From an optimization exercise on the open Yosys and OpenROAD flow, aimed at small area, a short achievable clock period and few clock cycles per item; shortcuts taken in it are not production practice. RTL that was checked went through simulation tests only; none was proved equivalent to the original. The series may have gaps, and a smaller design here may also do less where the tests do not look. No functional check of the RTL was part of runs 3 to 12.

Run 1, metal 1:
Drawn at 1.5 px/um. Supply wires on this layer in gray.
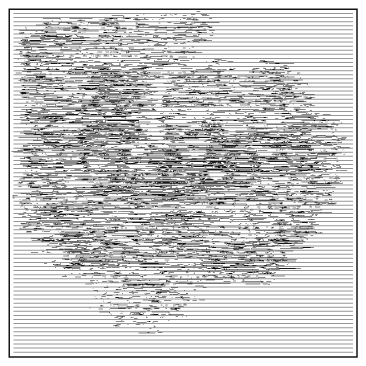
Run 1, met2 routing:
Drawn at 1.5 px/um.
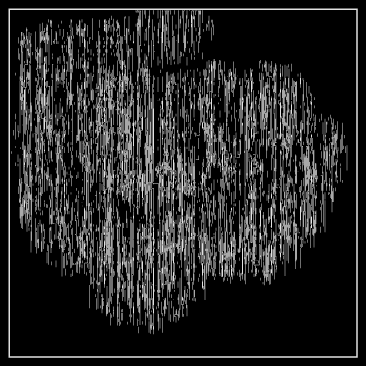
Run 1, signal wires on met3:
Drawn at 3 px/um.
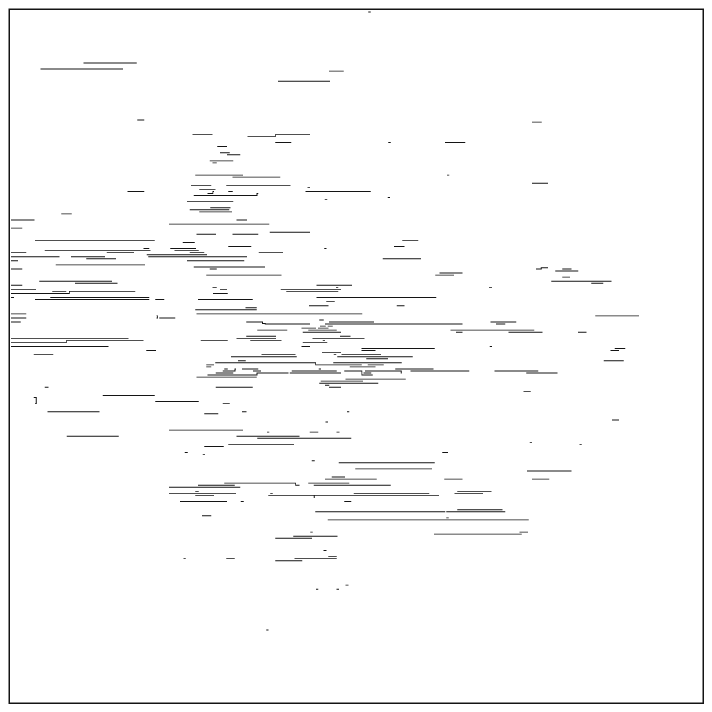
==> run.sh <==
#!/bin/bash
# synth_recipe.tcl (not shown) runs the flow's synth.tcl, then flattens the netlist and writes it again
# the make line also repeats each setting of config.mk as NAME=value (left out here)
make -C /OpenROAD-flow-scripts/flow DESIGN_CONFIG=/design/flow/config.mk WORK_HOME=/design/flow/orfs CLKGATE_MAP_FILE= SYNTH_SCRIPT=/design/flow/synth_recipe.tcl finish
==> config.mk <==
export PLATFORM = sky130hd
export DESIGN_NAME = logarithm
export DESIGN_NICKNAME = logarithm
export VERILOG_FILES = /design/flow/design.v
export SDC_FILE = /design/flow/constraint.sdc
export NUM_CORES = 4
export LEC_CHECK = 0
export CAP_MARGIN = 20
export CORE_MARGIN = 2
export CORE_UTILIZATION = 40
export SLEW_MARGIN = 20
==> constraint.sdc <==
create_clock -name core_clock -period 9.0 [get_ports {clk}]
set_input_delay 1.8000 -clock core_clock [delete_from_list [all_inputs] [get_ports {clk}]]
set_output_delay 1.8000 -clock core_clock [all_outputs]
set_load 0.01 [all_outputs]
==> design.v <==
module logarithm #(
	parameter n = 16,
	parameter m = 24,
	parameter k = 5 ,
	parameter p = 24
) (
	input        clk  ,  
	input        reset,  
	input        start,
	input  [0:n] x    ,
	output [1:p] y    ,
	output reg   done
);
	reg [2:0] current_state;
	reg [2:0] next_state   ;
	wire      z_gt2        ;
	wire      i_positive   ;
	reg [2:0] sel_z        ;
	reg       load_z       ;
	reg       sel_i        ;
	reg       load_i       ;
	reg       shift_y      ;
	reg  [  m+1:0] z           ;
	wire [  m+1:0] trunc_square;
	wire [  m+1:0] trunc_div   ;
	wire [  m+1:0] z_input     ;
	reg  [  k-1:0] i           ;
	wire [  k-1:0] i_input     ;
	wire [  k-1:0] i_minus_1   ;
	reg  [    1:p] yy          ;
	wire [    m:0] mult_in     ;
	wire [2*m+1:0] mult_out    ;
	assign z_input = (sel_z == 2'd00) ?  {1'b0, x, {(m-n){1'd0}}} :
	(sel_z == 2'd01) ? 	trunc_square :
	trunc_div;
	assign mult_in     = z[m:0];
	assign mult_out     = mult_in * mult_in;
	assign trunc_square = mult_out[2*m+1:m];
	assign trunc_div    = {1'd0, z[m+1:1]};
	always @(posedge clk or negedge reset) begin : proc_z
		if(~reset) begin
			z <= 0;
		end else begin
			if (load_z == 1'b1)
				z <= z_input;
		end
	end
	assign i_input = sel_i ? i_minus_1 : p;
	assign i_minus_1 = i - 1;
	wire [15:0] binary_p = p;
	always @(posedge clk or negedge reset) begin : proc_i
		if(~reset) begin
			i <= 0;
		end else begin
			if (load_i == 1'b1)
				i <= i_input;
		end
	end
	always @(posedge clk or negedge reset) begin : proc_yy
		if(~reset) begin
			yy <= 0;
		end else begin
			if (shift_y == 1'b1)
				yy <= {yy[2:p], z[m+1]};
		end
	end
	always @(posedge clk or negedge reset) begin : proc_current_state
		if(~reset) begin
			current_state <= 0;
		end else begin
			current_state <= next_state;
		end
	end
	assign i_positive = i ? 1 : 0;
	assign z_gt2 = z[m+1];
	assign y = yy;
	always @(*) begin
		next_state = current_state;
		case (current_state)
			3'd0 : begin
				if (~start)
					next_state = 3'd1;
			end
			3'd1 : begin
				if (start)
					next_state = 3'd2;
			end
			3'd2 : begin
				next_state = 3'd3;
			end
			3'd3 : begin
				next_state = 3'd4;
			end
			3'd4 : begin
				if (z_gt2)
					next_state = 3'd5;
				else
					next_state = 3'd6;
			end
			3'd5 : begin
				next_state = 3'd6;
			end
			3'd6 : begin
				if (i_positive)
					next_state = 3'd3;
				else
					next_state = 3'd0;
			end
			default : next_state = 3'd0;
		endcase
	end
	always @(*) begin
		case (current_state)
			3'd0, 3'd1: begin
				sel_z   = 2'b00;
				load_z  = 1'b0;
				sel_i   = 1'b0;
				load_i  = 1'b0;
				shift_y = 1'b0;
				done    = 1'b1;
			end
			3'd2 : begin
				sel_z   = 2'b00;
				load_z  = 1'b1;
				sel_i   = 1'b0;
				load_i  = 1'b1;
				shift_y = 1'b0;
				done    = 1'b0;
			end
			3'd3 : begin
				sel_z   = 2'b01;
				load_z  = 1'b1;
				sel_i   = 1'b1;
				load_i  = 1'b1;
				shift_y = 1'b0;
				done    = 1'b0;
			end
			3'd4 : begin
				sel_z   = 2'b00;
				load_z  = 1'b0;
				sel_i   = 1'b0;
				load_i  = 1'b0;
				shift_y = 1'b1;
				done    = 1'b0;
			end
			3'd5 : begin
				sel_z   = 2'b10;
				load_z  = 1'b1;
				sel_i   = 1'b0;
				load_i  = 1'b0;
				shift_y = 1'b0;
				done    = 1'b0;
			end
			3'd6 : begin
				sel_z   = 2'b00;
				load_z  = 1'b0;
				sel_i   = 1'b0;
				load_i  = 1'b0;
				shift_y = 1'b0;
				done    = 1'b0;
			end
			default : begin
				sel_z   = 2'b00;
				load_z  = 1'b0;
				sel_i   = 1'b0;
				load_i  = 1'b0;
				shift_y = 1'b0;
				done    = 1'b0;
			end
		endcase
	end
endmodule
==> run notes, run 1 <==
fillers=5026; layout cells sized above 1=3.68%; CP max-delay cell=dfrtp_1; PortBufs=44; met2 WL=26.7 mm; Post-synth EDFFs=0; multi-input gate share of total cell area=73.6%; Total GRT Usage=20.9%; antenna-violating nets left=0; sequential cells=58; number of nets in the layout=2954; max FFs per register=26; TritonCTS Buffers=9; Top Registers=z (26), yy (24), i (5); CP Capture Point=z[22]; setup TNS=0 ps; gpl congestion=0.918; cell depth of the worst setup path=23; FFs w/ async S/R, synth=100%; M1 GR Usage=27.4%; placed inst area=21700 um2; yosys synthesis warning count=1; Seq/Total Area, Yosys=7.05%; FF-to-FF setup slack=990 ps; Post-Synth Adder-Cell Area=56.8%; WL/cell=17.9 um; WHS Endpoint=i[3]; worst min-delay path category=register to register; synth top area cells=fa_1 (45%), inv_1 (12%), ha_1 (12%); kind of end point of the critical path=register; multiplexer share of the synthesized area=1.71%; worst setup path start=z[9]; most frequent cell after synthesis=inv_1; Starting Density=40.3%; #FFs+latches synth=58; CP Data Required Time=9250 ps; Non-CTS inverters=679; most common cell after layout, fill and taps aside=inv_1; Final period util=88.9%; WS Path Type=register to register; clock latency (worst-skew pair)=330 ps; Post-DP HPWL=44.1 mm; worst-path fanout max=24; status=finished clean; Reg2Reg Depth=23; critical path's largest stage delay=1090 ps; n_taps=680; first-pass GRT wire length=88.0 mm; core area=51100 um2; buffers and inverters on the worst path=5
Testbench counts for the RTL of run 1, summed over its fixed seeds: cycles 139,586, items 1,600.
Notes on 'metal 1' above:
share of all routed wire = 42%
wire length on this layer = 22.0 mm

Notes on 'met2 routing' above:
main direction = vertical
longest straight run = 76.5 um
wire length on this layer = 26.7 mm
share of all routed wire = 50%
nets with wire on the layer = 2522

Notes on 'signal wires on met3' above:
nets with wire on the layer = 144
wire length on this layer = 2800 um
longest straight run = 66.7 um
share of all routed wire = 5.3%
main direction = horizontal

Run 1, routing view:
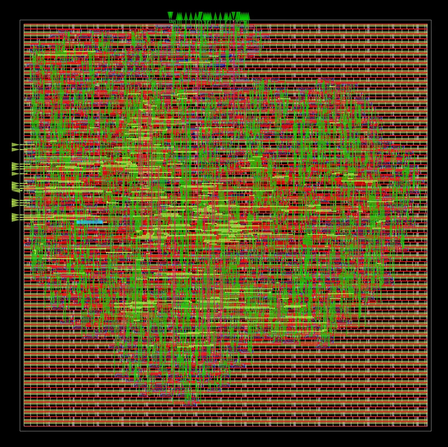

==> inputs of run 2 (changes only) <==
==> design.v (replaced) <==
module logarithm #(
	parameter n = 16,
	parameter m = 24,
	parameter k = 5 ,
	parameter p = 24
) (
	input        clk  ,  
	input        reset,  
	input        start,
	input  [0:n] x    ,
	output [1:p] y    ,
	output       done
);
	reg  [23:0] f;
	reg  [24:0] r;           
	wire [47:0] sq = f * f;
	wire [25:0] s  = {2'b00, sq[47:24]} + {1'b0, f, 1'b0};
	wire        b  = s[25] | s[24];
	wire [23:0] fn = b ? {s[25], s[23:1]} : s[23:0];
	always @(posedge clk)
		f <= r[24] ? {x[1:n], {(m-n){1'b0}}} : fn;
	always @(posedge clk or negedge reset) begin
		if (~reset)
			r[24] <= 1'b1;
		else if (start | ~r[24])
			r[24] <= start ? 1'b0 : r[23];
	end
	always @(posedge clk) begin
		if (start | ~r[24])
			r[23:0] <= start ? 24'd1 : {r[22:0], b & x[0]};
	end
	assign done = r[24];
	assign y    = r[23:0];
endmodule
Run 2, routing view:
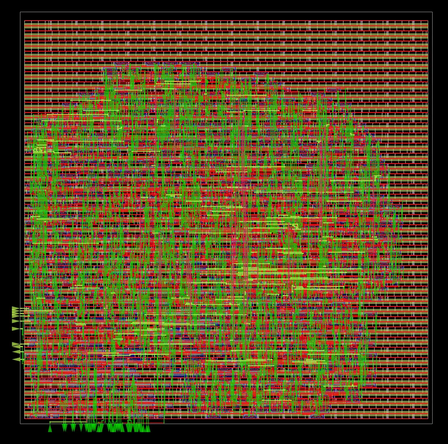
WL/cell: 17.2 um
highest routed layer: met4
Total GRT Usage: 21.0%

Run 2, met2 routing:
Drawn at 1.5 px/um.
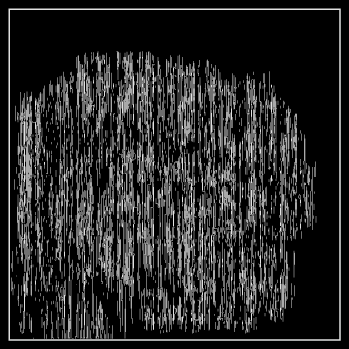
share of all routed wire = 52%
wire length on this layer = 25.6 mm
longest straight run = 65.3 um

Run 2, metal 1:
Drawn at 1.5 px/um. Supply wires on this layer in gray.
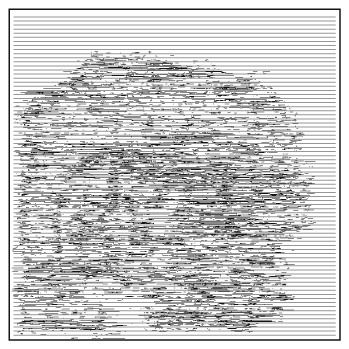
share of all routed wire = 41%
wire length on this layer = 20000 um
main direction = horizontal
nets with wire on the layer = 2716

Run 2, M4 wires:
Drawn at 2 px/um. Supply wires on this layer in gray. Cells faint in the background.
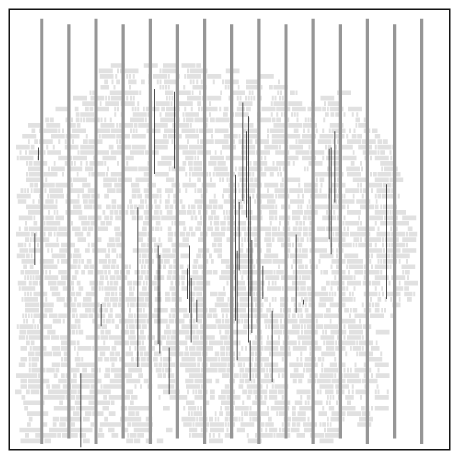
nets with wire on the layer = 29
longest straight run = 113 um

==> run 2 against run 1 <==
  * Area after synthesis fell by 9.7%
  * Die area fell by 9.6%
  * Worst hold slack better by 64 ps
  * Register-to-register slack worse by 820 ps
  * Worst setup slack lost 820 ps
  * Utilization grew 6.0 points
  * Flip-flop and latch count decreased by 9
  * Global-route usage increased by 0.051 points
  * First-iteration DRC count fell by 11%
==> run notes, run 2 <==
max FFs per register=25 (-3.8%); Reg2Reg Depth=37 (+61%); TritonCTS Buffers=5 (-4); placed inst area=21100 um2 (-2.9%); layout cells sized above 1=17.6% (+14 points); DRC violations left=0; yosys synthesis warning count=1 (unchanged); clock latency (worst-skew pair)=290 ps (-40 ps); most frequent cell after synthesis=inv_1; kind of end point of the critical path=register; met2 WL=25.6 mm (-4.3%); worst min-delay path startpoint=r[23]; sequential cells=49 (-16%); FF-to-FF setup slack=170 ps (-820 ps); Worst-Margin Slew=895 ps; CP max-delay cell=fa_1; Starting Density=40.8% (+0.48 points); Non-CTS inverters=573 (-16%); n_taps=600 (-12%); CP Data Required Time=9210 ps (-40 ps); Top Registers=r (25), f (24); Post-CTS Setup Repair Bufs=2; worst setup path start=f[5]; M1 GR Usage=26.2% (-1.2 points); buffers and inverters on the worst path=9 (+4); Setup Skew=8.70 ps; Final period util=98.1% (+9.2 points); multiplexer share of the synthesized area=0.175% (-1.5 points); Post-DP HPWL=40.8 mm (-7.4%); critical path's largest stage delay=540 ps (-550 ps); Seq/Total Area, Yosys=6.61% (-0.45 points); #FFs+latches synth=49 (-16%); core area=45600 um2 (-11%); worst min-delay path category=register to register; clock buffer depth=2; first-pass GRT wire length=78.5 mm (-11%); antenna-violating nets left=0 (unchanged); synth top area cells=fa_1 (46%), ha_1 (13%), inv_1 (12%); Post-Synth Adder-Cell Area=58.7% (+1.9 points); FFs w/ async S/R, synth=2.04% (-98 points); Critical R2R Capture=f[18]; Layout Cell Area excl Fill=22400 um2; status=finished clean; area grow syn2layout=20.5%; setup TNS=0 ps (unchanged); Post-synth EDFFs=24 (+24); cell depth of the worst setup path=37 (+61%); CP Capture Point=f[18]; clk root buf=clkbuf_16; PortBufs=44 (unchanged); gpl congestion=0.906 (-1.3%); fillers=4278 (-15%); multi-input gate share of total cell area=69.7% (-4.0 points)
Testbench counts for the RTL of run 2, summed over its fixed seeds: cycles 41,600, items 1,600.
Run 2, signal wires on met3:
Drawn at 3 px/um.
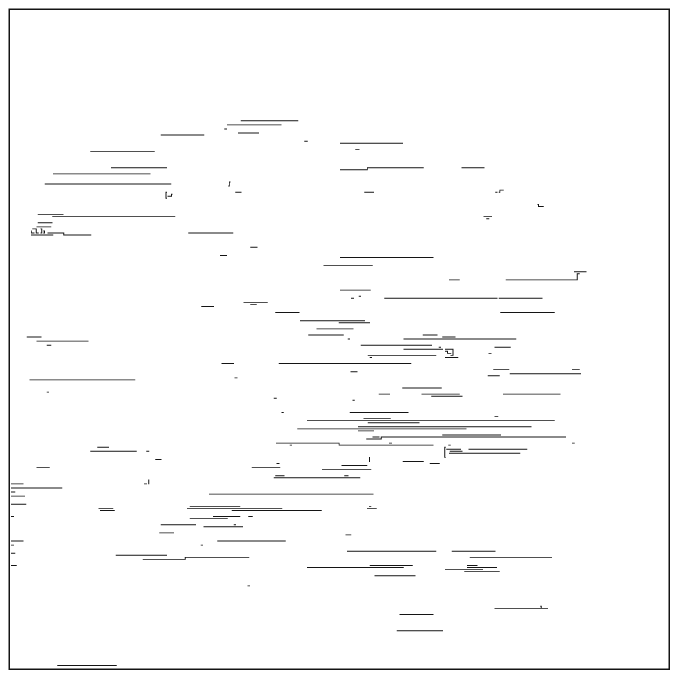

## Run 3: files that changed since run 2, shown whole
==> design.v <==
module logarithm #(
	parameter n = 16,
	parameter m = 24,
	parameter k = 5 ,
	parameter p = 24
) (
	input        clk  ,  
	input        reset,  
	input        start,
	input  [0:n] x    ,
	output [1:p] y    ,
	output       done
);
	reg  [23:0] f;
	reg  [24:0] r;           
	wire s1;
	wire c2;
	wire s3;
	wire c4;
	wire s5;
	wire c6;
	wire s7;
	wire c8;
	wire s9;
	wire c10;
	wire s11;
	wire c12;
	wire s13;
	wire c14;
	wire s15;
	wire c16;
	wire s17;
	wire c18;
	wire s19;
	wire c20;
	wire s21;
	wire c22;
	wire s23;
	wire c24;
	wire s25;
	wire c26;
	wire s27;
	wire c28;
	wire s29;
	wire c30;
	wire s31;
	wire c32;
	wire s33;
	wire c34;
	wire s35;
	wire c36;
	wire s37;
	wire c38;
	wire s39;
	wire c40;
	wire s41;
	wire c42;
	wire s43;
	wire c44;
	wire s45;
	wire c46;
	wire s47;
	wire c48;
	wire s49;
	wire c50;
	wire s51;
	wire c52;
	wire s53;
	wire c54;
	wire s55;
	wire c56;
	wire s57;
	wire c58;
	wire s59;
	wire c60;
	wire s61;
	wire c62;
	wire s63;
	wire c64;
	wire s65;
	wire c66;
	wire s67;
	wire c68;
	wire s69;
	wire c70;
	wire s71;
	wire c72;
	wire s73;
	wire c74;
	wire s75;
	wire c76;
	wire s77;
	wire c78;
	wire s79;
	wire c80;
	wire s81;
	wire c82;
	wire s83;
	wire c84;
	wire s85;
	wire c86;
	wire s87;
	wire c88;
	wire s89;
	wire c90;
	wire s91;
	wire c92;
	wire s93;
	wire c94;
	wire s95;
	wire c96;
	wire s97;
	wire c98;
	wire s99;
	wire c100;
	wire s101;
	wire c102;
	wire s103;
	wire c104;
	wire s105;
	wire c106;
	wire s107;
	wire c108;
	wire s109;
	wire c110;
	wire s111;
	wire c112;
	wire s113;
	wire c114;
	wire s115;
	wire c116;
	wire s117;
	wire c118;
	wire s119;
	wire c120;
	wire s121;
	wire c122;
	wire s123;
	wire c124;
	wire s125;
	wire c126;
	wire s127;
	wire c128;
	wire s129;
	wire c130;
	wire s131;
	wire c132;
	wire s133;
	wire c134;
	wire s135;
	wire c136;
	wire s137;
	wire c138;
	wire s139;
	wire c140;
	wire s141;
	wire c142;
	wire s143;
	wire c144;
	wire s145;
	wire c146;
	wire s147;
	wire c148;
	wire s149;
	wire c150;
	wire s151;
	wire c152;
	wire s153;
	wire c154;
	wire s155;
	wire c156;
	wire s157;
	wire c158;
	wire s159;
	wire c160;
	wire s161;
	wire c162;
	wire s163;
	wire c164;
	wire s165;
	wire c166;
	wire s167;
	wire c168;
	wire s169;
	wire c170;
	wire s171;
	wire c172;
	wire s173;
	wire c174;
	wire s175;
	wire c176;
	wire s177;
	wire c178;
	wire s179;
	wire c180;
	wire s181;
	wire c182;
	wire s183;
	wire c184;
	wire s185;
	wire c186;
	wire s187;
	wire c188;
	wire s189;
	wire c190;
	wire s191;
	wire c192;
	wire s193;
	wire c194;
	wire s195;
	wire c196;
	wire s197;
	wire c198;
	wire s199;
	wire c200;
	wire s201;
	wire c202;
	wire s203;
	wire c204;
	wire s205;
	wire c206;
	wire s207;
	wire c208;
	wire s209;
	wire c210;
	wire s211;
	wire c212;
	wire s213;
	wire c214;
	wire s215;
	wire c216;
	wire s217;
	wire c218;
	wire s219;
	wire c220;
	wire s221;
	wire c222;
	wire s223;
	wire c224;
	wire s225;
	wire c226;
	wire s227;
	wire c228;
	wire s229;
	wire c230;
	wire s231;
	wire c232;
	wire s233;
	wire c234;
	wire s235;
	wire c236;
	wire s237;
	wire c238;
	wire s239;
	wire c240;
	wire s241;
	wire c242;
	wire s243;
	wire c244;
	wire s245;
	wire c246;
	wire s247;
	wire c248;
	wire s249;
	wire c250;
	wire s251;
	wire c252;
	wire s253;
	wire c254;
	wire s255;
	wire c256;
	wire s257;
	wire c258;
	wire s259;
	wire c260;
	wire s261;
	wire c262;
	wire s263;
	wire c264;
	wire s265;
	wire c266;
	wire s267;
	wire c268;
	wire s269;
	wire c270;
	wire s271;
	wire c272;
	wire s273;
	wire c274;
	wire s275;
	wire c276;
	wire s277;
	wire c278;
	wire s279;
	wire c280;
	wire s281;
	wire c282;
	wire s283;
	wire c284;
	wire s285;
	wire c286;
	wire s287;
	wire c288;
	wire s289;
	wire c290;
	wire s291;
	wire c292;
	wire s293;
	wire c294;
	wire s295;
	wire c296;
	wire s297;
	wire c298;
	wire s299;
	wire c300;
	wire s301;
	wire c302;
	wire s303;
	wire c304;
	wire s305;
	wire c306;
	wire s307;
	wire c308;
	wire s309;
	wire c310;
	wire s311;
	wire c312;
	wire s313;
	wire c314;
	wire s315;
	wire c316;
	wire s317;
	wire c318;
	wire s319;
	wire c320;
	wire s321;
	wire c322;
	wire s323;
	wire c324;
	wire s325;
	wire c326;
	wire s327;
	wire c328;
	wire s329;
	wire c330;
	wire s331;
	wire c332;
	wire s333;
	wire c334;
	wire s335;
	wire c336;
	wire s337;
	wire c338;
	wire s339;
	wire c340;
	wire s341;
	wire c342;
	wire s343;
	wire c344;
	wire s345;
	wire c346;
	wire s347;
	wire c348;
	wire s349;
	wire c350;
	wire s351;
	wire c352;
	wire s353;
	wire c354;
	wire s355;
	wire c356;
	wire s357;
	wire c358;
	wire s359;
	wire c360;
	wire s361;
	wire c362;
	wire s363;
	wire c364;
	wire s365;
	wire c366;
	wire s367;
	wire c368;
	wire s369;
	wire c370;
	wire s371;
	wire c372;
	wire s373;
	wire c374;
	wire s375;
	wire c376;
	wire s377;
	wire c378;
	wire s379;
	wire c380;
	wire s381;
	wire c382;
	wire s383;
	wire c384;
	wire s385;
	wire c386;
	wire s387;
	wire c388;
	wire s389;
	wire c390;
	wire s391;
	wire c392;
	wire s393;
	wire c394;
	wire s395;
	wire c396;
	wire s397;
	wire c398;
	wire s399;
	wire c400;
	wire s401;
	wire c402;
	wire s403;
	wire c404;
	wire s405;
	wire c406;
	wire s407;
	wire c408;
	wire s409;
	wire c410;
	wire s411;
	wire c412;
	wire s413;
	wire c414;
	wire s415;
	wire c416;
	wire s417;
	wire c418;
	wire s419;
	wire c420;
	wire s421;
	wire c422;
	wire s423;
	wire c424;
	wire s425;
	wire c426;
	wire s427;
	wire c428;
	wire s429;
	wire c430;
	wire s431;
	wire c432;
	wire s433;
	wire c434;
	wire s435;
	wire c436;
	wire s437;
	wire c438;
	wire s439;
	wire c440;
	wire s441;
	wire c442;
	wire s443;
	wire c444;
	wire s445;
	wire c446;
	wire s447;
	wire c448;
	wire s449;
	wire c450;
	wire s451;
	wire c452;
	wire s453;
	wire c454;
	wire s455;
	wire c456;
	wire s457;
	wire c458;
	wire s459;
	wire c460;
	wire s461;
	wire c462;
	wire s463;
	wire c464;
	wire s465;
	wire c466;
	wire s467;
	wire c468;
	wire s469;
	wire c470;
	wire s471;
	wire c472;
	wire s473;
	wire c474;
	wire s475;
	wire c476;
	wire s477;
	wire c478;
	wire s479;
	wire c480;
	wire s481;
	wire c482;
	wire s483;
	wire c484;
	wire s485;
	wire c486;
	wire s487;
	wire c488;
	wire s489;
	wire c490;
	wire s491;
	wire c492;
	wire s493;
	wire c494;
	wire s495;
	wire c496;
	wire s497;
	wire c498;
	wire s499;
	wire c500;
	wire s501;
	wire c502;
	wire s503;
	wire c504;
	wire s505;
	wire c506;
	log_fa us1 (~f[9], ~(f[0] & f[17]), 1'b1, s1, c2);
	log_fa us3 (~(f[0] & f[18]), ~(f[1] & f[17]), 1'b1, s3, c4);
	log_fa us5 (~f[10], ~(f[0] & f[19]), ~(f[1] & f[18]), s5, c6);
	log_fa us7 (~(f[2] & f[17]), ~(f[3] & f[16]), 1'b1, s7, c8);
	log_fa us9 (~(f[0] & f[20]), ~(f[1] & f[19]), ~(f[2] & f[18]), s9, c10);
	log_fa us11 (~(f[3] & f[17]), ~(f[4] & f[16]), 1'b1, s11, c12);
	log_fa us13 (~f[11], ~(f[0] & f[21]), ~(f[1] & f[20]), s13, c14);
	log_fa us15 (~(f[2] & f[19]), ~(f[3] & f[18]), ~(f[4] & f[17]), s15, c16);
	log_fa us17 (~(f[5] & f[16]), ~(f[6] & f[15]), 1'b1, s17, c18);
	log_fa us19 (~(f[0] & f[22]), ~(f[1] & f[21]), ~(f[2] & f[20]), s19, c20);
	log_fa us21 (~(f[3] & f[19]), ~(f[4] & f[18]), ~(f[5] & f[17]), s21, c22);
	log_fa us23 (~(f[6] & f[16]), ~(f[7] & f[15]), 1'b1, s23, c24);
	log_fa us25 (~f[12], ~(f[0] & f[23]), ~(f[1] & f[22]), s25, c26);
	log_fa us27 (~(f[2] & f[21]), ~(f[3] & f[20]), ~(f[4] & f[19]), s27, c28);
	log_fa us29 (~(f[5] & f[18]), ~(f[6] & f[17]), ~(f[7] & f[16]), s29, c30);
	log_fa us31 (~(f[8] & f[15]), ~(f[9] & f[14]), 1'b1, s31, c32);
	log_fa us33 (~f[0], ~(f[1] & f[23]), ~(f[2] & f[22]), s33, c34);
	log_fa us35 (~(f[3] & f[21]), ~(f[4] & f[20]), ~(f[5] & f[19]), s35, c36);
	log_fa us37 (~(f[6] & f[18]), ~(f[7] & f[17]), ~(f[8] & f[16]), s37, c38);
	log_fa us39 (~(f[9] & f[15]), ~(f[10] & f[14]), 1'b1, s39, c40);
	log_fa us41 (~f[13], ~f[1], ~(f[2] & f[23]), s41, c42);
	log_fa us43 (~(f[3] & f[22]), ~(f[4] & f[21]), ~(f[5] & f[20]), s43, c44);
	log_fa us45 (~(f[6] & f[19]), ~(f[7] & f[18]), ~(f[8] & f[17]), s45, c46);
	log_fa us47 (~(f[9] & f[16]), ~(f[10] & f[15]), ~(f[11] & f[14]), s47, c48);
	log_fa us49 (~f[2], ~(f[3] & f[23]), ~(f[4] & f[22]), s49, c50);
	log_fa us51 (~(f[5] & f[21]), ~(f[6] & f[20]), ~(f[7] & f[19]), s51, c52);
	log_fa us53 (~(f[8] & f[18]), ~(f[9] & f[17]), ~(f[10] & f[16]), s53, c54);
	log_fa us55 (~f[14], ~f[3], ~(f[4] & f[23]), s55, c56);
	log_fa us57 (~(f[5] & f[22]), ~(f[6] & f[21]), ~(f[7] & f[20]), s57, c58);
	log_fa us59 (~(f[8] & f[19]), ~(f[9] & f[18]), ~(f[10] & f[17]), s59, c60);
	log_fa us61 (~f[4], ~(f[5] & f[23]), ~(f[6] & f[22]), s61, c62);
	log_fa us63 (~(f[7] & f[21]), ~(f[8] & f[20]), ~(f[9] & f[19]), s63, c64);
	log_fa us65 (~f[15], ~f[5], ~(f[6] & f[23]), s65, c66);
	log_fa us67 (~(f[7] & f[22]), ~(f[8] & f[21]), ~(f[9] & f[20]), s67, c68);
	log_fa us69 (~f[6], ~(f[7] & f[23]), ~(f[8] & f[22]), s69, c70);
	log_fa us71 (~f[16], ~f[7], ~(f[8] & f[23]), s71, c72);
	log_fa us73 (~f[6], ~(f[0] & f[11]), 1'b1, s73, c74);
	log_fa us75 (~(f[0] & f[12]), ~(f[1] & f[11]), 1'b1, s75, c76);
	log_fa us77 (~f[7], ~(f[0] & f[13]), ~(f[1] & f[12]), s77, c78);
	log_fa us79 (~(f[2] & f[11]), ~(f[3] & f[10]), 1'b1, s79, c80);
	log_fa us81 (~(f[0] & f[14]), ~(f[1] & f[13]), ~(f[2] & f[12]), s81, c82);
	log_fa us83 (~(f[3] & f[11]), ~(f[4] & f[10]), 1'b1, s83, c84);
	log_fa us85 (~f[8], ~(f[0] & f[15]), ~(f[1] & f[14]), s85, c86);
	log_fa us87 (~(f[2] & f[13]), ~(f[3] & f[12]), ~(f[4] & f[11]), s87, c88);
	log_fa us89 (~(f[5] & f[10]), ~(f[6] & f[9]), 1'b1, s89, c90);
	log_fa us91 (~(f[0] & f[16]), ~(f[1] & f[15]), ~(f[2] & f[14]), s91, c92);
	log_fa us93 (~(f[3] & f[13]), ~(f[4] & f[12]), ~(f[5] & f[11]), s93, c94);
	log_fa us95 (~(f[6] & f[10]), ~(f[7] & f[9]), 1'b1, s95, c96);
	log_fa us97 (~(f[1] & f[16]), ~(f[2] & f[15]), ~(f[3] & f[14]), s97, c98);
	log_fa us99 (~(f[4] & f[13]), ~(f[5] & f[12]), ~(f[6] & f[11]), s99, c100);
	log_fa us101 (~(f[7] & f[10]), ~(f[8] & f[9]), s1, s101, c102);
	log_fa us103 (~(f[2] & f[16]), ~(f[3] & f[15]), ~(f[4] & f[14]), s103, c104);
	log_fa us105 (~(f[5] & f[13]), ~(f[6] & f[12]), ~(f[7] & f[11]), s105, c106);
	log_fa us107 (~(f[8] & f[10]), c2, s3, s107, c108);
	log_fa us109 (~(f[4] & f[15]), ~(f[5] & f[14]), ~(f[6] & f[13]), s109, c110);
	log_fa us111 (~(f[7] & f[12]), ~(f[8] & f[11]), ~(f[9] & f[10]), s111, c112);
	log_fa us113 (c4, s7, s5, s113, c114);
	log_fa us115 (~(f[5] & f[15]), ~(f[6] & f[14]), ~(f[7] & f[13]), s115, c116);
	log_fa us117 (~(f[8] & f[12]), ~(f[9] & f[11]), c8, s117, c118);
	log_fa us119 (s11, c6, s9, s119, c120);
	log_fa us121 (~(f[7] & f[14]), ~(f[8] & f[13]), ~(f[9] & f[12]), s121, c122);
	log_fa us123 (~(f[10] & f[11]), c12, s17, s123, c124);
	log_fa us125 (c10, s13, s15, s125, c126);
	log_fa us127 (~(f[8] & f[14]), ~(f[9] & f[13]), ~(f[10] & f[12]), s127, c128);
	log_fa us129 (c18, s23, c14, s129, c130);
	log_fa us131 (c16, s19, s21, s131, c132);
	log_fa us133 (~(f[10] & f[13]), ~(f[11] & f[12]), c24, s133, c134);
	log_fa us135 (s31, c20, c22, s135, c136);
	log_fa us137 (s25, s27, s29, s137, c138);
	log_fa us139 (~(f[11] & f[13]), c32, s39, s139, c140);
	log_fa us141 (c26, c28, c30, s141, c142);
	log_fa us143 (s33, s35, s37, s143, c144);
	log_fa us145 (~(f[12] & f[13]), c40, c34, s145, c146);
	log_fa us147 (c36, c38, s41, s147, c148);
	log_fa us149 (s43, s45, s47, s149, c150);
	log_fa us151 (~(f[11] & f[15]), ~(f[12] & f[14]), c42, s151, c152);
	log_fa us153 (c44, c46, c48, s153, c154);
	log_fa us155 (s49, s51, s53, s155, c156);
	log_fa us157 (~(f[11] & f[16]), ~(f[12] & f[15]), ~(f[13] & f[14]), s157, c158);
	log_fa us159 (c50, c52, c54, s159, c160);
	log_fa us161 (s55, s57, s59, s161, c162);
	log_fa us163 (~(f[10] & f[18]), ~(f[11] & f[17]), ~(f[12] & f[16]), s163, c164);
	log_fa us165 (~(f[13] & f[15]), c56, c58, s165, c166);
	log_fa us167 (c60, s61, s63, s167, c168);
	log_fa us169 (~(f[10] & f[19]), ~(f[11] & f[18]), ~(f[12] & f[17]), s169, c170);
	log_fa us171 (~(f[13] & f[16]), ~(f[14] & f[15]), c62, s171, c172);
	log_fa us173 (c64, s65, s67, s173, c174);
	log_fa us175 (~(f[9] & f[21]), ~(f[10] & f[20]), ~(f[11] & f[19]), s175, c176);
	log_fa us177 (~(f[12] & f[18]), ~(f[13] & f[17]), ~(f[14] & f[16]), s177, c178);
	log_fa us179 (c66, c68, s69, s179, c180);
	log_fa us181 (~(f[9] & f[22]), ~(f[10] & f[21]), ~(f[11] & f[20]), s181, c182);
	log_fa us183 (~(f[12] & f[19]), ~(f[13] & f[18]), ~(f[14] & f[17]), s183, c184);
	log_fa us185 (~(f[15] & f[16]), c70, s71, s185, c186);
	log_fa us187 (~f[8], ~(f[9] & f[23]), ~(f[10] & f[22]), s187, c188);
	log_fa us189 (~(f[11] & f[21]), ~(f[12] & f[20]), ~(f[13] & f[19]), s189, c190);
	log_fa us191 (~(f[14] & f[18]), ~(f[15] & f[17]), c72, s191, c192);
	log_fa us193 (~f[17], ~f[9], ~(f[10] & f[23]), s193, c194);
	log_fa us195 (~(f[11] & f[22]), ~(f[12] & f[21]), ~(f[13] & f[20]), s195, c196);
	log_fa us197 (~(f[14] & f[19]), ~(f[15] & f[18]), ~(f[16] & f[17]), s197, c198);
	log_fa us199 (~f[10], ~(f[11] & f[23]), ~(f[12] & f[22]), s199, c200);
	log_fa us201 (~(f[13] & f[21]), ~(f[14] & f[20]), ~(f[15] & f[19]), s201, c202);
	log_fa us203 (~f[18], ~f[11], ~(f[12] & f[23]), s203, c204);
	log_fa us205 (~(f[13] & f[22]), ~(f[14] & f[21]), ~(f[15] & f[20]), s205, c206);
	log_fa us207 (~f[12], ~(f[13] & f[23]), ~(f[14] & f[22]), s207, c208);
	log_fa us209 (~f[19], ~f[13], ~(f[14] & f[23]), s209, c210);
	log_fa us211 (~f[4], ~(f[0] & f[7]), 1'b1, s211, c212);
	log_fa us213 (~(f[0] & f[8]), ~(f[1] & f[7]), 1'b1, s213, c214);
	log_fa us215 (~f[5], ~(f[0] & f[9]), ~(f[1] & f[8]), s215, c216);
	log_fa us217 (~(f[2] & f[7]), ~(f[3] & f[6]), 1'b1, s217, c218);
	log_fa us219 (~(f[0] & f[10]), ~(f[1] & f[9]), ~(f[2] & f[8]), s219, c220);
	log_fa us221 (~(f[3] & f[7]), ~(f[4] & f[6]), 1'b1, s221, c222);
	log_fa us223 (~(f[1] & f[10]), ~(f[2] & f[9]), ~(f[3] & f[8]), s223, c224);
	log_fa us225 (~(f[4] & f[7]), ~(f[5] & f[6]), s73, s225, c226);
	log_fa us227 (~(f[2] & f[10]), ~(f[3] & f[9]), ~(f[4] & f[8]), s227, c228);
	log_fa us229 (~(f[5] & f[7]), c74, s75, s229, c230);
	log_fa us231 (~(f[4] & f[9]), ~(f[5] & f[8]), ~(f[6] & f[7]), s231, c232);
	log_fa us233 (c76, s79, s77, s233, c234);
	log_fa us235 (~(f[5] & f[9]), ~(f[6] & f[8]), c80, s235, c236);
	log_fa us237 (s83, c78, s81, s237, c238);
	log_fa us239 (~(f[7] & f[8]), c84, s89, s239, c240);
	log_fa us241 (c82, s85, s87, s241, c242);
	log_fa us243 (c90, s95, c86, s243, c244);
	log_fa us245 (c88, s91, s93, s245, c246);
	log_fa us247 (c96, c92, c94, s247, c248);
	log_fa us249 (s97, s99, s101, s249, c250);
	log_fa us251 (c98, c100, s103, s251, c252);
	log_fa us253 (s105, c102, s107, s253, c254);
	log_fa us255 (c104, c106, s109, s255, c256);
	log_fa us257 (s111, c108, s113, s257, c258);
	log_fa us259 (c110, c112, s115, s259, c260);
	log_fa us261 (s117, c114, s119, s261, c262);
	log_fa us263 (c116, s121, c118, s263, c264);
	log_fa us265 (s123, c120, s125, s265, c266);
	log_fa us267 (c122, s127, c124, s267, c268);
	log_fa us269 (c126, s129, s131, s269, c270);
	log_fa us271 (c128, s133, c130, s271, c272);
	log_fa us273 (c132, s135, s137, s273, c274);
	log_fa us275 (c134, c136, s139, s275, c276);
	log_fa us277 (c138, s141, s143, s277, c278);
	log_fa us279 (c140, c142, c144, s279, c280);
	log_fa us281 (s145, s147, s149, s281, c282);
	log_fa us283 (c146, c148, c150, s283, c284);
	log_fa us285 (s151, s153, s155, s285, c286);
	log_fa us287 (s157, c152, c154, s287, c288);
	log_fa us289 (c156, s159, s161, s289, c290);
	log_fa us291 (c158, s163, c160, s291, c292);
	log_fa us293 (c162, s165, s167, s293, c294);
	log_fa us295 (c164, s169, c166, s295, c296);
	log_fa us297 (c168, s171, s173, s297, c298);
	log_fa us299 (c170, s175, s177, s299, c300);
	log_fa us301 (c172, c174, s179, s301, c302);
	log_fa us303 (c176, c178, s181, s303, c304);
	log_fa us305 (s183, c180, s185, s305, c306);
	log_fa us307 (c182, c184, s187, s307, c308);
	log_fa us309 (s189, c186, s191, s309, c310);
	log_fa us311 (c188, c190, s193, s311, c312);
	log_fa us313 (s195, s197, c192, s313, c314);
	log_fa us315 (~(f[16] & f[18]), c194, c196, s315, c316);
	log_fa us317 (c198, s199, s201, s317, c318);
	log_fa us319 (~(f[16] & f[19]), ~(f[17] & f[18]), c200, s319, c320);
	log_fa us321 (c202, s203, s205, s321, c322);
	log_fa us323 (~(f[15] & f[21]), ~(f[16] & f[20]), ~(f[17] & f[19]), s323, c324);
	log_fa us325 (c204, c206, s207, s325, c326);
	log_fa us327 (~(f[15] & f[22]), ~(f[16] & f[21]), ~(f[17] & f[20]), s327, c328);
	log_fa us329 (~(f[18] & f[19]), c208, s209, s329, c330);
	log_fa us331 (~f[14], ~(f[15] & f[23]), ~(f[16] & f[22]), s331, c332);
	log_fa us333 (~(f[17] & f[21]), ~(f[18] & f[20]), c210, s333, c334);
	log_fa us335 (~f[20], ~f[15], ~(f[16] & f[23]), s335, c336);
	log_fa us337 (~(f[17] & f[22]), ~(f[18] & f[21]), ~(f[19] & f[20]), s337, c338);
	log_fa us339 (~f[16], ~(f[17] & f[23]), ~(f[18] & f[22]), s339, c340);
	log_fa us341 (~f[21], ~f[17], ~(f[18] & f[23]), s341, c342);
	log_fa us343 (~f[3], ~(f[0] & f[5]), 1'b1, s343, c344);
	log_fa us345 (~(f[0] & f[6]), ~(f[1] & f[5]), 1'b1, s345, c346);
	log_fa us347 (~(f[1] & f[6]), ~(f[2] & f[5]), ~(f[3] & f[4]), s347, c348);
	log_fa us349 (~(f[2] & f[6]), ~(f[3] & f[5]), c212, s349, c350);
	log_fa us351 (~(f[4] & f[5]), c214, s217, s351, c352);
	log_fa us353 (c218, s221, c216, s353, c354);
	log_fa us355 (c222, c220, s223, s355, c356);
	log_fa us357 (c224, s227, c226, s357, c358);
	log_fa us359 (c228, s231, c230, s359, c360);
	log_fa us361 (c232, s235, c234, s361, c362);
	log_fa us363 (c236, s239, c238, s363, c364);
	log_fa us365 (c240, c242, s243, s365, c366);
	log_fa us367 (c244, c246, s247, s367, c368);
	log_fa us369 (c248, s251, c250, s369, c370);
	log_fa us371 (c252, s255, c254, s371, c372);
	log_fa us373 (c256, s259, c258, s373, c374);
	log_fa us375 (c260, s263, c262, s375, c376);
	log_fa us377 (c264, s267, c266, s377, c378);
	log_fa us379 (c268, s271, c270, s379, c380);
	log_fa us381 (c272, s275, c274, s381, c382);
	log_fa us383 (c276, c278, s279, s383, c384);
	log_fa us385 (c280, c282, s283, s385, c386);
	log_fa us387 (c284, s287, c286, s387, c388);
	log_fa us389 (c288, s291, c290, s389, c390);
	log_fa us391 (c292, s295, c294, s391, c392);
	log_fa us393 (s299, c296, c298, s393, c394);
	log_fa us395 (c300, s303, c302, s395, c396);
	log_fa us397 (c304, s307, c306, s397, c398);
	log_fa us399 (c308, s311, c310, s399, c400);
	log_fa us401 (c312, s315, s317, s401, c402);
	log_fa us403 (c316, c318, s319, s403, c404);
	log_fa us405 (s323, c320, c322, s405, c406);
	log_fa us407 (c324, s327, c326, s407, c408);
	log_fa us409 (c328, s331, c330, s409, c410);
	log_fa us411 (c332, s335, s337, s411, c412);
	log_fa us413 (~(f[19] & f[21]), c336, c338, s413, c414);
	log_fa us415 (~(f[19] & f[22]), ~(f[20] & f[21]), c340, s415, c416);
	log_fa us417 (~f[18], ~(f[19] & f[23]), ~(f[20] & f[22]), s417, c418);
	log_fa us419 (~f[22], ~f[19], ~(f[20] & f[23]), s419, c420);
	log_fa us421 (~f[2], ~(f[0] & f[3]), 1'b1, s421, c422);
	log_fa us423 (~(f[0] & f[4]), ~(f[1] & f[3]), 1'b1, s423, c424);
	log_fa us425 (~(f[1] & f[4]), ~(f[2] & f[3]), s343, s425, c426);
	log_fa us427 (~(f[2] & f[4]), c344, s345, s427, c428);
	log_fa us429 (c346, s211, s347, s429, c430);
	log_fa us431 (s213, c348, s349, s431, c432);
	log_fa us433 (s215, c350, s351, s433, c434);
	log_fa us435 (s219, c352, s353, s435, c436);
	log_fa us437 (c354, s225, s355, s437, c438);
	log_fa us439 (s229, c356, s357, s439, c440);
	log_fa us441 (s233, c358, s359, s441, c442);
	log_fa us443 (s237, c360, s361, s443, c444);
	log_fa us445 (s241, c362, s363, s445, c446);
	log_fa us447 (s245, c364, s365, s447, c448);
	log_fa us449 (c366, s249, s367, s449, c450);
	log_fa us451 (c368, s253, s369, s451, c452);
	log_fa us453 (s257, c370, s371, s453, c454);
	log_fa us455 (s261, c372, s373, s455, c456);
	log_fa us457 (s265, c374, s375, s457, c458);
	log_fa us459 (s269, c376, s377, s459, c460);
	log_fa us461 (s273, c378, s379, s461, c462);
	log_fa us463 (s277, c380, s381, s463, c464);
	log_fa us465 (s281, c382, s383, s465, c466);
	log_fa us467 (s285, c384, s385, s467, c468);
	log_fa us469 (s289, c386, s387, s469, c470);
	log_fa us471 (s293, c388, s389, s471, c472);
	log_fa us473 (s297, c390, s391, s473, c474);
	log_fa us475 (s301, c392, s393, s475, c476);
	log_fa us477 (s305, c394, s395, s477, c478);
	log_fa us479 (s309, c396, s397, s479, c480);
	log_fa us481 (s313, c398, s399, s481, c482);
	log_fa us483 (c314, s401, c400, s483, c484);
	log_fa us485 (s321, c402, s403, s485, c486);
	log_fa us487 (s325, c404, s405, s487, c488);
	log_fa us489 (s329, c406, s407, s489, c490);
	log_fa us491 (s333, c408, s409, s491, c492);
	log_fa us493 (c334, s411, c410, s493, c494);
	log_fa us495 (s339, c412, s413, s495, c496);
	log_fa us497 (s341, c414, s415, s497, c498);
	log_fa us499 (c342, s417, c416, s499, c500);
	log_fa us501 (~(f[21] & f[22]), c418, s419, s501, c502);
	log_fa us503 (~f[20], ~(f[21] & f[23]), c420, s503, c504);
	log_fa us505 (~f[23], ~f[21], ~(f[22] & f[23]), s505, c506);
	wire [49:0] ta = {1'b1, ~f[23], c506, c504, c502, c500, c498, c496, c494, c492, c490, c488, c486, c484, c482, c480, c478, c476, c474, c472, c470, c468, c466, c464, c462, c460, c458, c456, c454, c452, c450, c448, c446, c444, c442, c440, c438, c436, c434, c432, c430, c428, c426, c424, c422, s421, ~(f[0] & f[2]), ~f[1], 1'b1, ~f[0]};
	wire [49:0] tb = {1'b1, 1'b1, ~f[22], s505, s503, s501, s499, s497, s495, s493, s491, s489, s487, s485, s483, s481, s479, s477, s475, s473, s471, s469, s467, s465, s463, s461, s459, s457, s455, s453, s451, s449, s447, s445, s443, s441, s439, s437, s435, s433, s431, s429, s427, s425, s423, ~(f[1] & f[2]), 1'b1, ~(f[0] & f[1]), 1'b1, 1'b1};
	wire [49:0] t  = ~(ta + tb + 1'b1);
	wire [25:0] s  = t[49:24];
	wire        b  = s[25] | s[24];
	wire [23:0] fn = b ? {s[25], s[23:1]} : s[23:0];
	always @(posedge clk)
		f <= r[24] ? {x[1:n], {(m-n){1'b0}}} : fn;
	always @(posedge clk or negedge reset) begin
		if (~reset)
			r[24] <= 1'b1;
		else if (start | ~r[24])
			r[24] <= start ? 1'b0 : r[23];
	end
	always @(posedge clk) begin
		if (start | ~r[24])
			r[23:0] <= start ? 24'd1 : {r[22:0], b & x[0]};
	end
	assign done = r[24];
	assign y    = r[23:0];
endmodule
module log_fa (input a, input b, input c, output s, output co);
	assign s  = a ^ b ^ c;
	assign co = (a & b) | (a & c) | (b & c);
endmodule
module log_ha (input a, input b, output s, output co);
	assign s  = a ^ b;
	assign co = a & b;
endmodule
module log_han (input a, input b, output s, output co);
	assign s  = ~(a ^ b);
	assign co = a | b;
endmodule
==> config.mk <==
export PLATFORM = sky130hd
export DESIGN_NAME = logarithm
export DESIGN_NICKNAME = logarithm
export VERILOG_FILES = /design/flow/design.v
export SDC_FILE = /design/flow/constraint.sdc
export NUM_CORES = 4
export LEC_CHECK = 0
export CAP_MARGIN = 20
export CORE_MARGIN = 2
export CORE_UTILIZATION = 40
export SETUP_SLACK_MARGIN = 3.5
export SLEW_MARGIN = 20
export SYNTH_HIERARCHICAL = 1
export SYNTH_MINIMUM_KEEP_SIZE = 0
Run 3, signal wires on met3:
Drawn at 4 px/um.
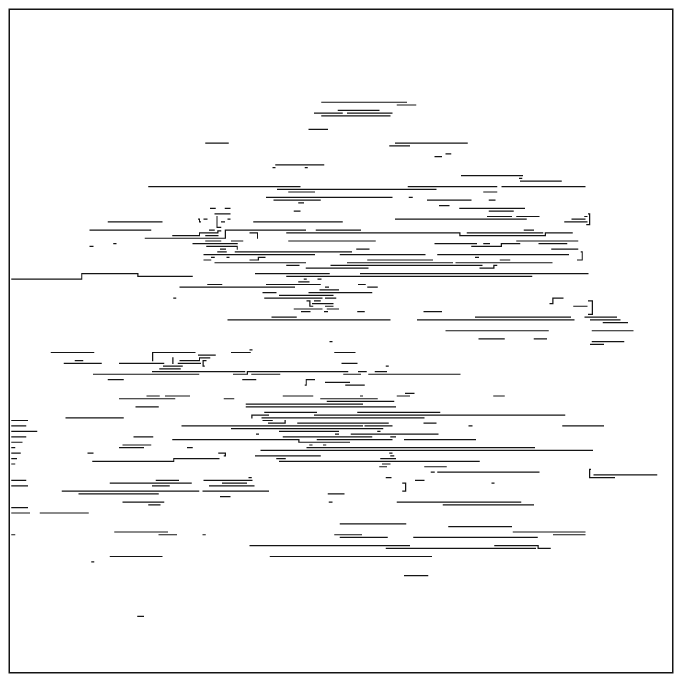
wire length on this layer = 3210 um
main direction = horizontal
longest straight run = 82.8 um
share of all routed wire = 9.1%
nets with wire on the layer = 189

Run 3, M4 wires:
Drawn at 3 px/um. Supply wires on this layer in gray. Cells faint in the background.
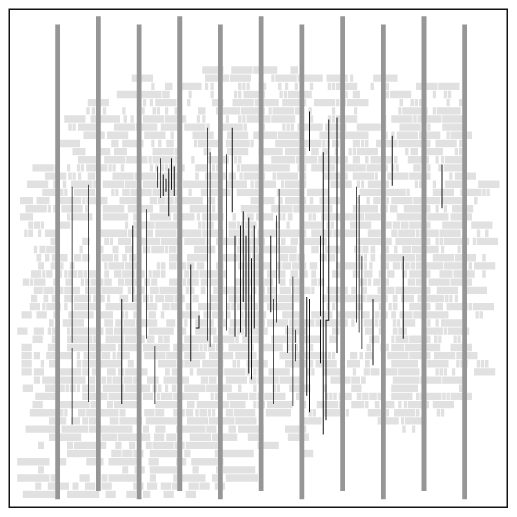
wire length on this layer = 1640 um
main direction = vertical

==> run 3 against run 2 <==
  * Sequential share of layout area is 4.0 points higher
  * Via count fell by 37%
  * Clock-buffer cell count unchanged
  * First-iteration DRC count grew 24%
==> run notes, run 3 <==
buffers and inverters on the worst path=2 (-7); CP max-delay cell=fa_1; synth top area cells=fa_1 (49%), nand2_1 (11%), edfxtp_1 (6.9%); status=finished clean; clock latency (worst-skew pair)=300 ps (about the same); Worst-Margin Slew=895 ps (-0.155 ps); critical path's largest stage delay=580 ps (+40 ps); Total GRT Usage=24.4% (+3.5 points); area grow syn2layout=29.5%; kind of end point of the critical path=register; M1 GR Usage=32.7% (+6.5 points); multiplexer share of the synthesized area=0.396% (+0.22 points); Reg2Reg Depth=18 (-51%); Top Registers=r (25), f (24); gpl congestion=0.966 (+6.6%); FFs w/ async S/R, synth=2.04% (unchanged); Post-synth EDFFs=24 (unchanged); #FFs+latches synth=49 (unchanged); max FFs per register=25 (unchanged); worst setup path start=f[20]; cell depth of the worst setup path=18 (-51%); FF-to-FF setup slack=3530 ps (+3370 ps); CP Data Required Time=9130 ps (-80 ps)
Run 3, routing view:
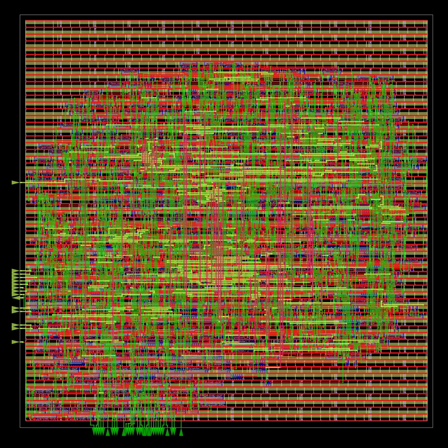
routed via count: 8835
final wirelength: 35.4 mm

Run 3, met2 routing:
Drawn at 2 px/um.
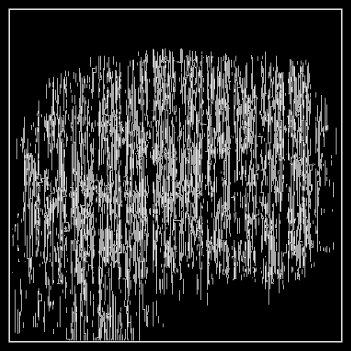
share of all routed wire = 47%
longest straight run = 64.6 um

Run 3, metal 1:
Drawn at 2 px/um. Supply wires on this layer in gray.
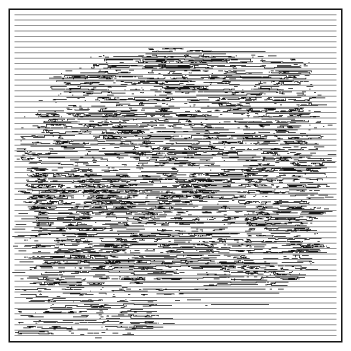

==> inputs of run 4 (changes only) <==
--- a/config.mk
+++ b/config.mk
@@ -10,3 +10,3 @@
 export CORE_UTILIZATION = 40
-export SETUP_SLACK_MARGIN = 3.5
+export SETUP_SLACK_MARGIN = 4.5
 export SLEW_MARGIN = 20
Run 4, metal 1:
Drawn at 2 px/um. Supply wires on this layer in gray.
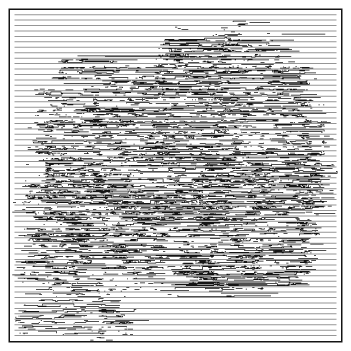
nets with wire on the layer = 1373
main direction = horizontal

Run 4, signal wires on met3:
Drawn at 4 px/um.
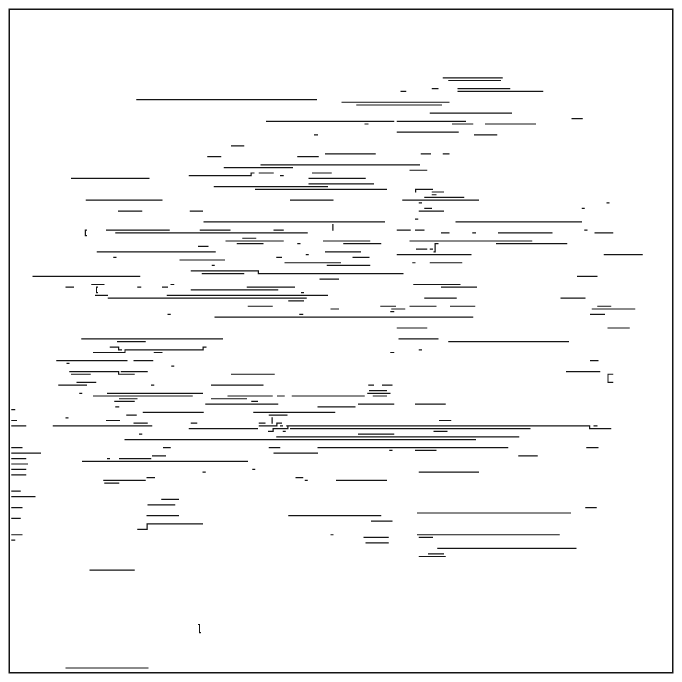
nets with wire on the layer = 163
share of all routed wire = 7.1%
wire length on this layer = 2600 um
longest straight run = 87.6 um
main direction = horizontal

Run 4, met2 routing:
Drawn at 2 px/um.
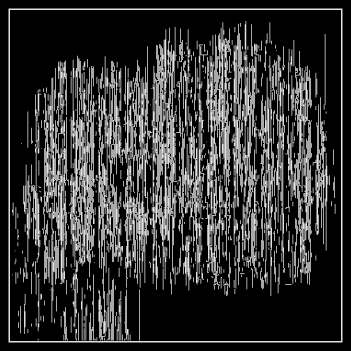
share of all routed wire = 48%
longest straight run = 59.8 um
wire length on this layer = 17600 um

Run 4, routing view:
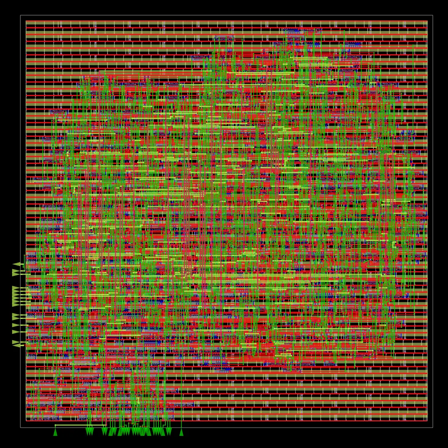
WL/cell: 23.9 um
Met3 Wirelength: 2.60 mm
met2 WL: 17.6 mm
DRT met1 WL: 14.7 mm
routed via count: 8947

==> run 4 against run 3 <==
  * First-iteration DRC count fell by 20%
  * Non-clock buffer count increased by 5
  * Worst setup slack got worse by 25 ps
  * Critical endpoint is now f[7]
  * Flip-flop and latch count stayed put
  * Critical path depth is 2 higher
  * Sequential share of layout area is 0.050 points higher
  * Area after synthesis did not move
  * Synthesized cell count stayed put
==> run notes, run 4 <==
status=finished clean; max FFs per register=25 (unchanged); GR met2 Demand/Resource=45.4%; Die H=166 um; Post-synth EDFFs=24 (unchanged); synth top area cells=fa_1 (49%), nand2_1 (11%), edfxtp_1 (6.9%); critical path's largest stage delay=590 ps (about the same); multiplexer share of the synthesized area=0.396% (unchanged); worst min-delay path startpoint=r[23]; chip width=166 um; Ports=45; worst setup path start=f[6]; CP Data Required Time=9150 ps (+20 ps); CP max-delay cell=fa_2; most frequent cells after synthesis=nand2_1 (312), fa_1 (253), clkbuf_1 (60); Top Registers=r (25), f (24); gpl congestion=0.878 (-9.1%); Reg2Reg Depth=20 (+2); Worst-Margin Slew=879 ps (-15.8 ps); kind of end point of the critical path=register; Max-Cap Viols=0; final wirelength=36.6 mm (+3.4%); worst-path fanout max=6; FFs w/ async S/R, synth=2.04% (unchanged); M1 GR Usage=35.7% (+3.0 points); cell depth of the worst setup path=20 (+2); #FFs+latches synth=49 (unchanged); area grow syn2layout=28.6%; clock latency (worst-skew pair)=290 ps (about the same); FF-to-FF setup slack=3510 ps (-30 ps)
Run 4, M4 wires:
Drawn at 3 px/um. Supply wires on this layer in gray. Cells faint in the background.
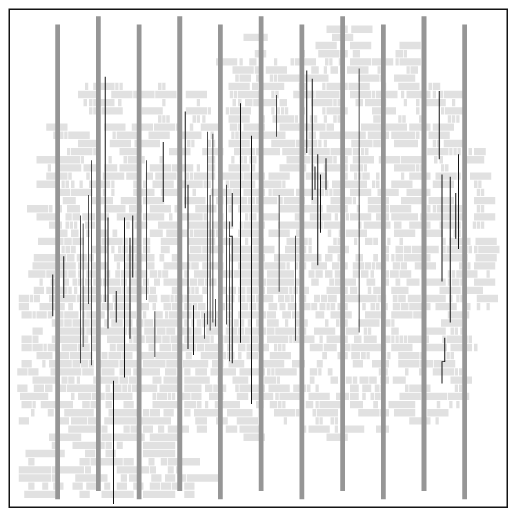

==> inputs of run 5 (changes only) <==
--- a/config.mk
+++ b/config.mk
@@ -10,3 +10,3 @@
 export CORE_UTILIZATION = 40
-export SETUP_SLACK_MARGIN = 4.5
+export SETUP_SLACK_MARGIN = 0
 export SLEW_MARGIN = 20
Run 5, M4 wires:
Drawn at 3 px/um. Supply wires on this layer in gray. Cells faint in the background.
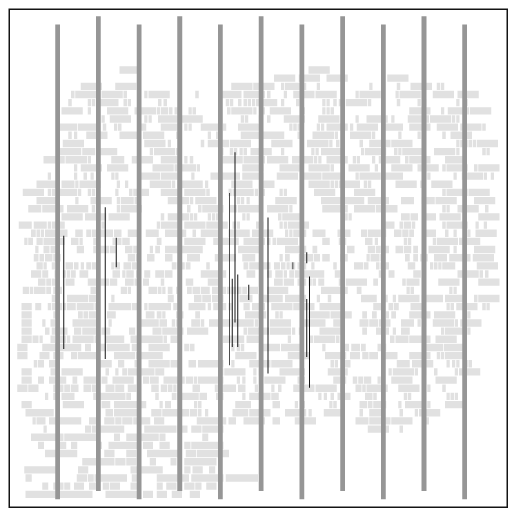
nets with wire on the layer = 13
share of all routed wire = 1.3%

Run 5, signal wires on met3:
Drawn at 4 px/um.
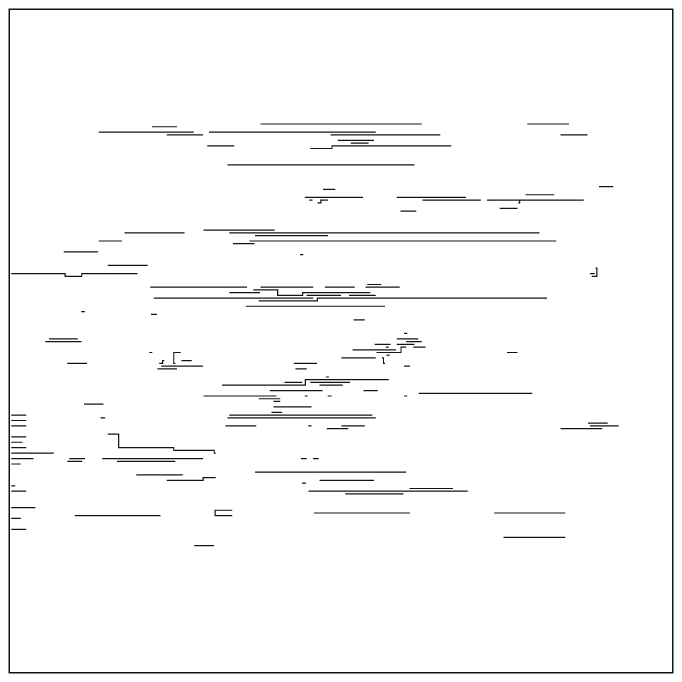
share of all routed wire = 5.6%
nets with wire on the layer = 91
main direction = horizontal
wire length on this layer = 1620 um

==> run 5 against run 4 <==
  * Global-route usage shrank 4.7 points
  * Non-clock buffer count fell by 104
  * Cell area is 15% lower
  * Utilization decreased by 7.6 points
  * Via count is 12% lower
  * Die area unchanged
  * Register-to-register slack worse by 810 ps
==> run notes, run 5 <==
most frequent cells in the layout=nand2_1 (312), fa_1 (253), ha_1 (44), clkdlybuf4s50_1 (44), a21oi_1 (42); status=finished clean; multiplexer share of the synthesized area=0.396% (unchanged); buffers and inverters on the worst path=1; Post-synth EDFFs=24 (unchanged); Reg2Reg Depth=17 (-15%); critical path's largest stage delay=810 ps (+220 ps); Die H=166 um (unchanged); final wirelength=28.9 mm (-21%); synth top area cells=fa_1 (49%), nand2_1 (11%), edfxtp_1 (6.9%); max FFs per register=25 (unchanged); #FFs+latches synth=49 (unchanged); CP max-delay cell=dfxtp_1; chip width=166 um (unchanged); FFs w/ async S/R, synth=2.04% (unchanged); post-cts gate resize count=0; worst setup path start=f[17]; met2 WL=14.5 mm (-17%); DRT met1 WL=12.4 mm (-16%); most frequent cells after synthesis=nand2_1 (312), fa_1 (253), clkbuf_1 (60); FF-to-FF setup slack=2700 ps (-810 ps); Worst-Margin Slew=883 ps (+3.81 ps); worst-path fanout max=22 (+16); Met3 Wirelength=1.62 mm (-38%); CP Data Required Time=9220 ps (+70 ps); Row Count=59; Final Util=44.4%; Num Clock Sinks=49; Ports=45 (unchanged); xor/xnor share of the synthesized area=1.01%; M1 GR Usage=30.6% (-5.1 points); area grow syn2layout=9.83%; cell depth of the worst setup path=17 (-15%); WL/cell=20.4 um (-15%); Top Registers=r (25), f (24); gpl congestion=0.959 (+9.1%); kind of end point of the critical path=register; worst min-delay path category=register to register; Total GRT Usage=22.7%; Non-CTS inverters=42; clock latency (worst-skew pair)=290 ps (about the same)
Run 5, metal 1:
Drawn at 2 px/um. Supply wires on this layer in gray.
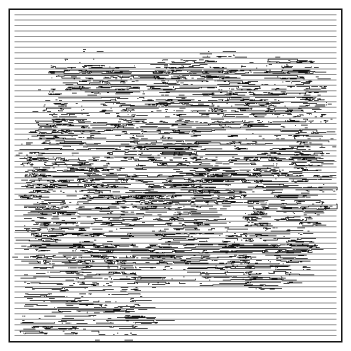
nets with wire on the layer = 1267
share of all routed wire = 43%
main direction = horizontal
wire length on this layer = 12400 um
longest straight run = 71.8 um

Run 5, met2 routing:
Drawn at 2 px/um.
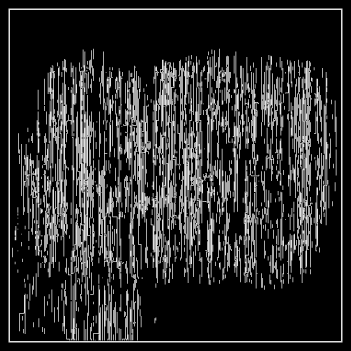
wire length on this layer = 14500 um
main direction = vertical
share of all routed wire = 50%
nets with wire on the layer = 1237
longest straight run = 54.4 um

Run 5, routing view:
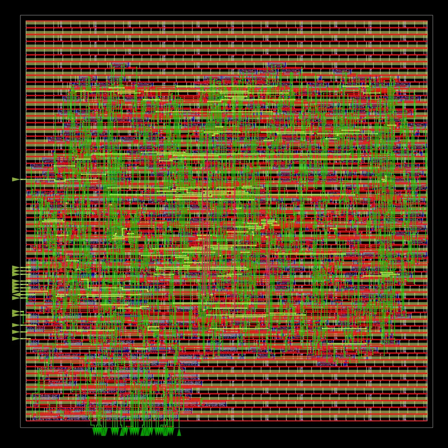

==> inputs of run 6 (changes only) <==
--- a/config.mk
+++ b/config.mk
@@ -10,3 +10,3 @@
 export CORE_UTILIZATION = 40
-export SETUP_SLACK_MARGIN = 0
+export SETUP_SLACK_MARGIN = 2.5
 export SLEW_MARGIN = 20
Run 6, routing view:
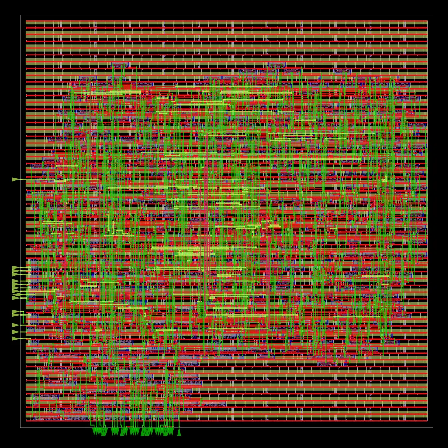
Met3 Wirelength: 1.60 mm
DRT met1 WL: 12.5 mm
WL/cell: 20.4 um
met2 WL: 14.6 mm
Total GRT Usage: 22.7%

Run 6, met2 routing:
Drawn at 2 px/um.
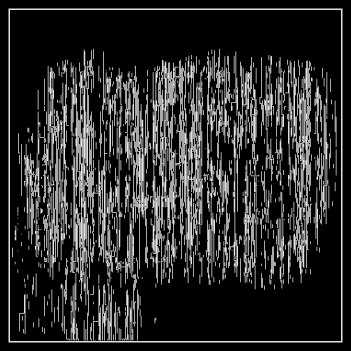
longest straight run = 65.6 um
nets with wire on the layer = 1236

==> run 6 against run 5 <==
  * Flip-flop and latch count unchanged
  * First-iteration DRC count decreased by 0.76%
  * Worst hold slack about the same
  * Critical endpoint is now f[20]
  * Critical path depth unchanged
  * Maximum frequency increased by 1.0%
  * Die area unchanged
  * Non-clock buffer count increased by 1
  * Utilization increased by 0.13 points
  * Via count about the same
==> run notes, run 6 <==
status=finished clean; clock latency (worst-skew pair)=290 ps (about the same); worst min-delay path category=register to register; chip width=166 um (unchanged); area grow syn2layout=10.2%; worst setup path start=f[2]; M1 GR Usage=30.6% (unchanged); #FFs+latches synth=49 (unchanged); Post-synth EDFFs=24 (unchanged); Die H=166 um (unchanged); cell depth of the worst setup path=17 (unchanged); kind of end point of the critical path=register; most frequent cells after synthesis=nand2_1 (312), fa_1 (253), clkbuf_1 (60); Reg2Reg Depth=17 (unchanged); max FFs per register=25 (unchanged); Final Util=44.5% (+0.13 points); Ports=45 (unchanged); CP Data Required Time=9140 ps (-80 ps); most frequent cells in the layout=nand2_1 (312), fa_1 (253), ha_1 (44), clkdlybuf4s50_1 (44), a21oi_1 (42); FFs w/ async S/R, synth=2.04% (unchanged); worst-path fanout max=23 (+4.5%); post-cts gate resize count=0 (unchanged); Row Count=59 (unchanged); FF-to-FF setup slack=2760 ps (+60 ps); synth top area cells=fa_1 (49%), nand2_1 (11%), edfxtp_1 (6.9%); Worst-Margin Slew=912 ps (+29.5 ps); gpl congestion=0.959 (unchanged)
Run 6, signal wires on met3:
Drawn at 4 px/um.
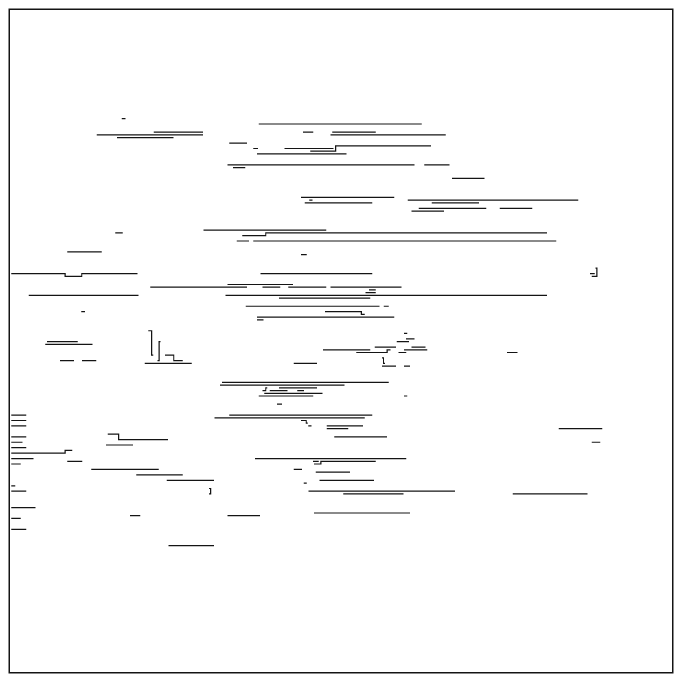
longest straight run = 80.0 um
main direction = horizontal
nets with wire on the layer = 88

Run 6, metal 1:
Drawn at 2 px/um. Supply wires on this layer in gray.
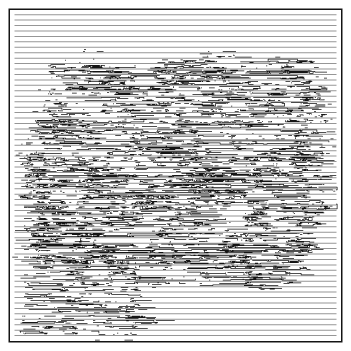
wire length on this layer = 12500 um
nets with wire on the layer = 1267
longest straight run = 66.2 um
main direction = horizontal
share of all routed wire = 43%

Run 6, M4 wires:
Drawn at 3 px/um. Supply wires on this layer in gray. Cells faint in the background.
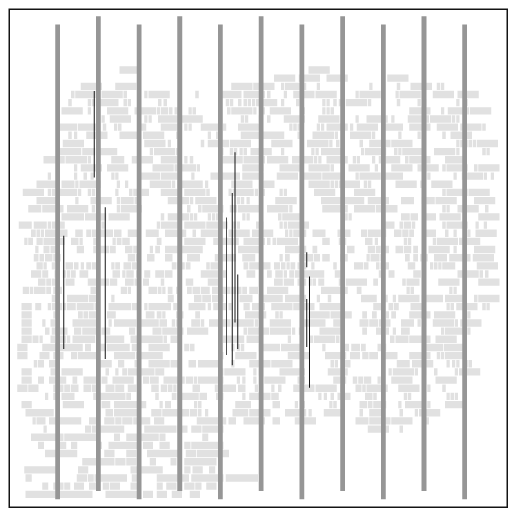

==> inputs of run 7 (changes only) <==
--- a/config.mk
+++ b/config.mk
@@ -10,4 +10,3 @@
 export CORE_UTILIZATION = 40
-export SETUP_SLACK_MARGIN = 2.5
-export SLEW_MARGIN = 20
+export SLEW_MARGIN = 60
 export SYNTH_HIERARCHICAL = 1
Run 7, M4 wires:
Drawn at 3 px/um. Supply wires on this layer in gray. Cells faint in the background.
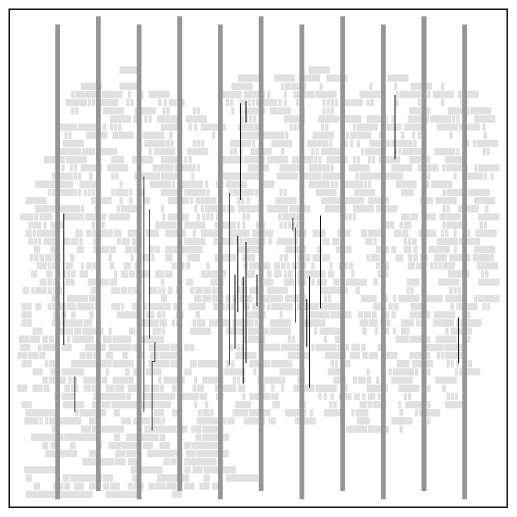
longest straight run = 78.2 um
share of all routed wire = 2.0%
wire length on this layer = 592 um
nets with wire on the layer = 16
main direction = vertical

Run 7, met2 routing:
Drawn at 2 px/um.
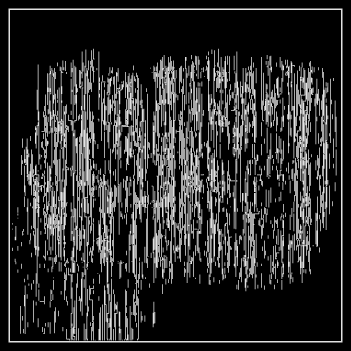
wire length on this layer = 14500 um
longest straight run = 71.9 um

==> run 7 against run 6 <==
  * Register-to-register slack gained 80 ps
  * Flip-flop and latch count did not move
  * Via count is 1.6% higher
  * Clock skew fell by 6.3 ps
  * Global-route usage is essentially flat
  * Maximum frequency increased by 1.3%
  * Critical path depth increased by 1
  * Worst hold slack better by 8.9 ps
==> run notes, run 7 <==
FFs w/ async S/R, synth=2.04% (unchanged); met2 WL=14.5 mm (-0.47%); worst min-delay path category=register to register; Post-synth EDFFs=24 (unchanged); Seq/Total Area, Yosys=11.8%; Final Util=44.4% (-0.053 points); M1 GR Usage=30.2% (-0.45 points); FF-to-FF setup slack=2840 ps (+80 ps); cell depth of the worst setup path=18 (+1); antenna violations before repair=0; most frequent cells after synthesis=nand2_1 (312), fa_1 (253), clkbuf_1 (60); most frequent cells in the layout=nand2_1 (312), fa_1 (253), ha_1 (44); synth top area cells=fa_1 (49%), nand2_1 (11%), edfxtp_1 (6.9%); Total GRT Usage=22.7% (about the same); Die H=166 um (unchanged); first-pass GRT wire length=47.2 mm; status=finished clean; gpl congestion=0.959 (unchanged); Worst-Margin Slew=536 ps (-376 ps); worst setup path start=f[2]; highest routed layer=met4; worst-path fanout max=18 (-22%); Met3 Wirelength=1.69 mm (+5.7%); post-cts gate resize count=0 (unchanged); area grow syn2layout=10.0%; clock latency (worst-skew pair)=290 ps (about the same); max FFs per register=25 (unchanged); Netlist Area Pre-Place=10400 um2; CP Data Required Time=9160 ps (+20 ps); Ports=45 (unchanged); kind of end point of the critical path=register
Run 7, routing view:
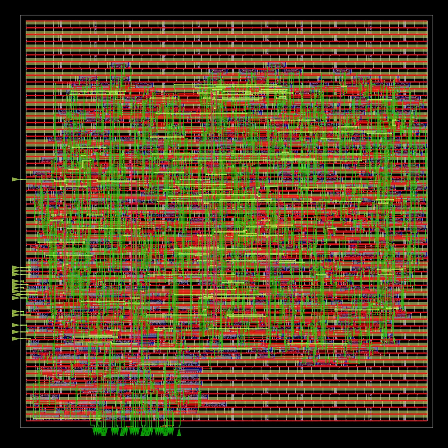
final wirelength: 29.0 mm
routed via count: 7988
DRT met1 WL: 12.2 mm

Run 7, signal wires on met3:
Drawn at 4 px/um.
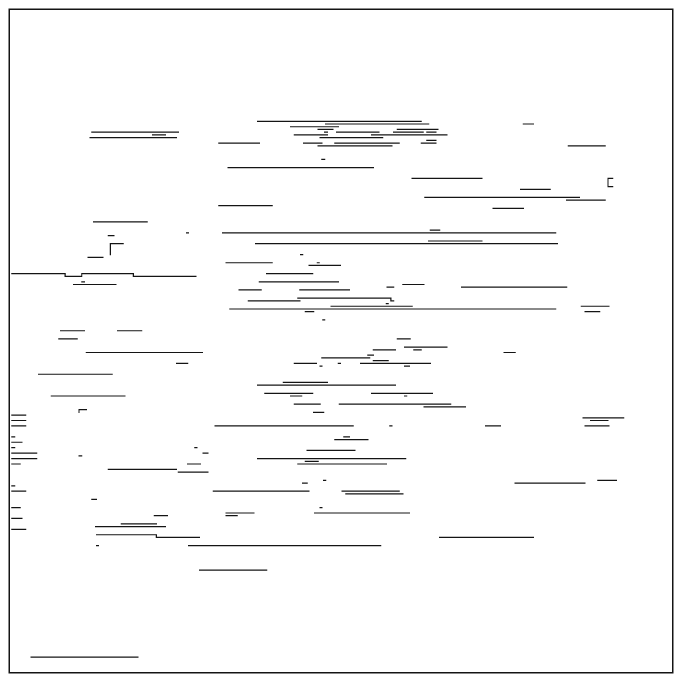
main direction = horizontal
longest straight run = 83.3 um
share of all routed wire = 5.8%
nets with wire on the layer = 103

Run 7, metal 1:
Drawn at 2 px/um. Supply wires on this layer in gray.
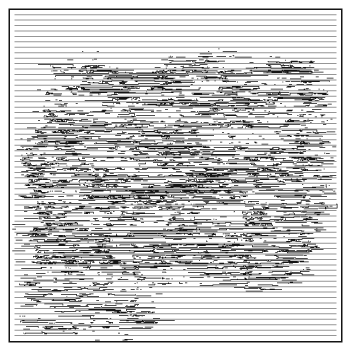

==> inputs of run 8 (changes only) <==
--- a/config.mk
+++ b/config.mk
@@ -10,2 +10,3 @@
 export CORE_UTILIZATION = 40
+export SETUP_SLACK_MARGIN = 3
 export SLEW_MARGIN = 60
Run 8, metal 1:
Drawn at 2 px/um. Supply wires on this layer in gray.
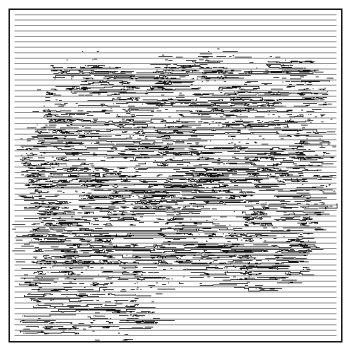
main direction = horizontal
share of all routed wire = 43%
nets with wire on the layer = 1270

Run 8, routing view:
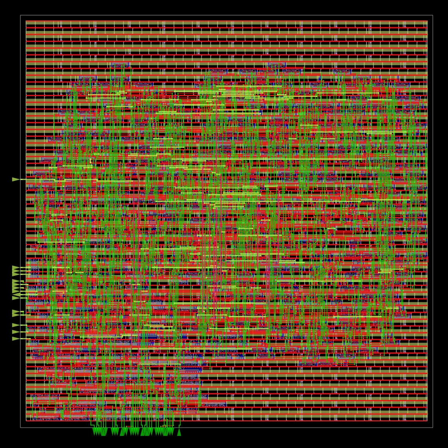
WL/cell: 20.4 um
Met3 Wirelength: 1.52 mm
final wirelength: 29.1 mm
routed via count: 7898

Run 8, met2 routing:
Drawn at 2 px/um.
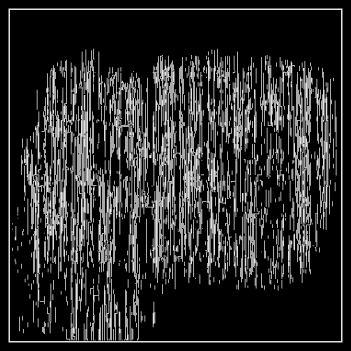
share of all routed wire = 50%
longest straight run = 54.9 um

Run 8, M4 wires:
Drawn at 3 px/um. Supply wires on this layer in gray. Cells faint in the background.
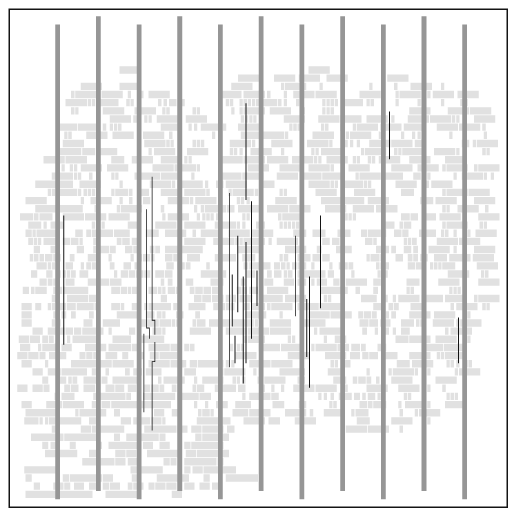
main direction = vertical
share of all routed wire = 2.1%
nets with wire on the layer = 16
wire length on this layer = 613 um
longest straight run = 57.8 um

==> run 8 against run 7 <==
  * Clock-buffer cell count stayed put
  * Worst setup slack better by 320 ps
  * Die area stayed put
  * Global-route usage hardly changed
  * Routed wire length is 0.41% higher
  * Non-clock buffer count is 4 higher
  * Clock skew is 3.7 ps higher
  * Synthesized cell count stayed put
  * Maximum frequency is 5.5% higher
  * Cell area is 1.3% higher
  * Largest cell class unchanged
  * Highest routed layer unchanged
==> run notes, run 8 <==
status=finished clean; Post-synth EDFFs=24 (unchanged); cell depth of the worst setup path=17 (-1); Netlist Area Pre-Place=10400 um2 (unchanged); DRT met1 WL=12.5 mm (+2.2%); clock latency (worst-skew pair)=290 ps (about the same); synth top area cells=fa_1 (49%), nand2_1 (11%), edfxtp_1 (6.9%); area grow syn2layout=11.5%; FFs w/ async S/R, synth=2.04% (unchanged); kind of end point of the critical path=register; Non-CTS inverters=42; gpl congestion=0.959 (unchanged); antenna violations before repair=0 (unchanged); post-cts gate resize count=4 (+4); Die H=166 um (unchanged); max FFs per register=25 (unchanged); first-pass GRT wire length=47.2 mm (about the same); M1 GR Usage=30.1% (about the same); highest routed layer=met4; Worst-Margin Slew=511 ps (-25.9 ps); worst setup path start=f[11]; worst min-delay path category=register to register; met2 WL=14.5 mm (about the same); Final Util=45.0% (+0.58 points); FF-to-FF setup slack=3160 ps (+320 ps); worst-path fanout max=24 (+6); Seq/Total Area, Yosys=11.8% (unchanged); CP Data Required Time=9140 ps (-20 ps)
Run 8, signal wires on met3:
Drawn at 4 px/um.
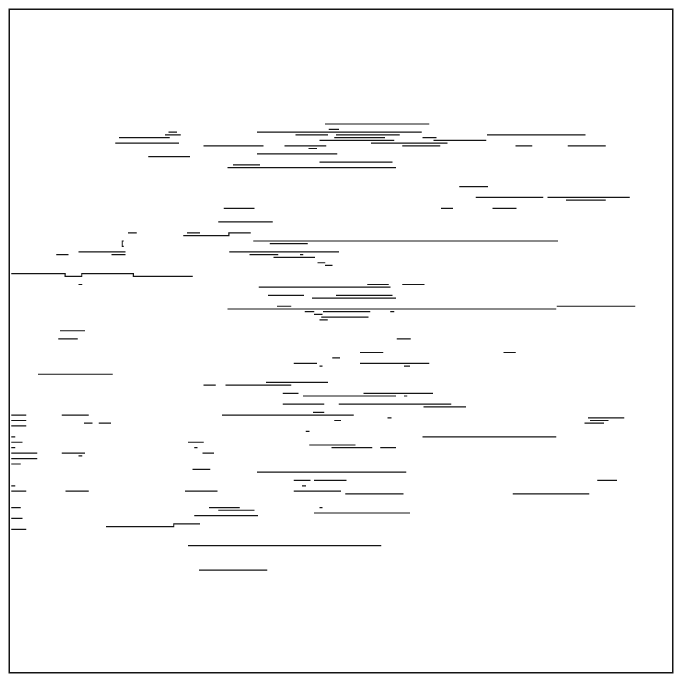

--- run 9: outline of the changes from run 8 ---
design.v: 807 -> 833 lines; modules unchanged: 1
  logarithm: edited, 795 -> 817 lines
  log_xor: new, 3 lines
  log_maj: new, 3 lines
  log_xnor: new, 3 lines
  log_or: new, 3 lines
  removed: log_ha, log_han
==> module log_xor as of run 9 <==
module log_xor (input a, input b, output y);
	assign y = a ^ b;
endmodule
==> module log_xnor as of run 9 <==
module log_xnor (input a, input b, output y);
	assign y = ~(a ^ b);
endmodule
==> module log_or as of run 9 <==
module log_or (input a, input b, output y);
	assign y = a | b;
endmodule
==> module log_maj as of run 9 <==
module log_maj (input a, input b, input c, output y);
	assign y = (a & b) | (a & c) | (b & c);
endmodule
Run 9, signal wires on met3:
Drawn at 4 px/um.
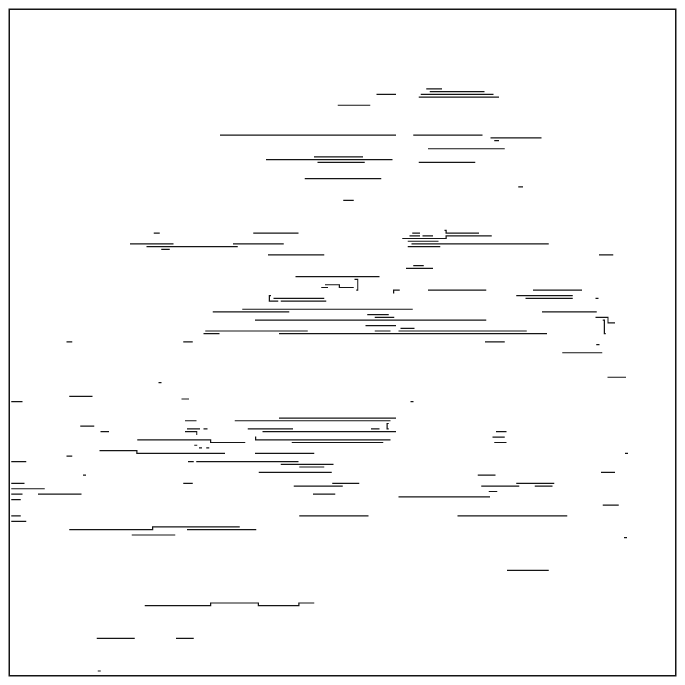
main direction = horizontal
longest straight run = 66.7 um
share of all routed wire = 4.9%
wire length on this layer = 1500 um
nets with wire on the layer = 96

Run 9, M4 wires:
Drawn at 3 px/um. Supply wires on this layer in gray. Cells faint in the background.
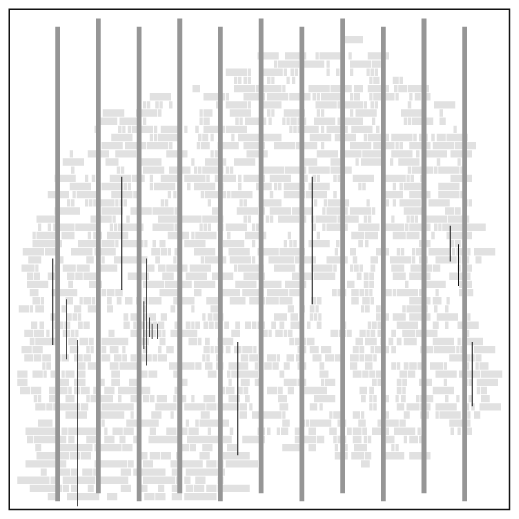
longest straight run = 55.1 um
wire length on this layer = 333 um
main direction = vertical

Run 9, met2 routing:
Drawn at 2 px/um.
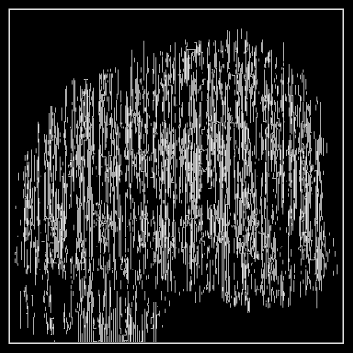
wire length on this layer = 15300 um
longest straight run = 54.7 um

Run 9, metal 1:
Drawn at 2 px/um. Supply wires on this layer in gray.
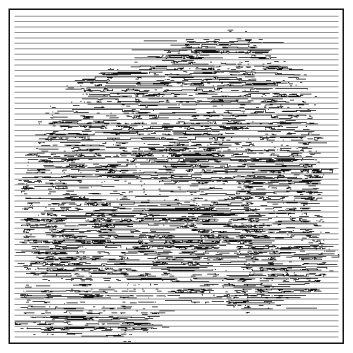
wire length on this layer = 13200 um
main direction = horizontal

==> run 9 against run 8 <==
  * Global-route usage decreased by 0.26 points
  * Sequential share of layout area is essentially flat
  * Worst setup slack gained 22 ps
  * Largest cell class unchanged
  * Highest routed layer unchanged
==> run notes, run 9 <==
cell depth of the worst setup path=16 (-1); M1 GR Usage=31.0% (+0.86 points); max FFs per register=25 (unchanged); antenna-violating nets left=0; post-cts gate resize count=4 (unchanged); met2 WL=15.3 mm (+4.9%); Post-CTS Setup Repair Bufs=0; routed via count=8408 (+6.5%); CP Data Required Time=9200 ps (+60 ps); worst-path fanout max=14 (-42%); final wirelength=30.3 mm (+4.0%); worst min-delay path category=register to register; area grow syn2layout=9.11%; synth top area cells=fa_1 (44%), nand2_1 (11%), edfxtp_1 (6.8%); highest routed layer=met4; kind of end point of the critical path=register; number of nets in the layout=1426; FFs w/ async S/R, synth=2.04% (unchanged); status=finished clean; Met3 Wirelength=1.50 mm (-1.2%); WL/cell=20.7 um (+1.2%); buffering overhead=5.63%; Die H=166 um (+0.45%); Final Util=44.2% (-0.80 points); FF-to-FF setup slack=3180 ps (+20 ps); DRT met1 WL=13.2 mm (+6.0%); Worst-Margin Slew=529 ps (+18.2 ps); final hold viol count=0; sequential cells=49; Netlist Area Pre-Place=10500 um2 (+0.92%); Post-synth EDFFs=24 (unchanged); #FFs+latches synth=49; gpl congestion=0.923 (-3.7%); CTS tree=yes; first-pass GRT wire length=49.4 mm (+4.6%)
Run 9, routing view:
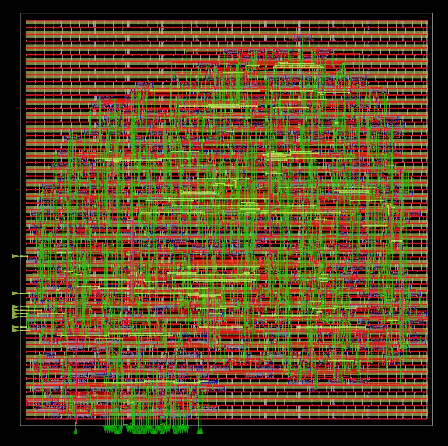

==> inputs of run 10 (changes only) <==
--- a/config.mk
+++ b/config.mk
@@ -10,3 +10,3 @@
 export CORE_UTILIZATION = 40
-export SETUP_SLACK_MARGIN = 3
+export SETUP_SLACK_MARGIN = 4
 export SLEW_MARGIN = 60
Run 10, routing view:
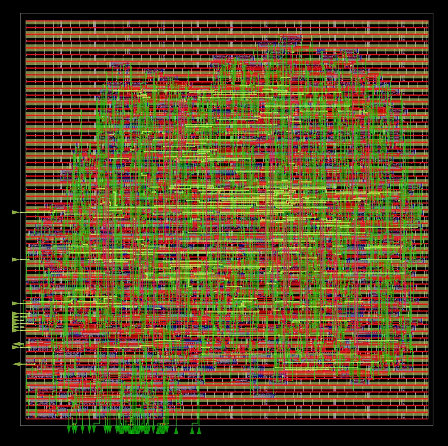
DRT met1 WL: 14.1 mm
final wirelength: 36.2 mm

Run 10, metal 1:
Drawn at 2 px/um. Supply wires on this layer in gray.
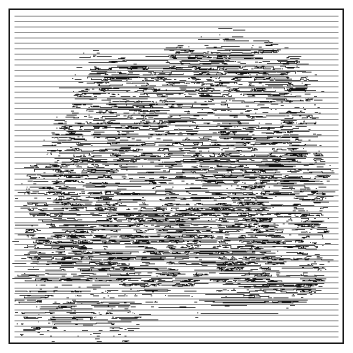
share of all routed wire = 39%
longest straight run = 54.3 um
nets with wire on the layer = 1408
main direction = horizontal

Run 10, met2 routing:
Drawn at 2 px/um.
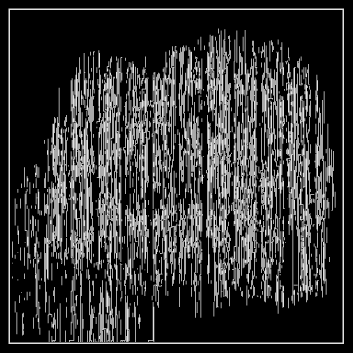
main direction = vertical
nets with wire on the layer = 1454
wire length on this layer = 17800 um

Run 10, M4 wires:
Drawn at 3 px/um. Supply wires on this layer in gray. Cells faint in the background.
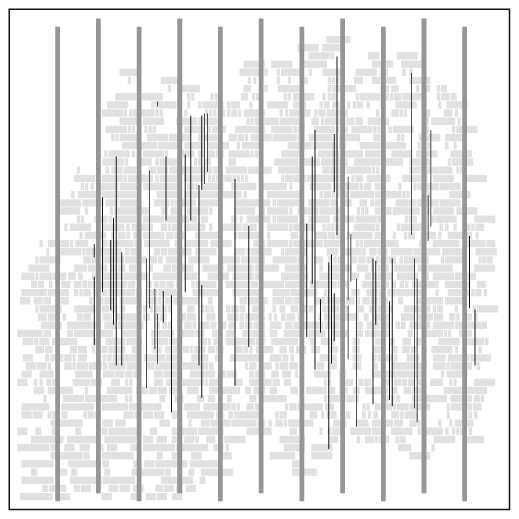
wire length on this layer = 1650 um
nets with wire on the layer = 42
longest straight run = 79.6 um
share of all routed wire = 4.6%

==> run 10 against run 9 <==
  * Cell area rose by 22%
  * Highest routed layer unchanged
  * Worst setup slack improved by 550 ps
  * Flip-flop and latch count did not move
  * Critical path depth fell by 1
  * Via count up 10%
  * First-iteration DRC count shrank 1.4%
  * Still clean
  * Routed wire length is 19% higher
  * Clock-buffer cell count did not move
==> run notes, run 10 <==
status=finished clean; antenna-violating nets left=0 (unchanged); CP Data Required Time=9190 ps (about the same); post-cts gate resize count=178 (+174); cell depth of the worst setup path=15 (-1); gpl congestion=0.890 (-3.6%); kind of end point of the critical path=register; WL/cell=22.7 um (+9.7%); worst-path fanout max=6 (-8); highest routed layer=met4; number of nets in the layout=1555 (+9.0%); M1 GR Usage=32.7% (+1.6 points); CTS tree=yes; buffering overhead=16.5% (+11 points); area grow syn2layout=32.9%; Met3 Wirelength=2.59 mm (+73%); worst min-delay path category=register to register; routed via count=9279 (+10%); Netlist Area Pre-Place=10500 um2 (unchanged); Post-synth EDFFs=24 (unchanged); Worst-Margin Slew=539 ps (+10.5 ps); FF-to-FF setup slack=3730 ps (+550 ps); max FFs per register=25 (unchanged); first-pass GRT wire length=55.5 mm (+12%); #FFs+latches synth=49 (unchanged); met2 WL=17.8 mm (+17%); sequential cells=49 (unchanged)
Run 10, signal wires on met3:
Drawn at 4 px/um.
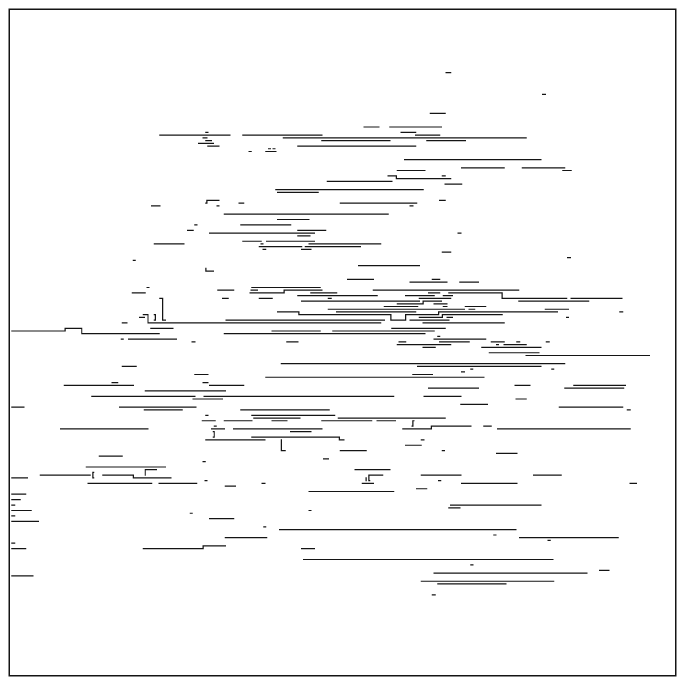

## Run 11: large edit since run 10, in outline
design.v: 833 -> 1100 lines; modules unchanged: 5
  logarithm: edited, 817 -> 1084 lines
--- a/config.mk
+++ b/config.mk
@@ -9,6 +9,5 @@
 export CORE_MARGIN = 2
 export CORE_UTILIZATION = 40
-export SETUP_SLACK_MARGIN = 4
-export SLEW_MARGIN = 60
+export SLEW_MARGIN = 20
 export SYNTH_HIERARCHICAL = 1
 export SYNTH_MINIMUM_KEEP_SIZE = 0
Run 11, signal wires on met3:
Drawn at 4 px/um.
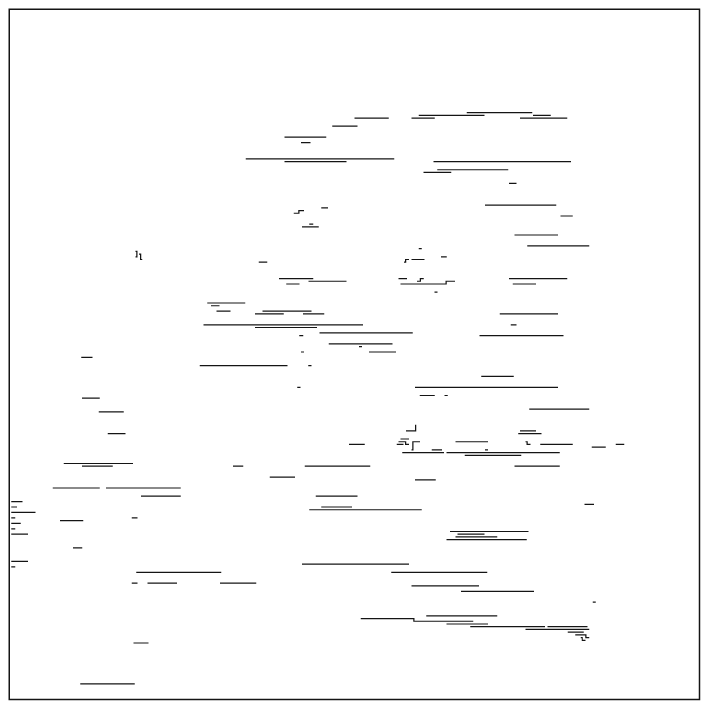
share of all routed wire = 3.9%
wire length on this layer = 1180 um

Run 11, routing view:
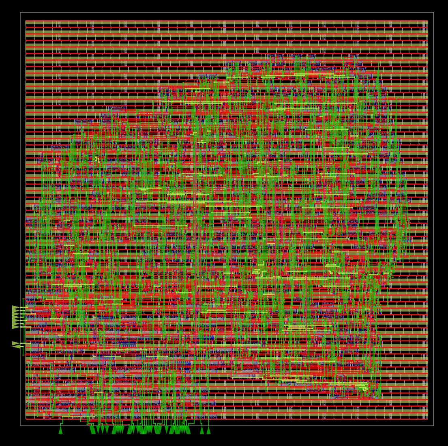
Met3 Wirelength: 1.18 mm
routed via count: 9203
met2 WL: 15.2 mm
DRT met1 WL: 13.7 mm

Run 11, met2 routing:
Drawn at 2 px/um.
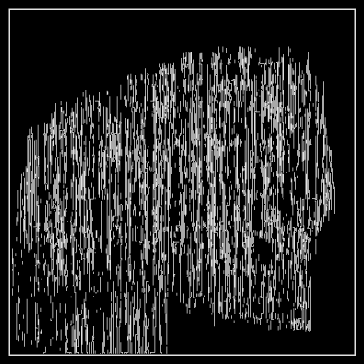
nets with wire on the layer = 1330
longest straight run = 89.6 um
main direction = vertical
wire length on this layer = 15200 um

Run 11, M4 wires:
Drawn at 3 px/um. Supply wires on this layer in gray. Cells faint in the background.
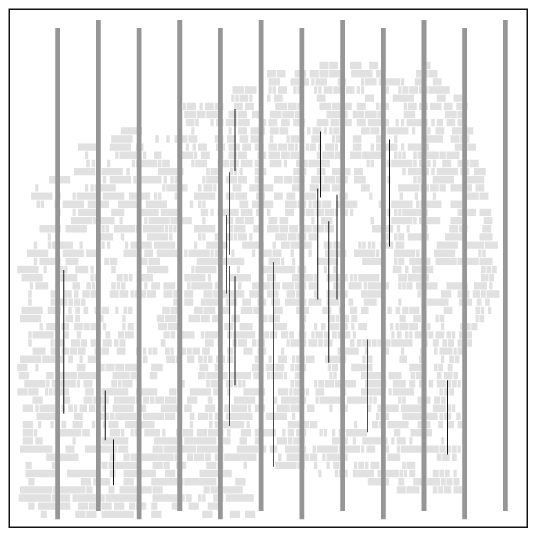
wire length on this layer = 540 um
share of all routed wire = 1.8%
nets with wire on the layer = 16

==> run 11 against run 10 <==
  * Still clean
  * Non-clock buffer count decreased by 134
  * Utilization is 9.7 points lower
  * Clock skew up 2.8 ps
  * Worst hold slack got worse by 8.1 ps
  * Flip-flop and latch count stayed put
  * Via count shrank 0.82%
  * Global-route usage fell by 4.7 points
  * Die area up 7.3%
  * Worst setup slack got worse by 1200 ps
  * Cell area down 12%
  * Critical path type unchanged
  * Highest routed layer unchanged
==> run notes, run 11 <==
status=finished clean; Netlist Area Pre-Place=11300 um2 (+7.4%); Post-synth EDFFs=24 (unchanged); WL/cell=18.2 um (-20%); gpl congestion=0.886 (-0.44%); Die H=172 um; CP arrival=6690 ps; cells after synthesis=1305; highest routed layer=met4; worst-path fanout max=24 (+18); clkbuf count=5; cell depth of the worst setup path=18 (+3); min Tclk post-route=6500 ps; M1 GR Usage=29.1% (-3.5 points); antenna-violating nets left=0 (unchanged); xor/xnor share of the synthesized area=17.2%; final wirelength=30.7 mm (-15%); buffering overhead=5.04% (-11 points); Final Util=44.2%; GR met2 Demand/Resource=37.4%; CTS tree=yes; #FFs+latches synth=49 (unchanged); number of nets in the layout=1513 (-2.7%); final hold viol count=0; clock latency (worst-skew pair)=290 ps; clock buffer depth=2; core area=27800 um2; max-slew violations=0; Total GRT Usage=21.4%; Worst-Margin Slew=1120 ps (+580 ps); FF-to-FF setup slack=2500 ps (-1240 ps); max FFs per register=25 (unchanged); kind of end point of the critical path=register; Row Count=61; sequential cells=49 (unchanged); CP Data Required Time=9190 ps (about the same); worst min-delay path category=register to register; Ports=45; most frequent cells after synthesis=nand2_1 (309), xor2_1 (187), fa_1 (142); area grow syn2layout=8.43%; Reg2Reg Depth=18; critical path's largest stage delay=1050 ps; Register Area=1230 um2; placed inst area=12100 um2; Most used DFF post-synth=edfxtp_1; first-pass GRT wire length=49.6 mm (-11%); Worst Hold Slack=535 ps; worst setup margin=2500 ps; n_taps=378; CP Capture Point=f[13]; post-cts gate resize count=0 (-100%)
Run 11, metal 1:
Drawn at 2 px/um. Supply wires on this layer in gray.
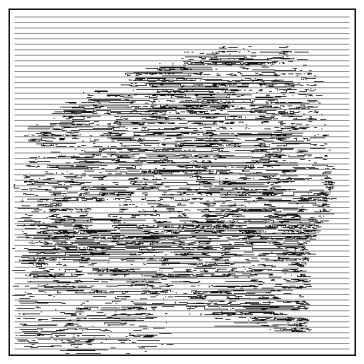

## Run 12: large edit since run 11, in outline
design.v: 1100 -> 1526 lines; modules unchanged: 5
  logarithm: edited, 1084 -> 1510 lines
Run 12, metal 1:
Drawn at 2 px/um. Supply wires on this layer in gray.
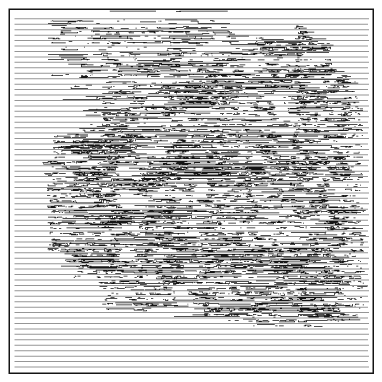
main direction = horizontal
nets with wire on the layer = 1592
share of all routed wire = 44%
wire length on this layer = 15300 um

Run 12, M4 wires:
Drawn at 2 px/um. Supply wires on this layer in gray. Cells faint in the background.
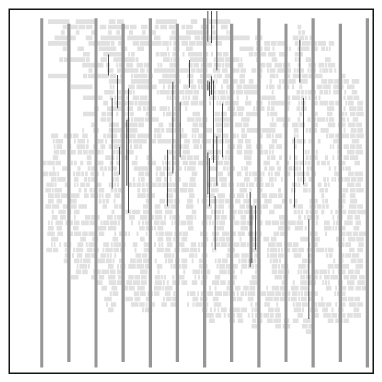
nets with wire on the layer = 26
wire length on this layer = 773 um
main direction = vertical

==> run 12 against run 11 <==
  * Still clean
  * Routed wire length rose by 15%
  * Maximum frequency rose by 6.6%
  * First-iteration DRC count increased by 16%
  * Flip-flop and latch count is the same
  * Register-to-register slack gained 400 ps
  * Synthesized cell count is 22% higher
  * Die area up 11%
  * Critical path depth up 4
  * Worst setup slack better by 400 ps
  * Critical endpoint unchanged
  * Highest routed layer unchanged
==> run notes, run 12 <==
core area=30700 um2 (+11%); clock buffer depth=2 (unchanged); Worst-Margin Slew=896 ps (-223 ps); sequential cells=49 (unchanged); Total GRT Usage=21.2% (-0.16 points); CP Data Required Time=9190 ps (about the same); cell depth of the worst setup path=22 (+4); CP arrival=6290 ps (-400 ps); final wirelength=35.2 mm (+15%); FF-to-FF setup slack=2900 ps (+400 ps); number of nets in the layout=1659 (+9.6%); buffering overhead=4.78% (-0.26 points); Row Count=64 (+4.9%); Netlist Area Pre-Place=12600 um2 (+11%); Post-synth EDFFs=24 (unchanged); area grow syn2layout=8.03%; Ports=45 (unchanged); worst-path fanout max=23 (-4.2%); GR met2 Demand/Resource=39.7% (+2.3 points); worst setup margin=2900 ps (+405 ps); critical path's largest stage delay=760 ps (-290 ps); status=finished clean; Final Util=44.1% (about the same); M1 GR Usage=26.0% (-3.1 points); first-pass GRT wire length=56.6 mm (+14%)
Run 12, met2 routing:
Drawn at 2 px/um.
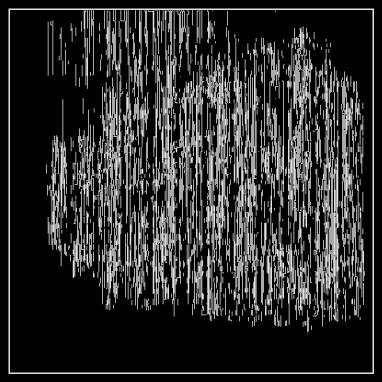
wire length on this layer = 18100 um
longest straight run = 76.2 um
nets with wire on the layer = 1488
share of all routed wire = 51%
main direction = vertical

Run 12, signal wires on met3:
Drawn at 4 px/um.
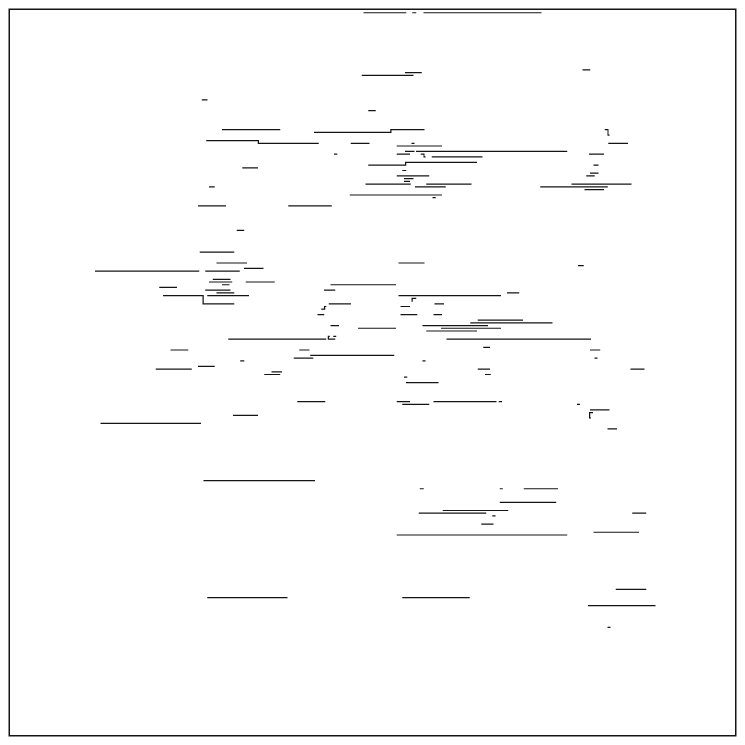
wire length on this layer = 1050 um
share of all routed wire = 3.0%
main direction = horizontal
longest straight run = 42.3 um

Run 12, routing view:
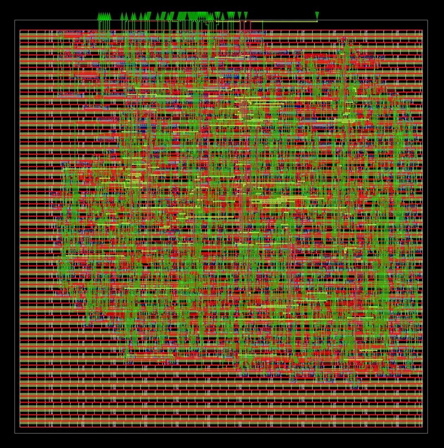

## Run 13: large edit since run 12, in outline
design.v: 1526 -> 1048 lines; modules unchanged: 0
  logarithm: edited, 1510 -> 1048 lines
  removed: log_fa, log_xor, log_maj, log_xnor, log_or
--- a/config.mk
+++ b/config.mk
@@ -8,6 +8,6 @@
 export CAP_MARGIN = 20
 export CORE_MARGIN = 2
-export CORE_UTILIZATION = 40
+export CORE_UTILIZATION = 65
+export PLACE_DENSITY = 0.75
+export SETUP_SLACK_MARGIN = 3
 export SLEW_MARGIN = 20
-export SYNTH_HIERARCHICAL = 1
-export SYNTH_MINIMUM_KEEP_SIZE = 0
Run 13, routing view:
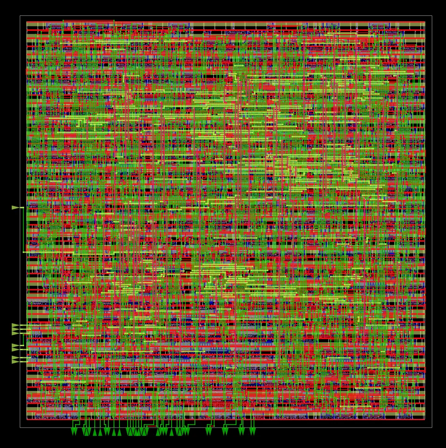
DRT met1 WL: 12.7 mm
met2 WL: 17.7 mm

Run 13, M4 wires:
Drawn at 3 px/um. Supply wires on this layer in gray. Cells faint in the background.
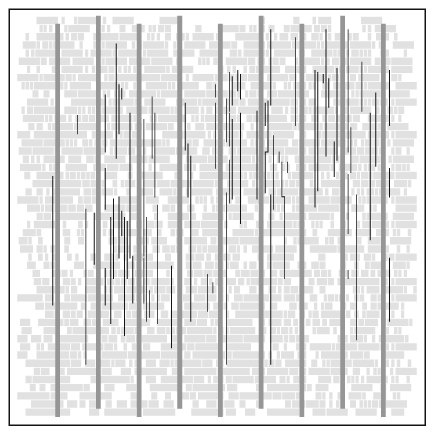
wire length on this layer = 1670 um
share of all routed wire = 4.8%
main direction = vertical

Run 13, signal wires on met3:
Drawn at 6 px/um.
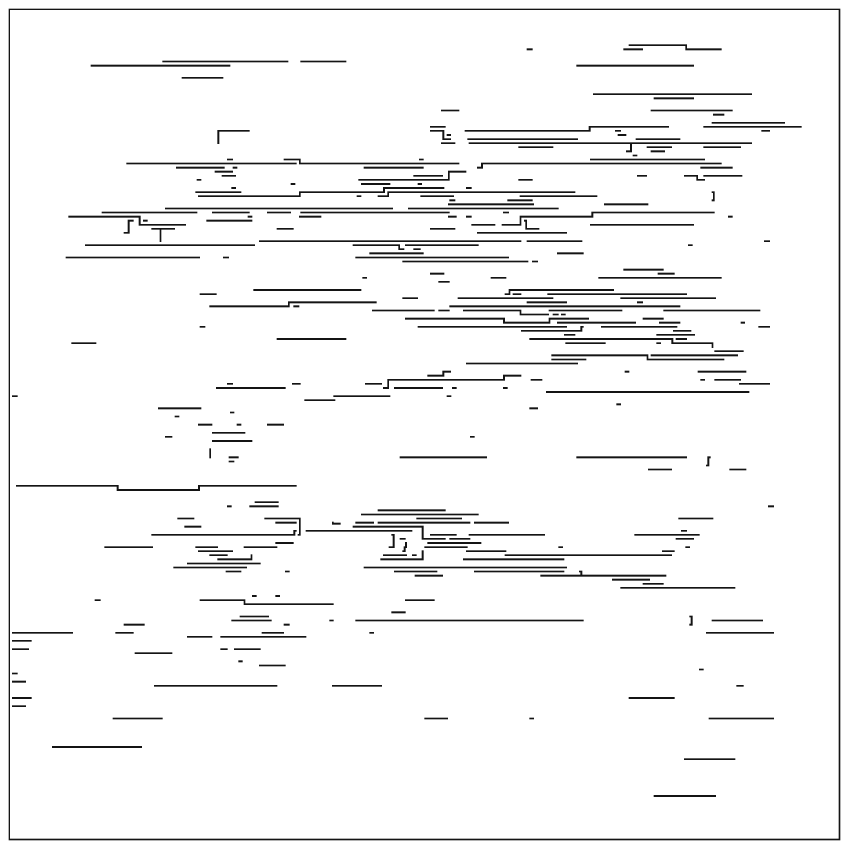
wire length on this layer = 2500 um
longest straight run = 46.9 um
main direction = horizontal

Run 13, metal 1:
Drawn at 3 px/um. Supply wires on this layer in gray.
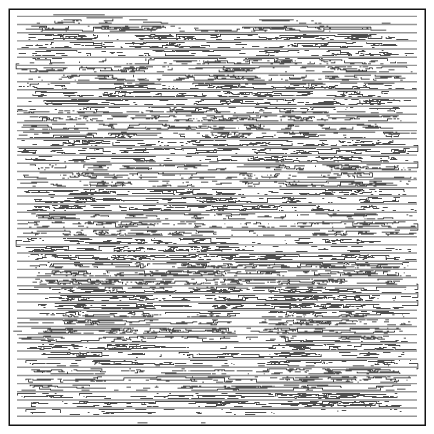
wire length on this layer = 12700 um
longest straight run = 45.1 um
nets with wire on the layer = 1635
main direction = horizontal
share of all routed wire = 37%

==> run 13 against run 12 <==
  * Flip-flop and latch count unchanged
  * Global-route usage increased by 14 points
  * Worst setup slack improved by 230 ps
  * Non-clock buffer count up 69
  * Highest routed layer unchanged
  * Critical path type unchanged
  * Utilization up 33 points
==> run notes, run 13 <==
critical path's largest stage delay=540 ps (-220 ps); Peak Freq=170 MHz; Final period util=65.2%; Final Util=77.0% (+33 points); min Tclk post-route=5870 ps; status=finished clean; leading area contributor after synthesis=fa_1; FF-to-FF setup slack=3130 ps (+230 ps); sequential cells=49 (unchanged); CP Launch Type=register; M1 GR Usage=43.9% (+18 points); Post-synth EDFFs=24 (unchanged); drt pass-1 iters=6; area grow syn2layout=17.0%; CP Data Required Time=9130 ps (-60 ps); vias in the first global route=9964; Netlist Area Pre-Place=11700 um2 (-6.9%); Post-DP HPWL=23.5 mm; CP arrival=6000 ps (-290 ps); Total GRT Usage=34.9% (+14 points); number of nets in the layout=1761 (+6.1%); clock buffer depth=2 (unchanged); Ports=45 (unchanged); GR met2 Demand/Resource=61.1% (+21 points); final wirelength=34.6 mm (-1.7%); clock latency (worst-skew pair)=290 ps; Worst-Margin Slew=888 ps (-7.80 ps); Most used DFF post-synth=edfxtp_1; worst min-delay path category=register to register; Top Usage Layer GRT=met2; post-synthesis area per instance=8.65 um2; WS Path Type=register to register; Largest delay share family, worst path=adder cells; core area=17800 um2 (-42%); Row Count=49 (-23%); largest net degree at the start of global routing=37; worst-path fanout max=8 (-65%); buffering overhead=10.9% (+6.1 points); kind of end point of the critical path=register
Testbench counts for the RTL of run 13, summed over its fixed seeds: cycles 41,600, items 1,600.
Run 13, met2 routing:
Drawn at 3 px/um.
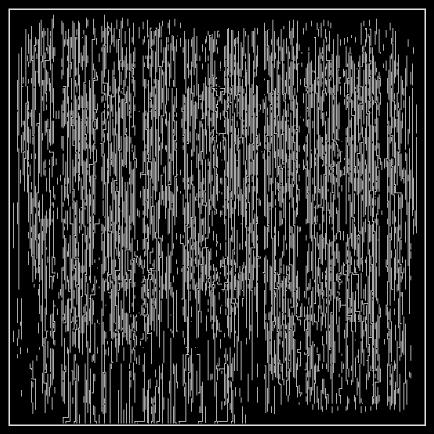

==> inputs of run 14 (changes only) <==
--- a/config.mk
+++ b/config.mk
@@ -11,3 +11,2 @@
 export PLACE_DENSITY = 0.75
-export SETUP_SLACK_MARGIN = 3
 export SLEW_MARGIN = 20
Run 14, met2 routing:
Drawn at 3 px/um.
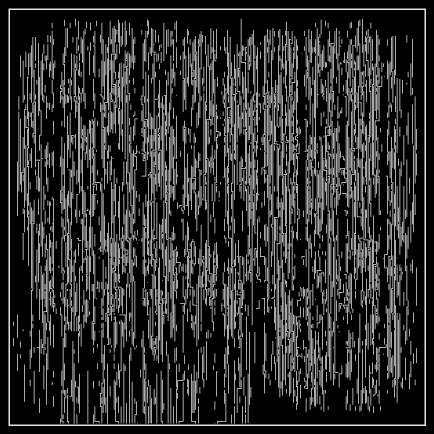
share of all routed wire = 51%
wire length on this layer = 15600 um
nets with wire on the layer = 1442

Run 14, metal 1:
Drawn at 3 px/um. Supply wires on this layer in gray.
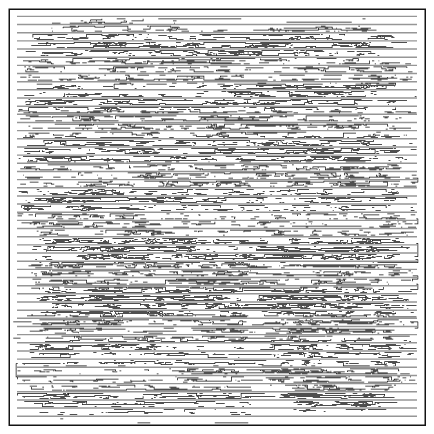
longest straight run = 40.0 um
share of all routed wire = 39%
nets with wire on the layer = 1555
main direction = horizontal

Run 14, signal wires on met3:
Drawn at 6 px/um.
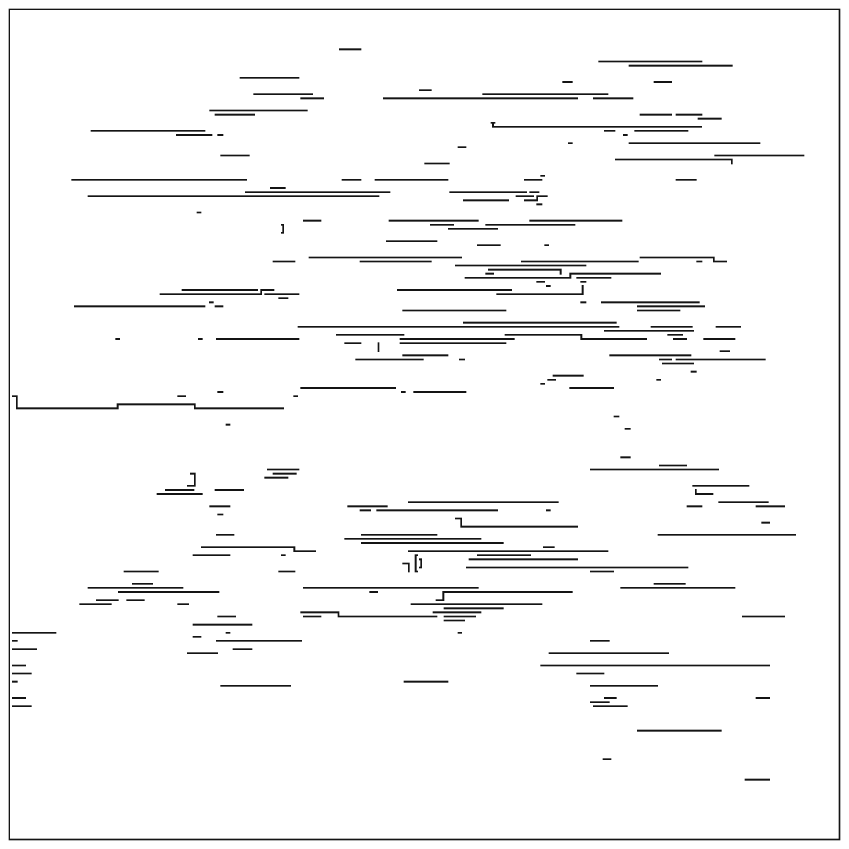
longest straight run = 53.4 um
main direction = horizontal
nets with wire on the layer = 115
share of all routed wire = 6.3%
wire length on this layer = 1960 um

Run 14, M4 wires:
Drawn at 3 px/um. Supply wires on this layer in gray. Cells faint in the background.
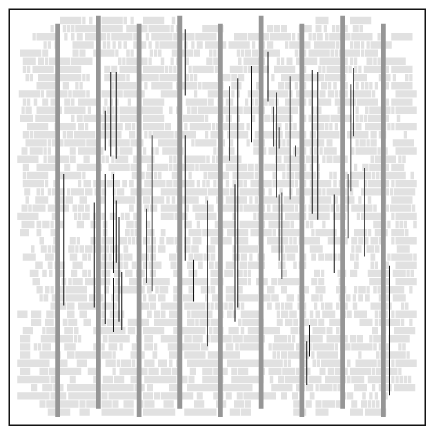
share of all routed wire = 3.7%
longest straight run = 76.2 um
main direction = vertical
nets with wire on the layer = 36
wire length on this layer = 1160 um

==> run 14 against run 13 <==
  * Sequential share of layout area is 0.32 points higher
  * Register-to-register slack worse by 1000 ps
  * Worst hold slack better by 17 ps
  * Clock skew is 2.9 ps lower
  * Maximum frequency is 15% lower
==> run notes, run 14 <==
status=finished clean; FF-to-FF setup slack=2120 ps (-1010 ps); drt pass-1 iters=5 (-1); clock latency (worst-skew pair)=290 ps (about the same); Ports=45 (unchanged); Final period util=76.4% (+11 points); worst min-delay path category=register to register; final wirelength=30.9 mm (-11%); most frequent cells in the layout=inv_1 (305), fa_1 (229), nand2_1 (165); WS Path Type=register to register; CP Data Required Time=9240 ps (+110 ps); Worst-Margin Slew=921 ps (+33.2 ps); Max-Cap Viols=0; CP arrival=7110 ps (+1110 ps); Total GRT Usage=33.0% (-1.9 points); GR met2 Demand/Resource=57.8% (-3.3 points); Post-synth EDFFs=24 (unchanged); kind of end point of the critical path=register; multi-input logic area=9070 um2; area grow syn2layout=6.71%; critical path's largest stage delay=930 ps (+390 ps); vias in the first global route=9740 (-2.2%); highest routed layer=met4; Final Util=70.2% (-6.8 points); M1 GR Usage=43.7% (-0.23 points); sequential cells=49 (unchanged); clock buffer depth=2 (unchanged); worst-path fanout max=18 (+10); DRT met1 WL=12.2 mm (-4.3%); met2 WL=15.6 mm (-12%); core area=17800 um2 (unchanged); Row Count=49 (unchanged); Top Usage Layer GRT=met2; Peak Freq=145 MHz (-15%); Most used DFF post-synth=edfxtp_1; buffering overhead=4.61% (-6.3 points); Largest delay share family, worst path=adder cells; leading area contributor after synthesis=fa_1
Run 14, routing view:
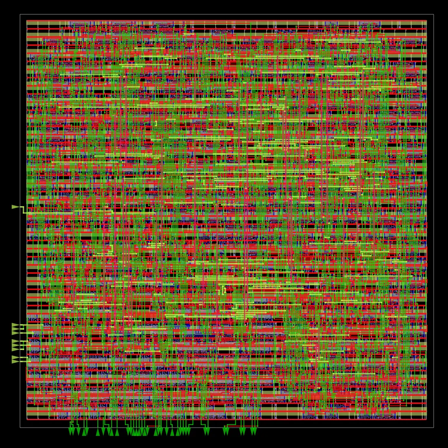

==> inputs of run 15 (changes only) <==
--- a/config.mk
+++ b/config.mk
@@ -9,4 +9,3 @@
 export CORE_MARGIN = 2
-export CORE_UTILIZATION = 65
-export PLACE_DENSITY = 0.75
+export CORE_UTILIZATION = 40
 export SLEW_MARGIN = 20
Run 15, routing view:
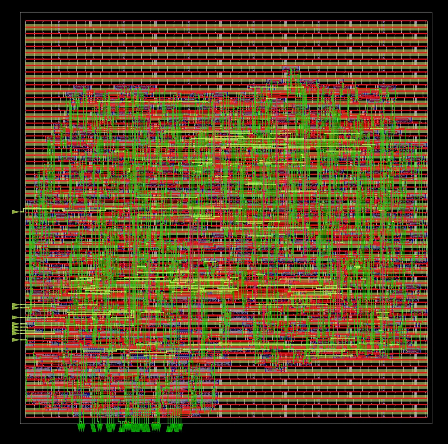
met2 WL: 15.4 mm
WL/cell: 18.0 um
final wirelength: 31.5 mm
routed via count: 9046

Run 15, signal wires on met3:
Drawn at 4 px/um.
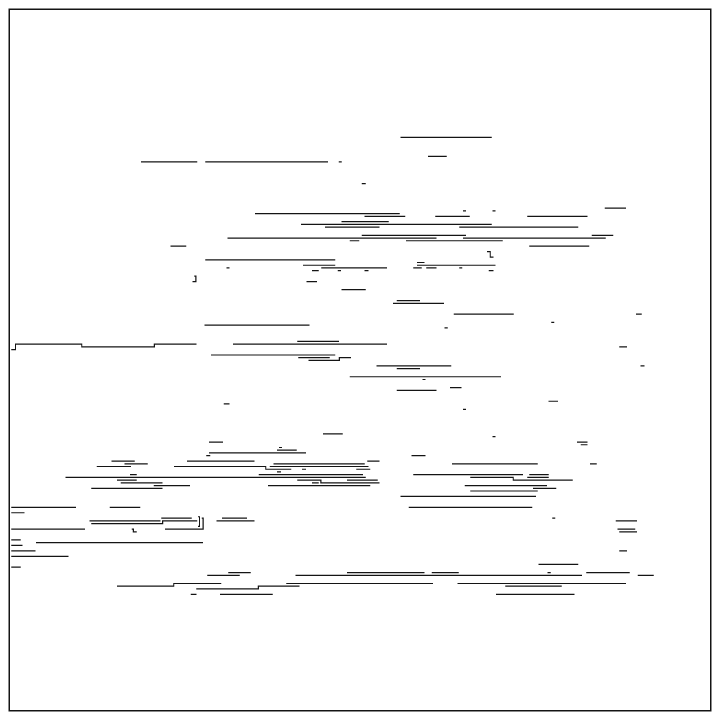
nets with wire on the layer = 100
share of all routed wire = 5.9%
main direction = horizontal
longest straight run = 74.8 um
wire length on this layer = 1870 um

==> run 15 against run 14 <==
  * Global-route usage decreased by 12 points
  * Worst setup slack gained 18 ps
  * Clock-buffer cell count decreased by 1
  * Cell area rose by 1.7%
  * Largest cell class unchanged
  * Clock skew is 5.2 ps higher
  * Worst hold slack improved by 21 ps
  * Utilization decreased by 26 points
  * Maximum frequency rose by 0.26%
  * Die area grew 60%
==> run notes, run 15 <==
most frequent cells in the layout=inv_1 (305), fa_1 (229), nand2_1 (165); Worst-Margin Slew=884 ps (-37.9 ps); Post-synth EDFFs=24 (unchanged); min Tclk post-route=6860 ps; CP max-delay cell=dfxtp_1; CP arrival=7090 ps (-20 ps); CP Data Required Time=9230 ps (about the same); worst min-delay path category=register to register; Final period util=76.2% (-0.20 points); htree depth=2; Ports=45 (unchanged); Top Registers=r (25), f (24); Row Count=62 (+27%); most frequent cell after synthesis=inv_1; Post-Layout Cell Count=1750; GR met2 Demand/Resource=36.2% (-22 points); worst setup margin=2140 ps; post-synthesis area per instance=8.65 um2; WHS Endpoint=r[24]; multi-input logic area=9070 um2 (unchanged); Crit path top cell by count=fa_1; DRT met1 WL=13.4 mm (+9.6%); drt pass-1 iters=5 (unchanged); leading area contributor after synthesis=fa_1; kind of end point of the critical path=register; Die H=175 um; Top Usage Layer GRT=met2; sequential cells=49 (unchanged); Most used DFF post-synth=edfxtp_1; WS Path Type=register to register; buffering overhead=4.83% (+0.22 points); Post-CTS Setup Repair Bufs=0; Peak Freq=146 MHz (+0.26%); antenna-violating nets left=0; largest net degree at the start of global routing=37; Total GRT Usage=21.3% (-12 points); clock buffer depth=2 (unchanged); worst-path fanout max=18 (unchanged); core area=28800 um2 (+62%); FFs w/ async S/R, synth=2.04%; area grow syn2layout=8.54%; highest routed layer=met4; M1 GR Usage=28.6% (-15 points); Largest delay share family, worst path=adder cells; clock latency (worst-skew pair)=290 ps (about the same); vias in the first global route=9555 (-1.9%); Starting Density=40.6%; status=finished clean; critical path's largest stage delay=900 ps (-30 ps); xor/xnor share of the synthesized area=1.80%; Max-Cap Viols=0 (unchanged)
Run 15, metal 1:
Drawn at 2 px/um. Supply wires on this layer in gray.
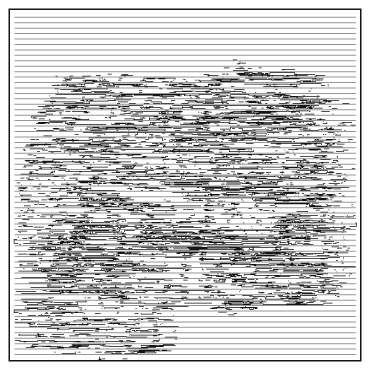
nets with wire on the layer = 1553
longest straight run = 59.3 um
wire length on this layer = 13400 um

Run 15, met2 routing:
Drawn at 2 px/um.
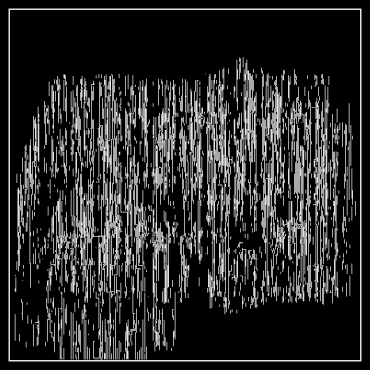
longest straight run = 63.9 um
main direction = vertical

-- afterwards: timing with drivers on the ports --
How much do the figures lean on ideal ports? The routed layouts below were timed once more, with nothing changed but the port constraints.
Step 1: set_driving_cell puts a clkbuf_16 on clk and a buf_2 on each other input, an assumption about the parent block.
Step 2 times the ports against the registers' clock, not the clock port: input delays grow and output delays shrink by t, the midpoint of the rising clock arrivals with the driver on.
Slacks: ideal / step 1 / step 2; pairs: ideal / step 1.
| run | shift t [ns] | setup WS [ns] | clock arrival spread, ns | worst data-port slew with drivers (ns) |
|---|---|---|---|---|
| run 1 | 0.367 | 0.995 / 0.995 / 0.995 | 0.005 / 0.006 | 0.06 |
| run 2 | 0.323 | 0.170 / 0.170 / 0.170 | 0.009 / 0.008 | 0.05 |
| run 3 | 0.333 | 3.535 / 3.535 / 3.535 | 0.010 / 0.010 | 0.05 |
| run 4 | 0.322 | 3.510 / 3.510 / 3.510 | 0.009 / 0.008 | 0.05 |
| run 5 | 0.329 | 2.696 / 2.696 / 2.696 | 0.010 / 0.011 | 0.04 |
| run 6 | 0.328 | 2.760 / 2.760 / 2.760 | 0.011 / 0.011 | 0.04 |
| run 7 | 0.328 | 2.840 / 2.840 / 2.840 | 0.004 / 0.004 | 0.04 |
| run 8 | 0.329 | 3.159 / 3.159 / 3.159 | 0.007 / 0.008 | 0.05 |
| run 9 | 0.341 | 3.181 / 3.181 / 3.181 | 0.008 / 0.008 | 0.05 |
| run 10 | 0.337 | 3.734 / 3.734 / 3.734 | 0.005 / 0.005 | 0.05 |
| run 11 | 0.317 | 2.497 / 2.497 / 2.497 | 0.008 / 0.008 | 0.05 |
| run 12 | 0.335 | 2.901 / 2.901 / 2.901 | 0.011 / 0.011 | 0.06 |
| run 13 | 0.322 | 3.128 / 3.128 / 3.128 | 0.008 / 0.008 | 0.05 |
| run 14 | 0.322 | 2.122 / 2.122 / 2.122 | 0.005 / 0.005 | 0.04 |
| run 15 | 0.329 | 2.139 / 2.139 / 2.139 | 0.010 / 0.010 | 0.04 |
After both steps every run listed still meets setup and hold.
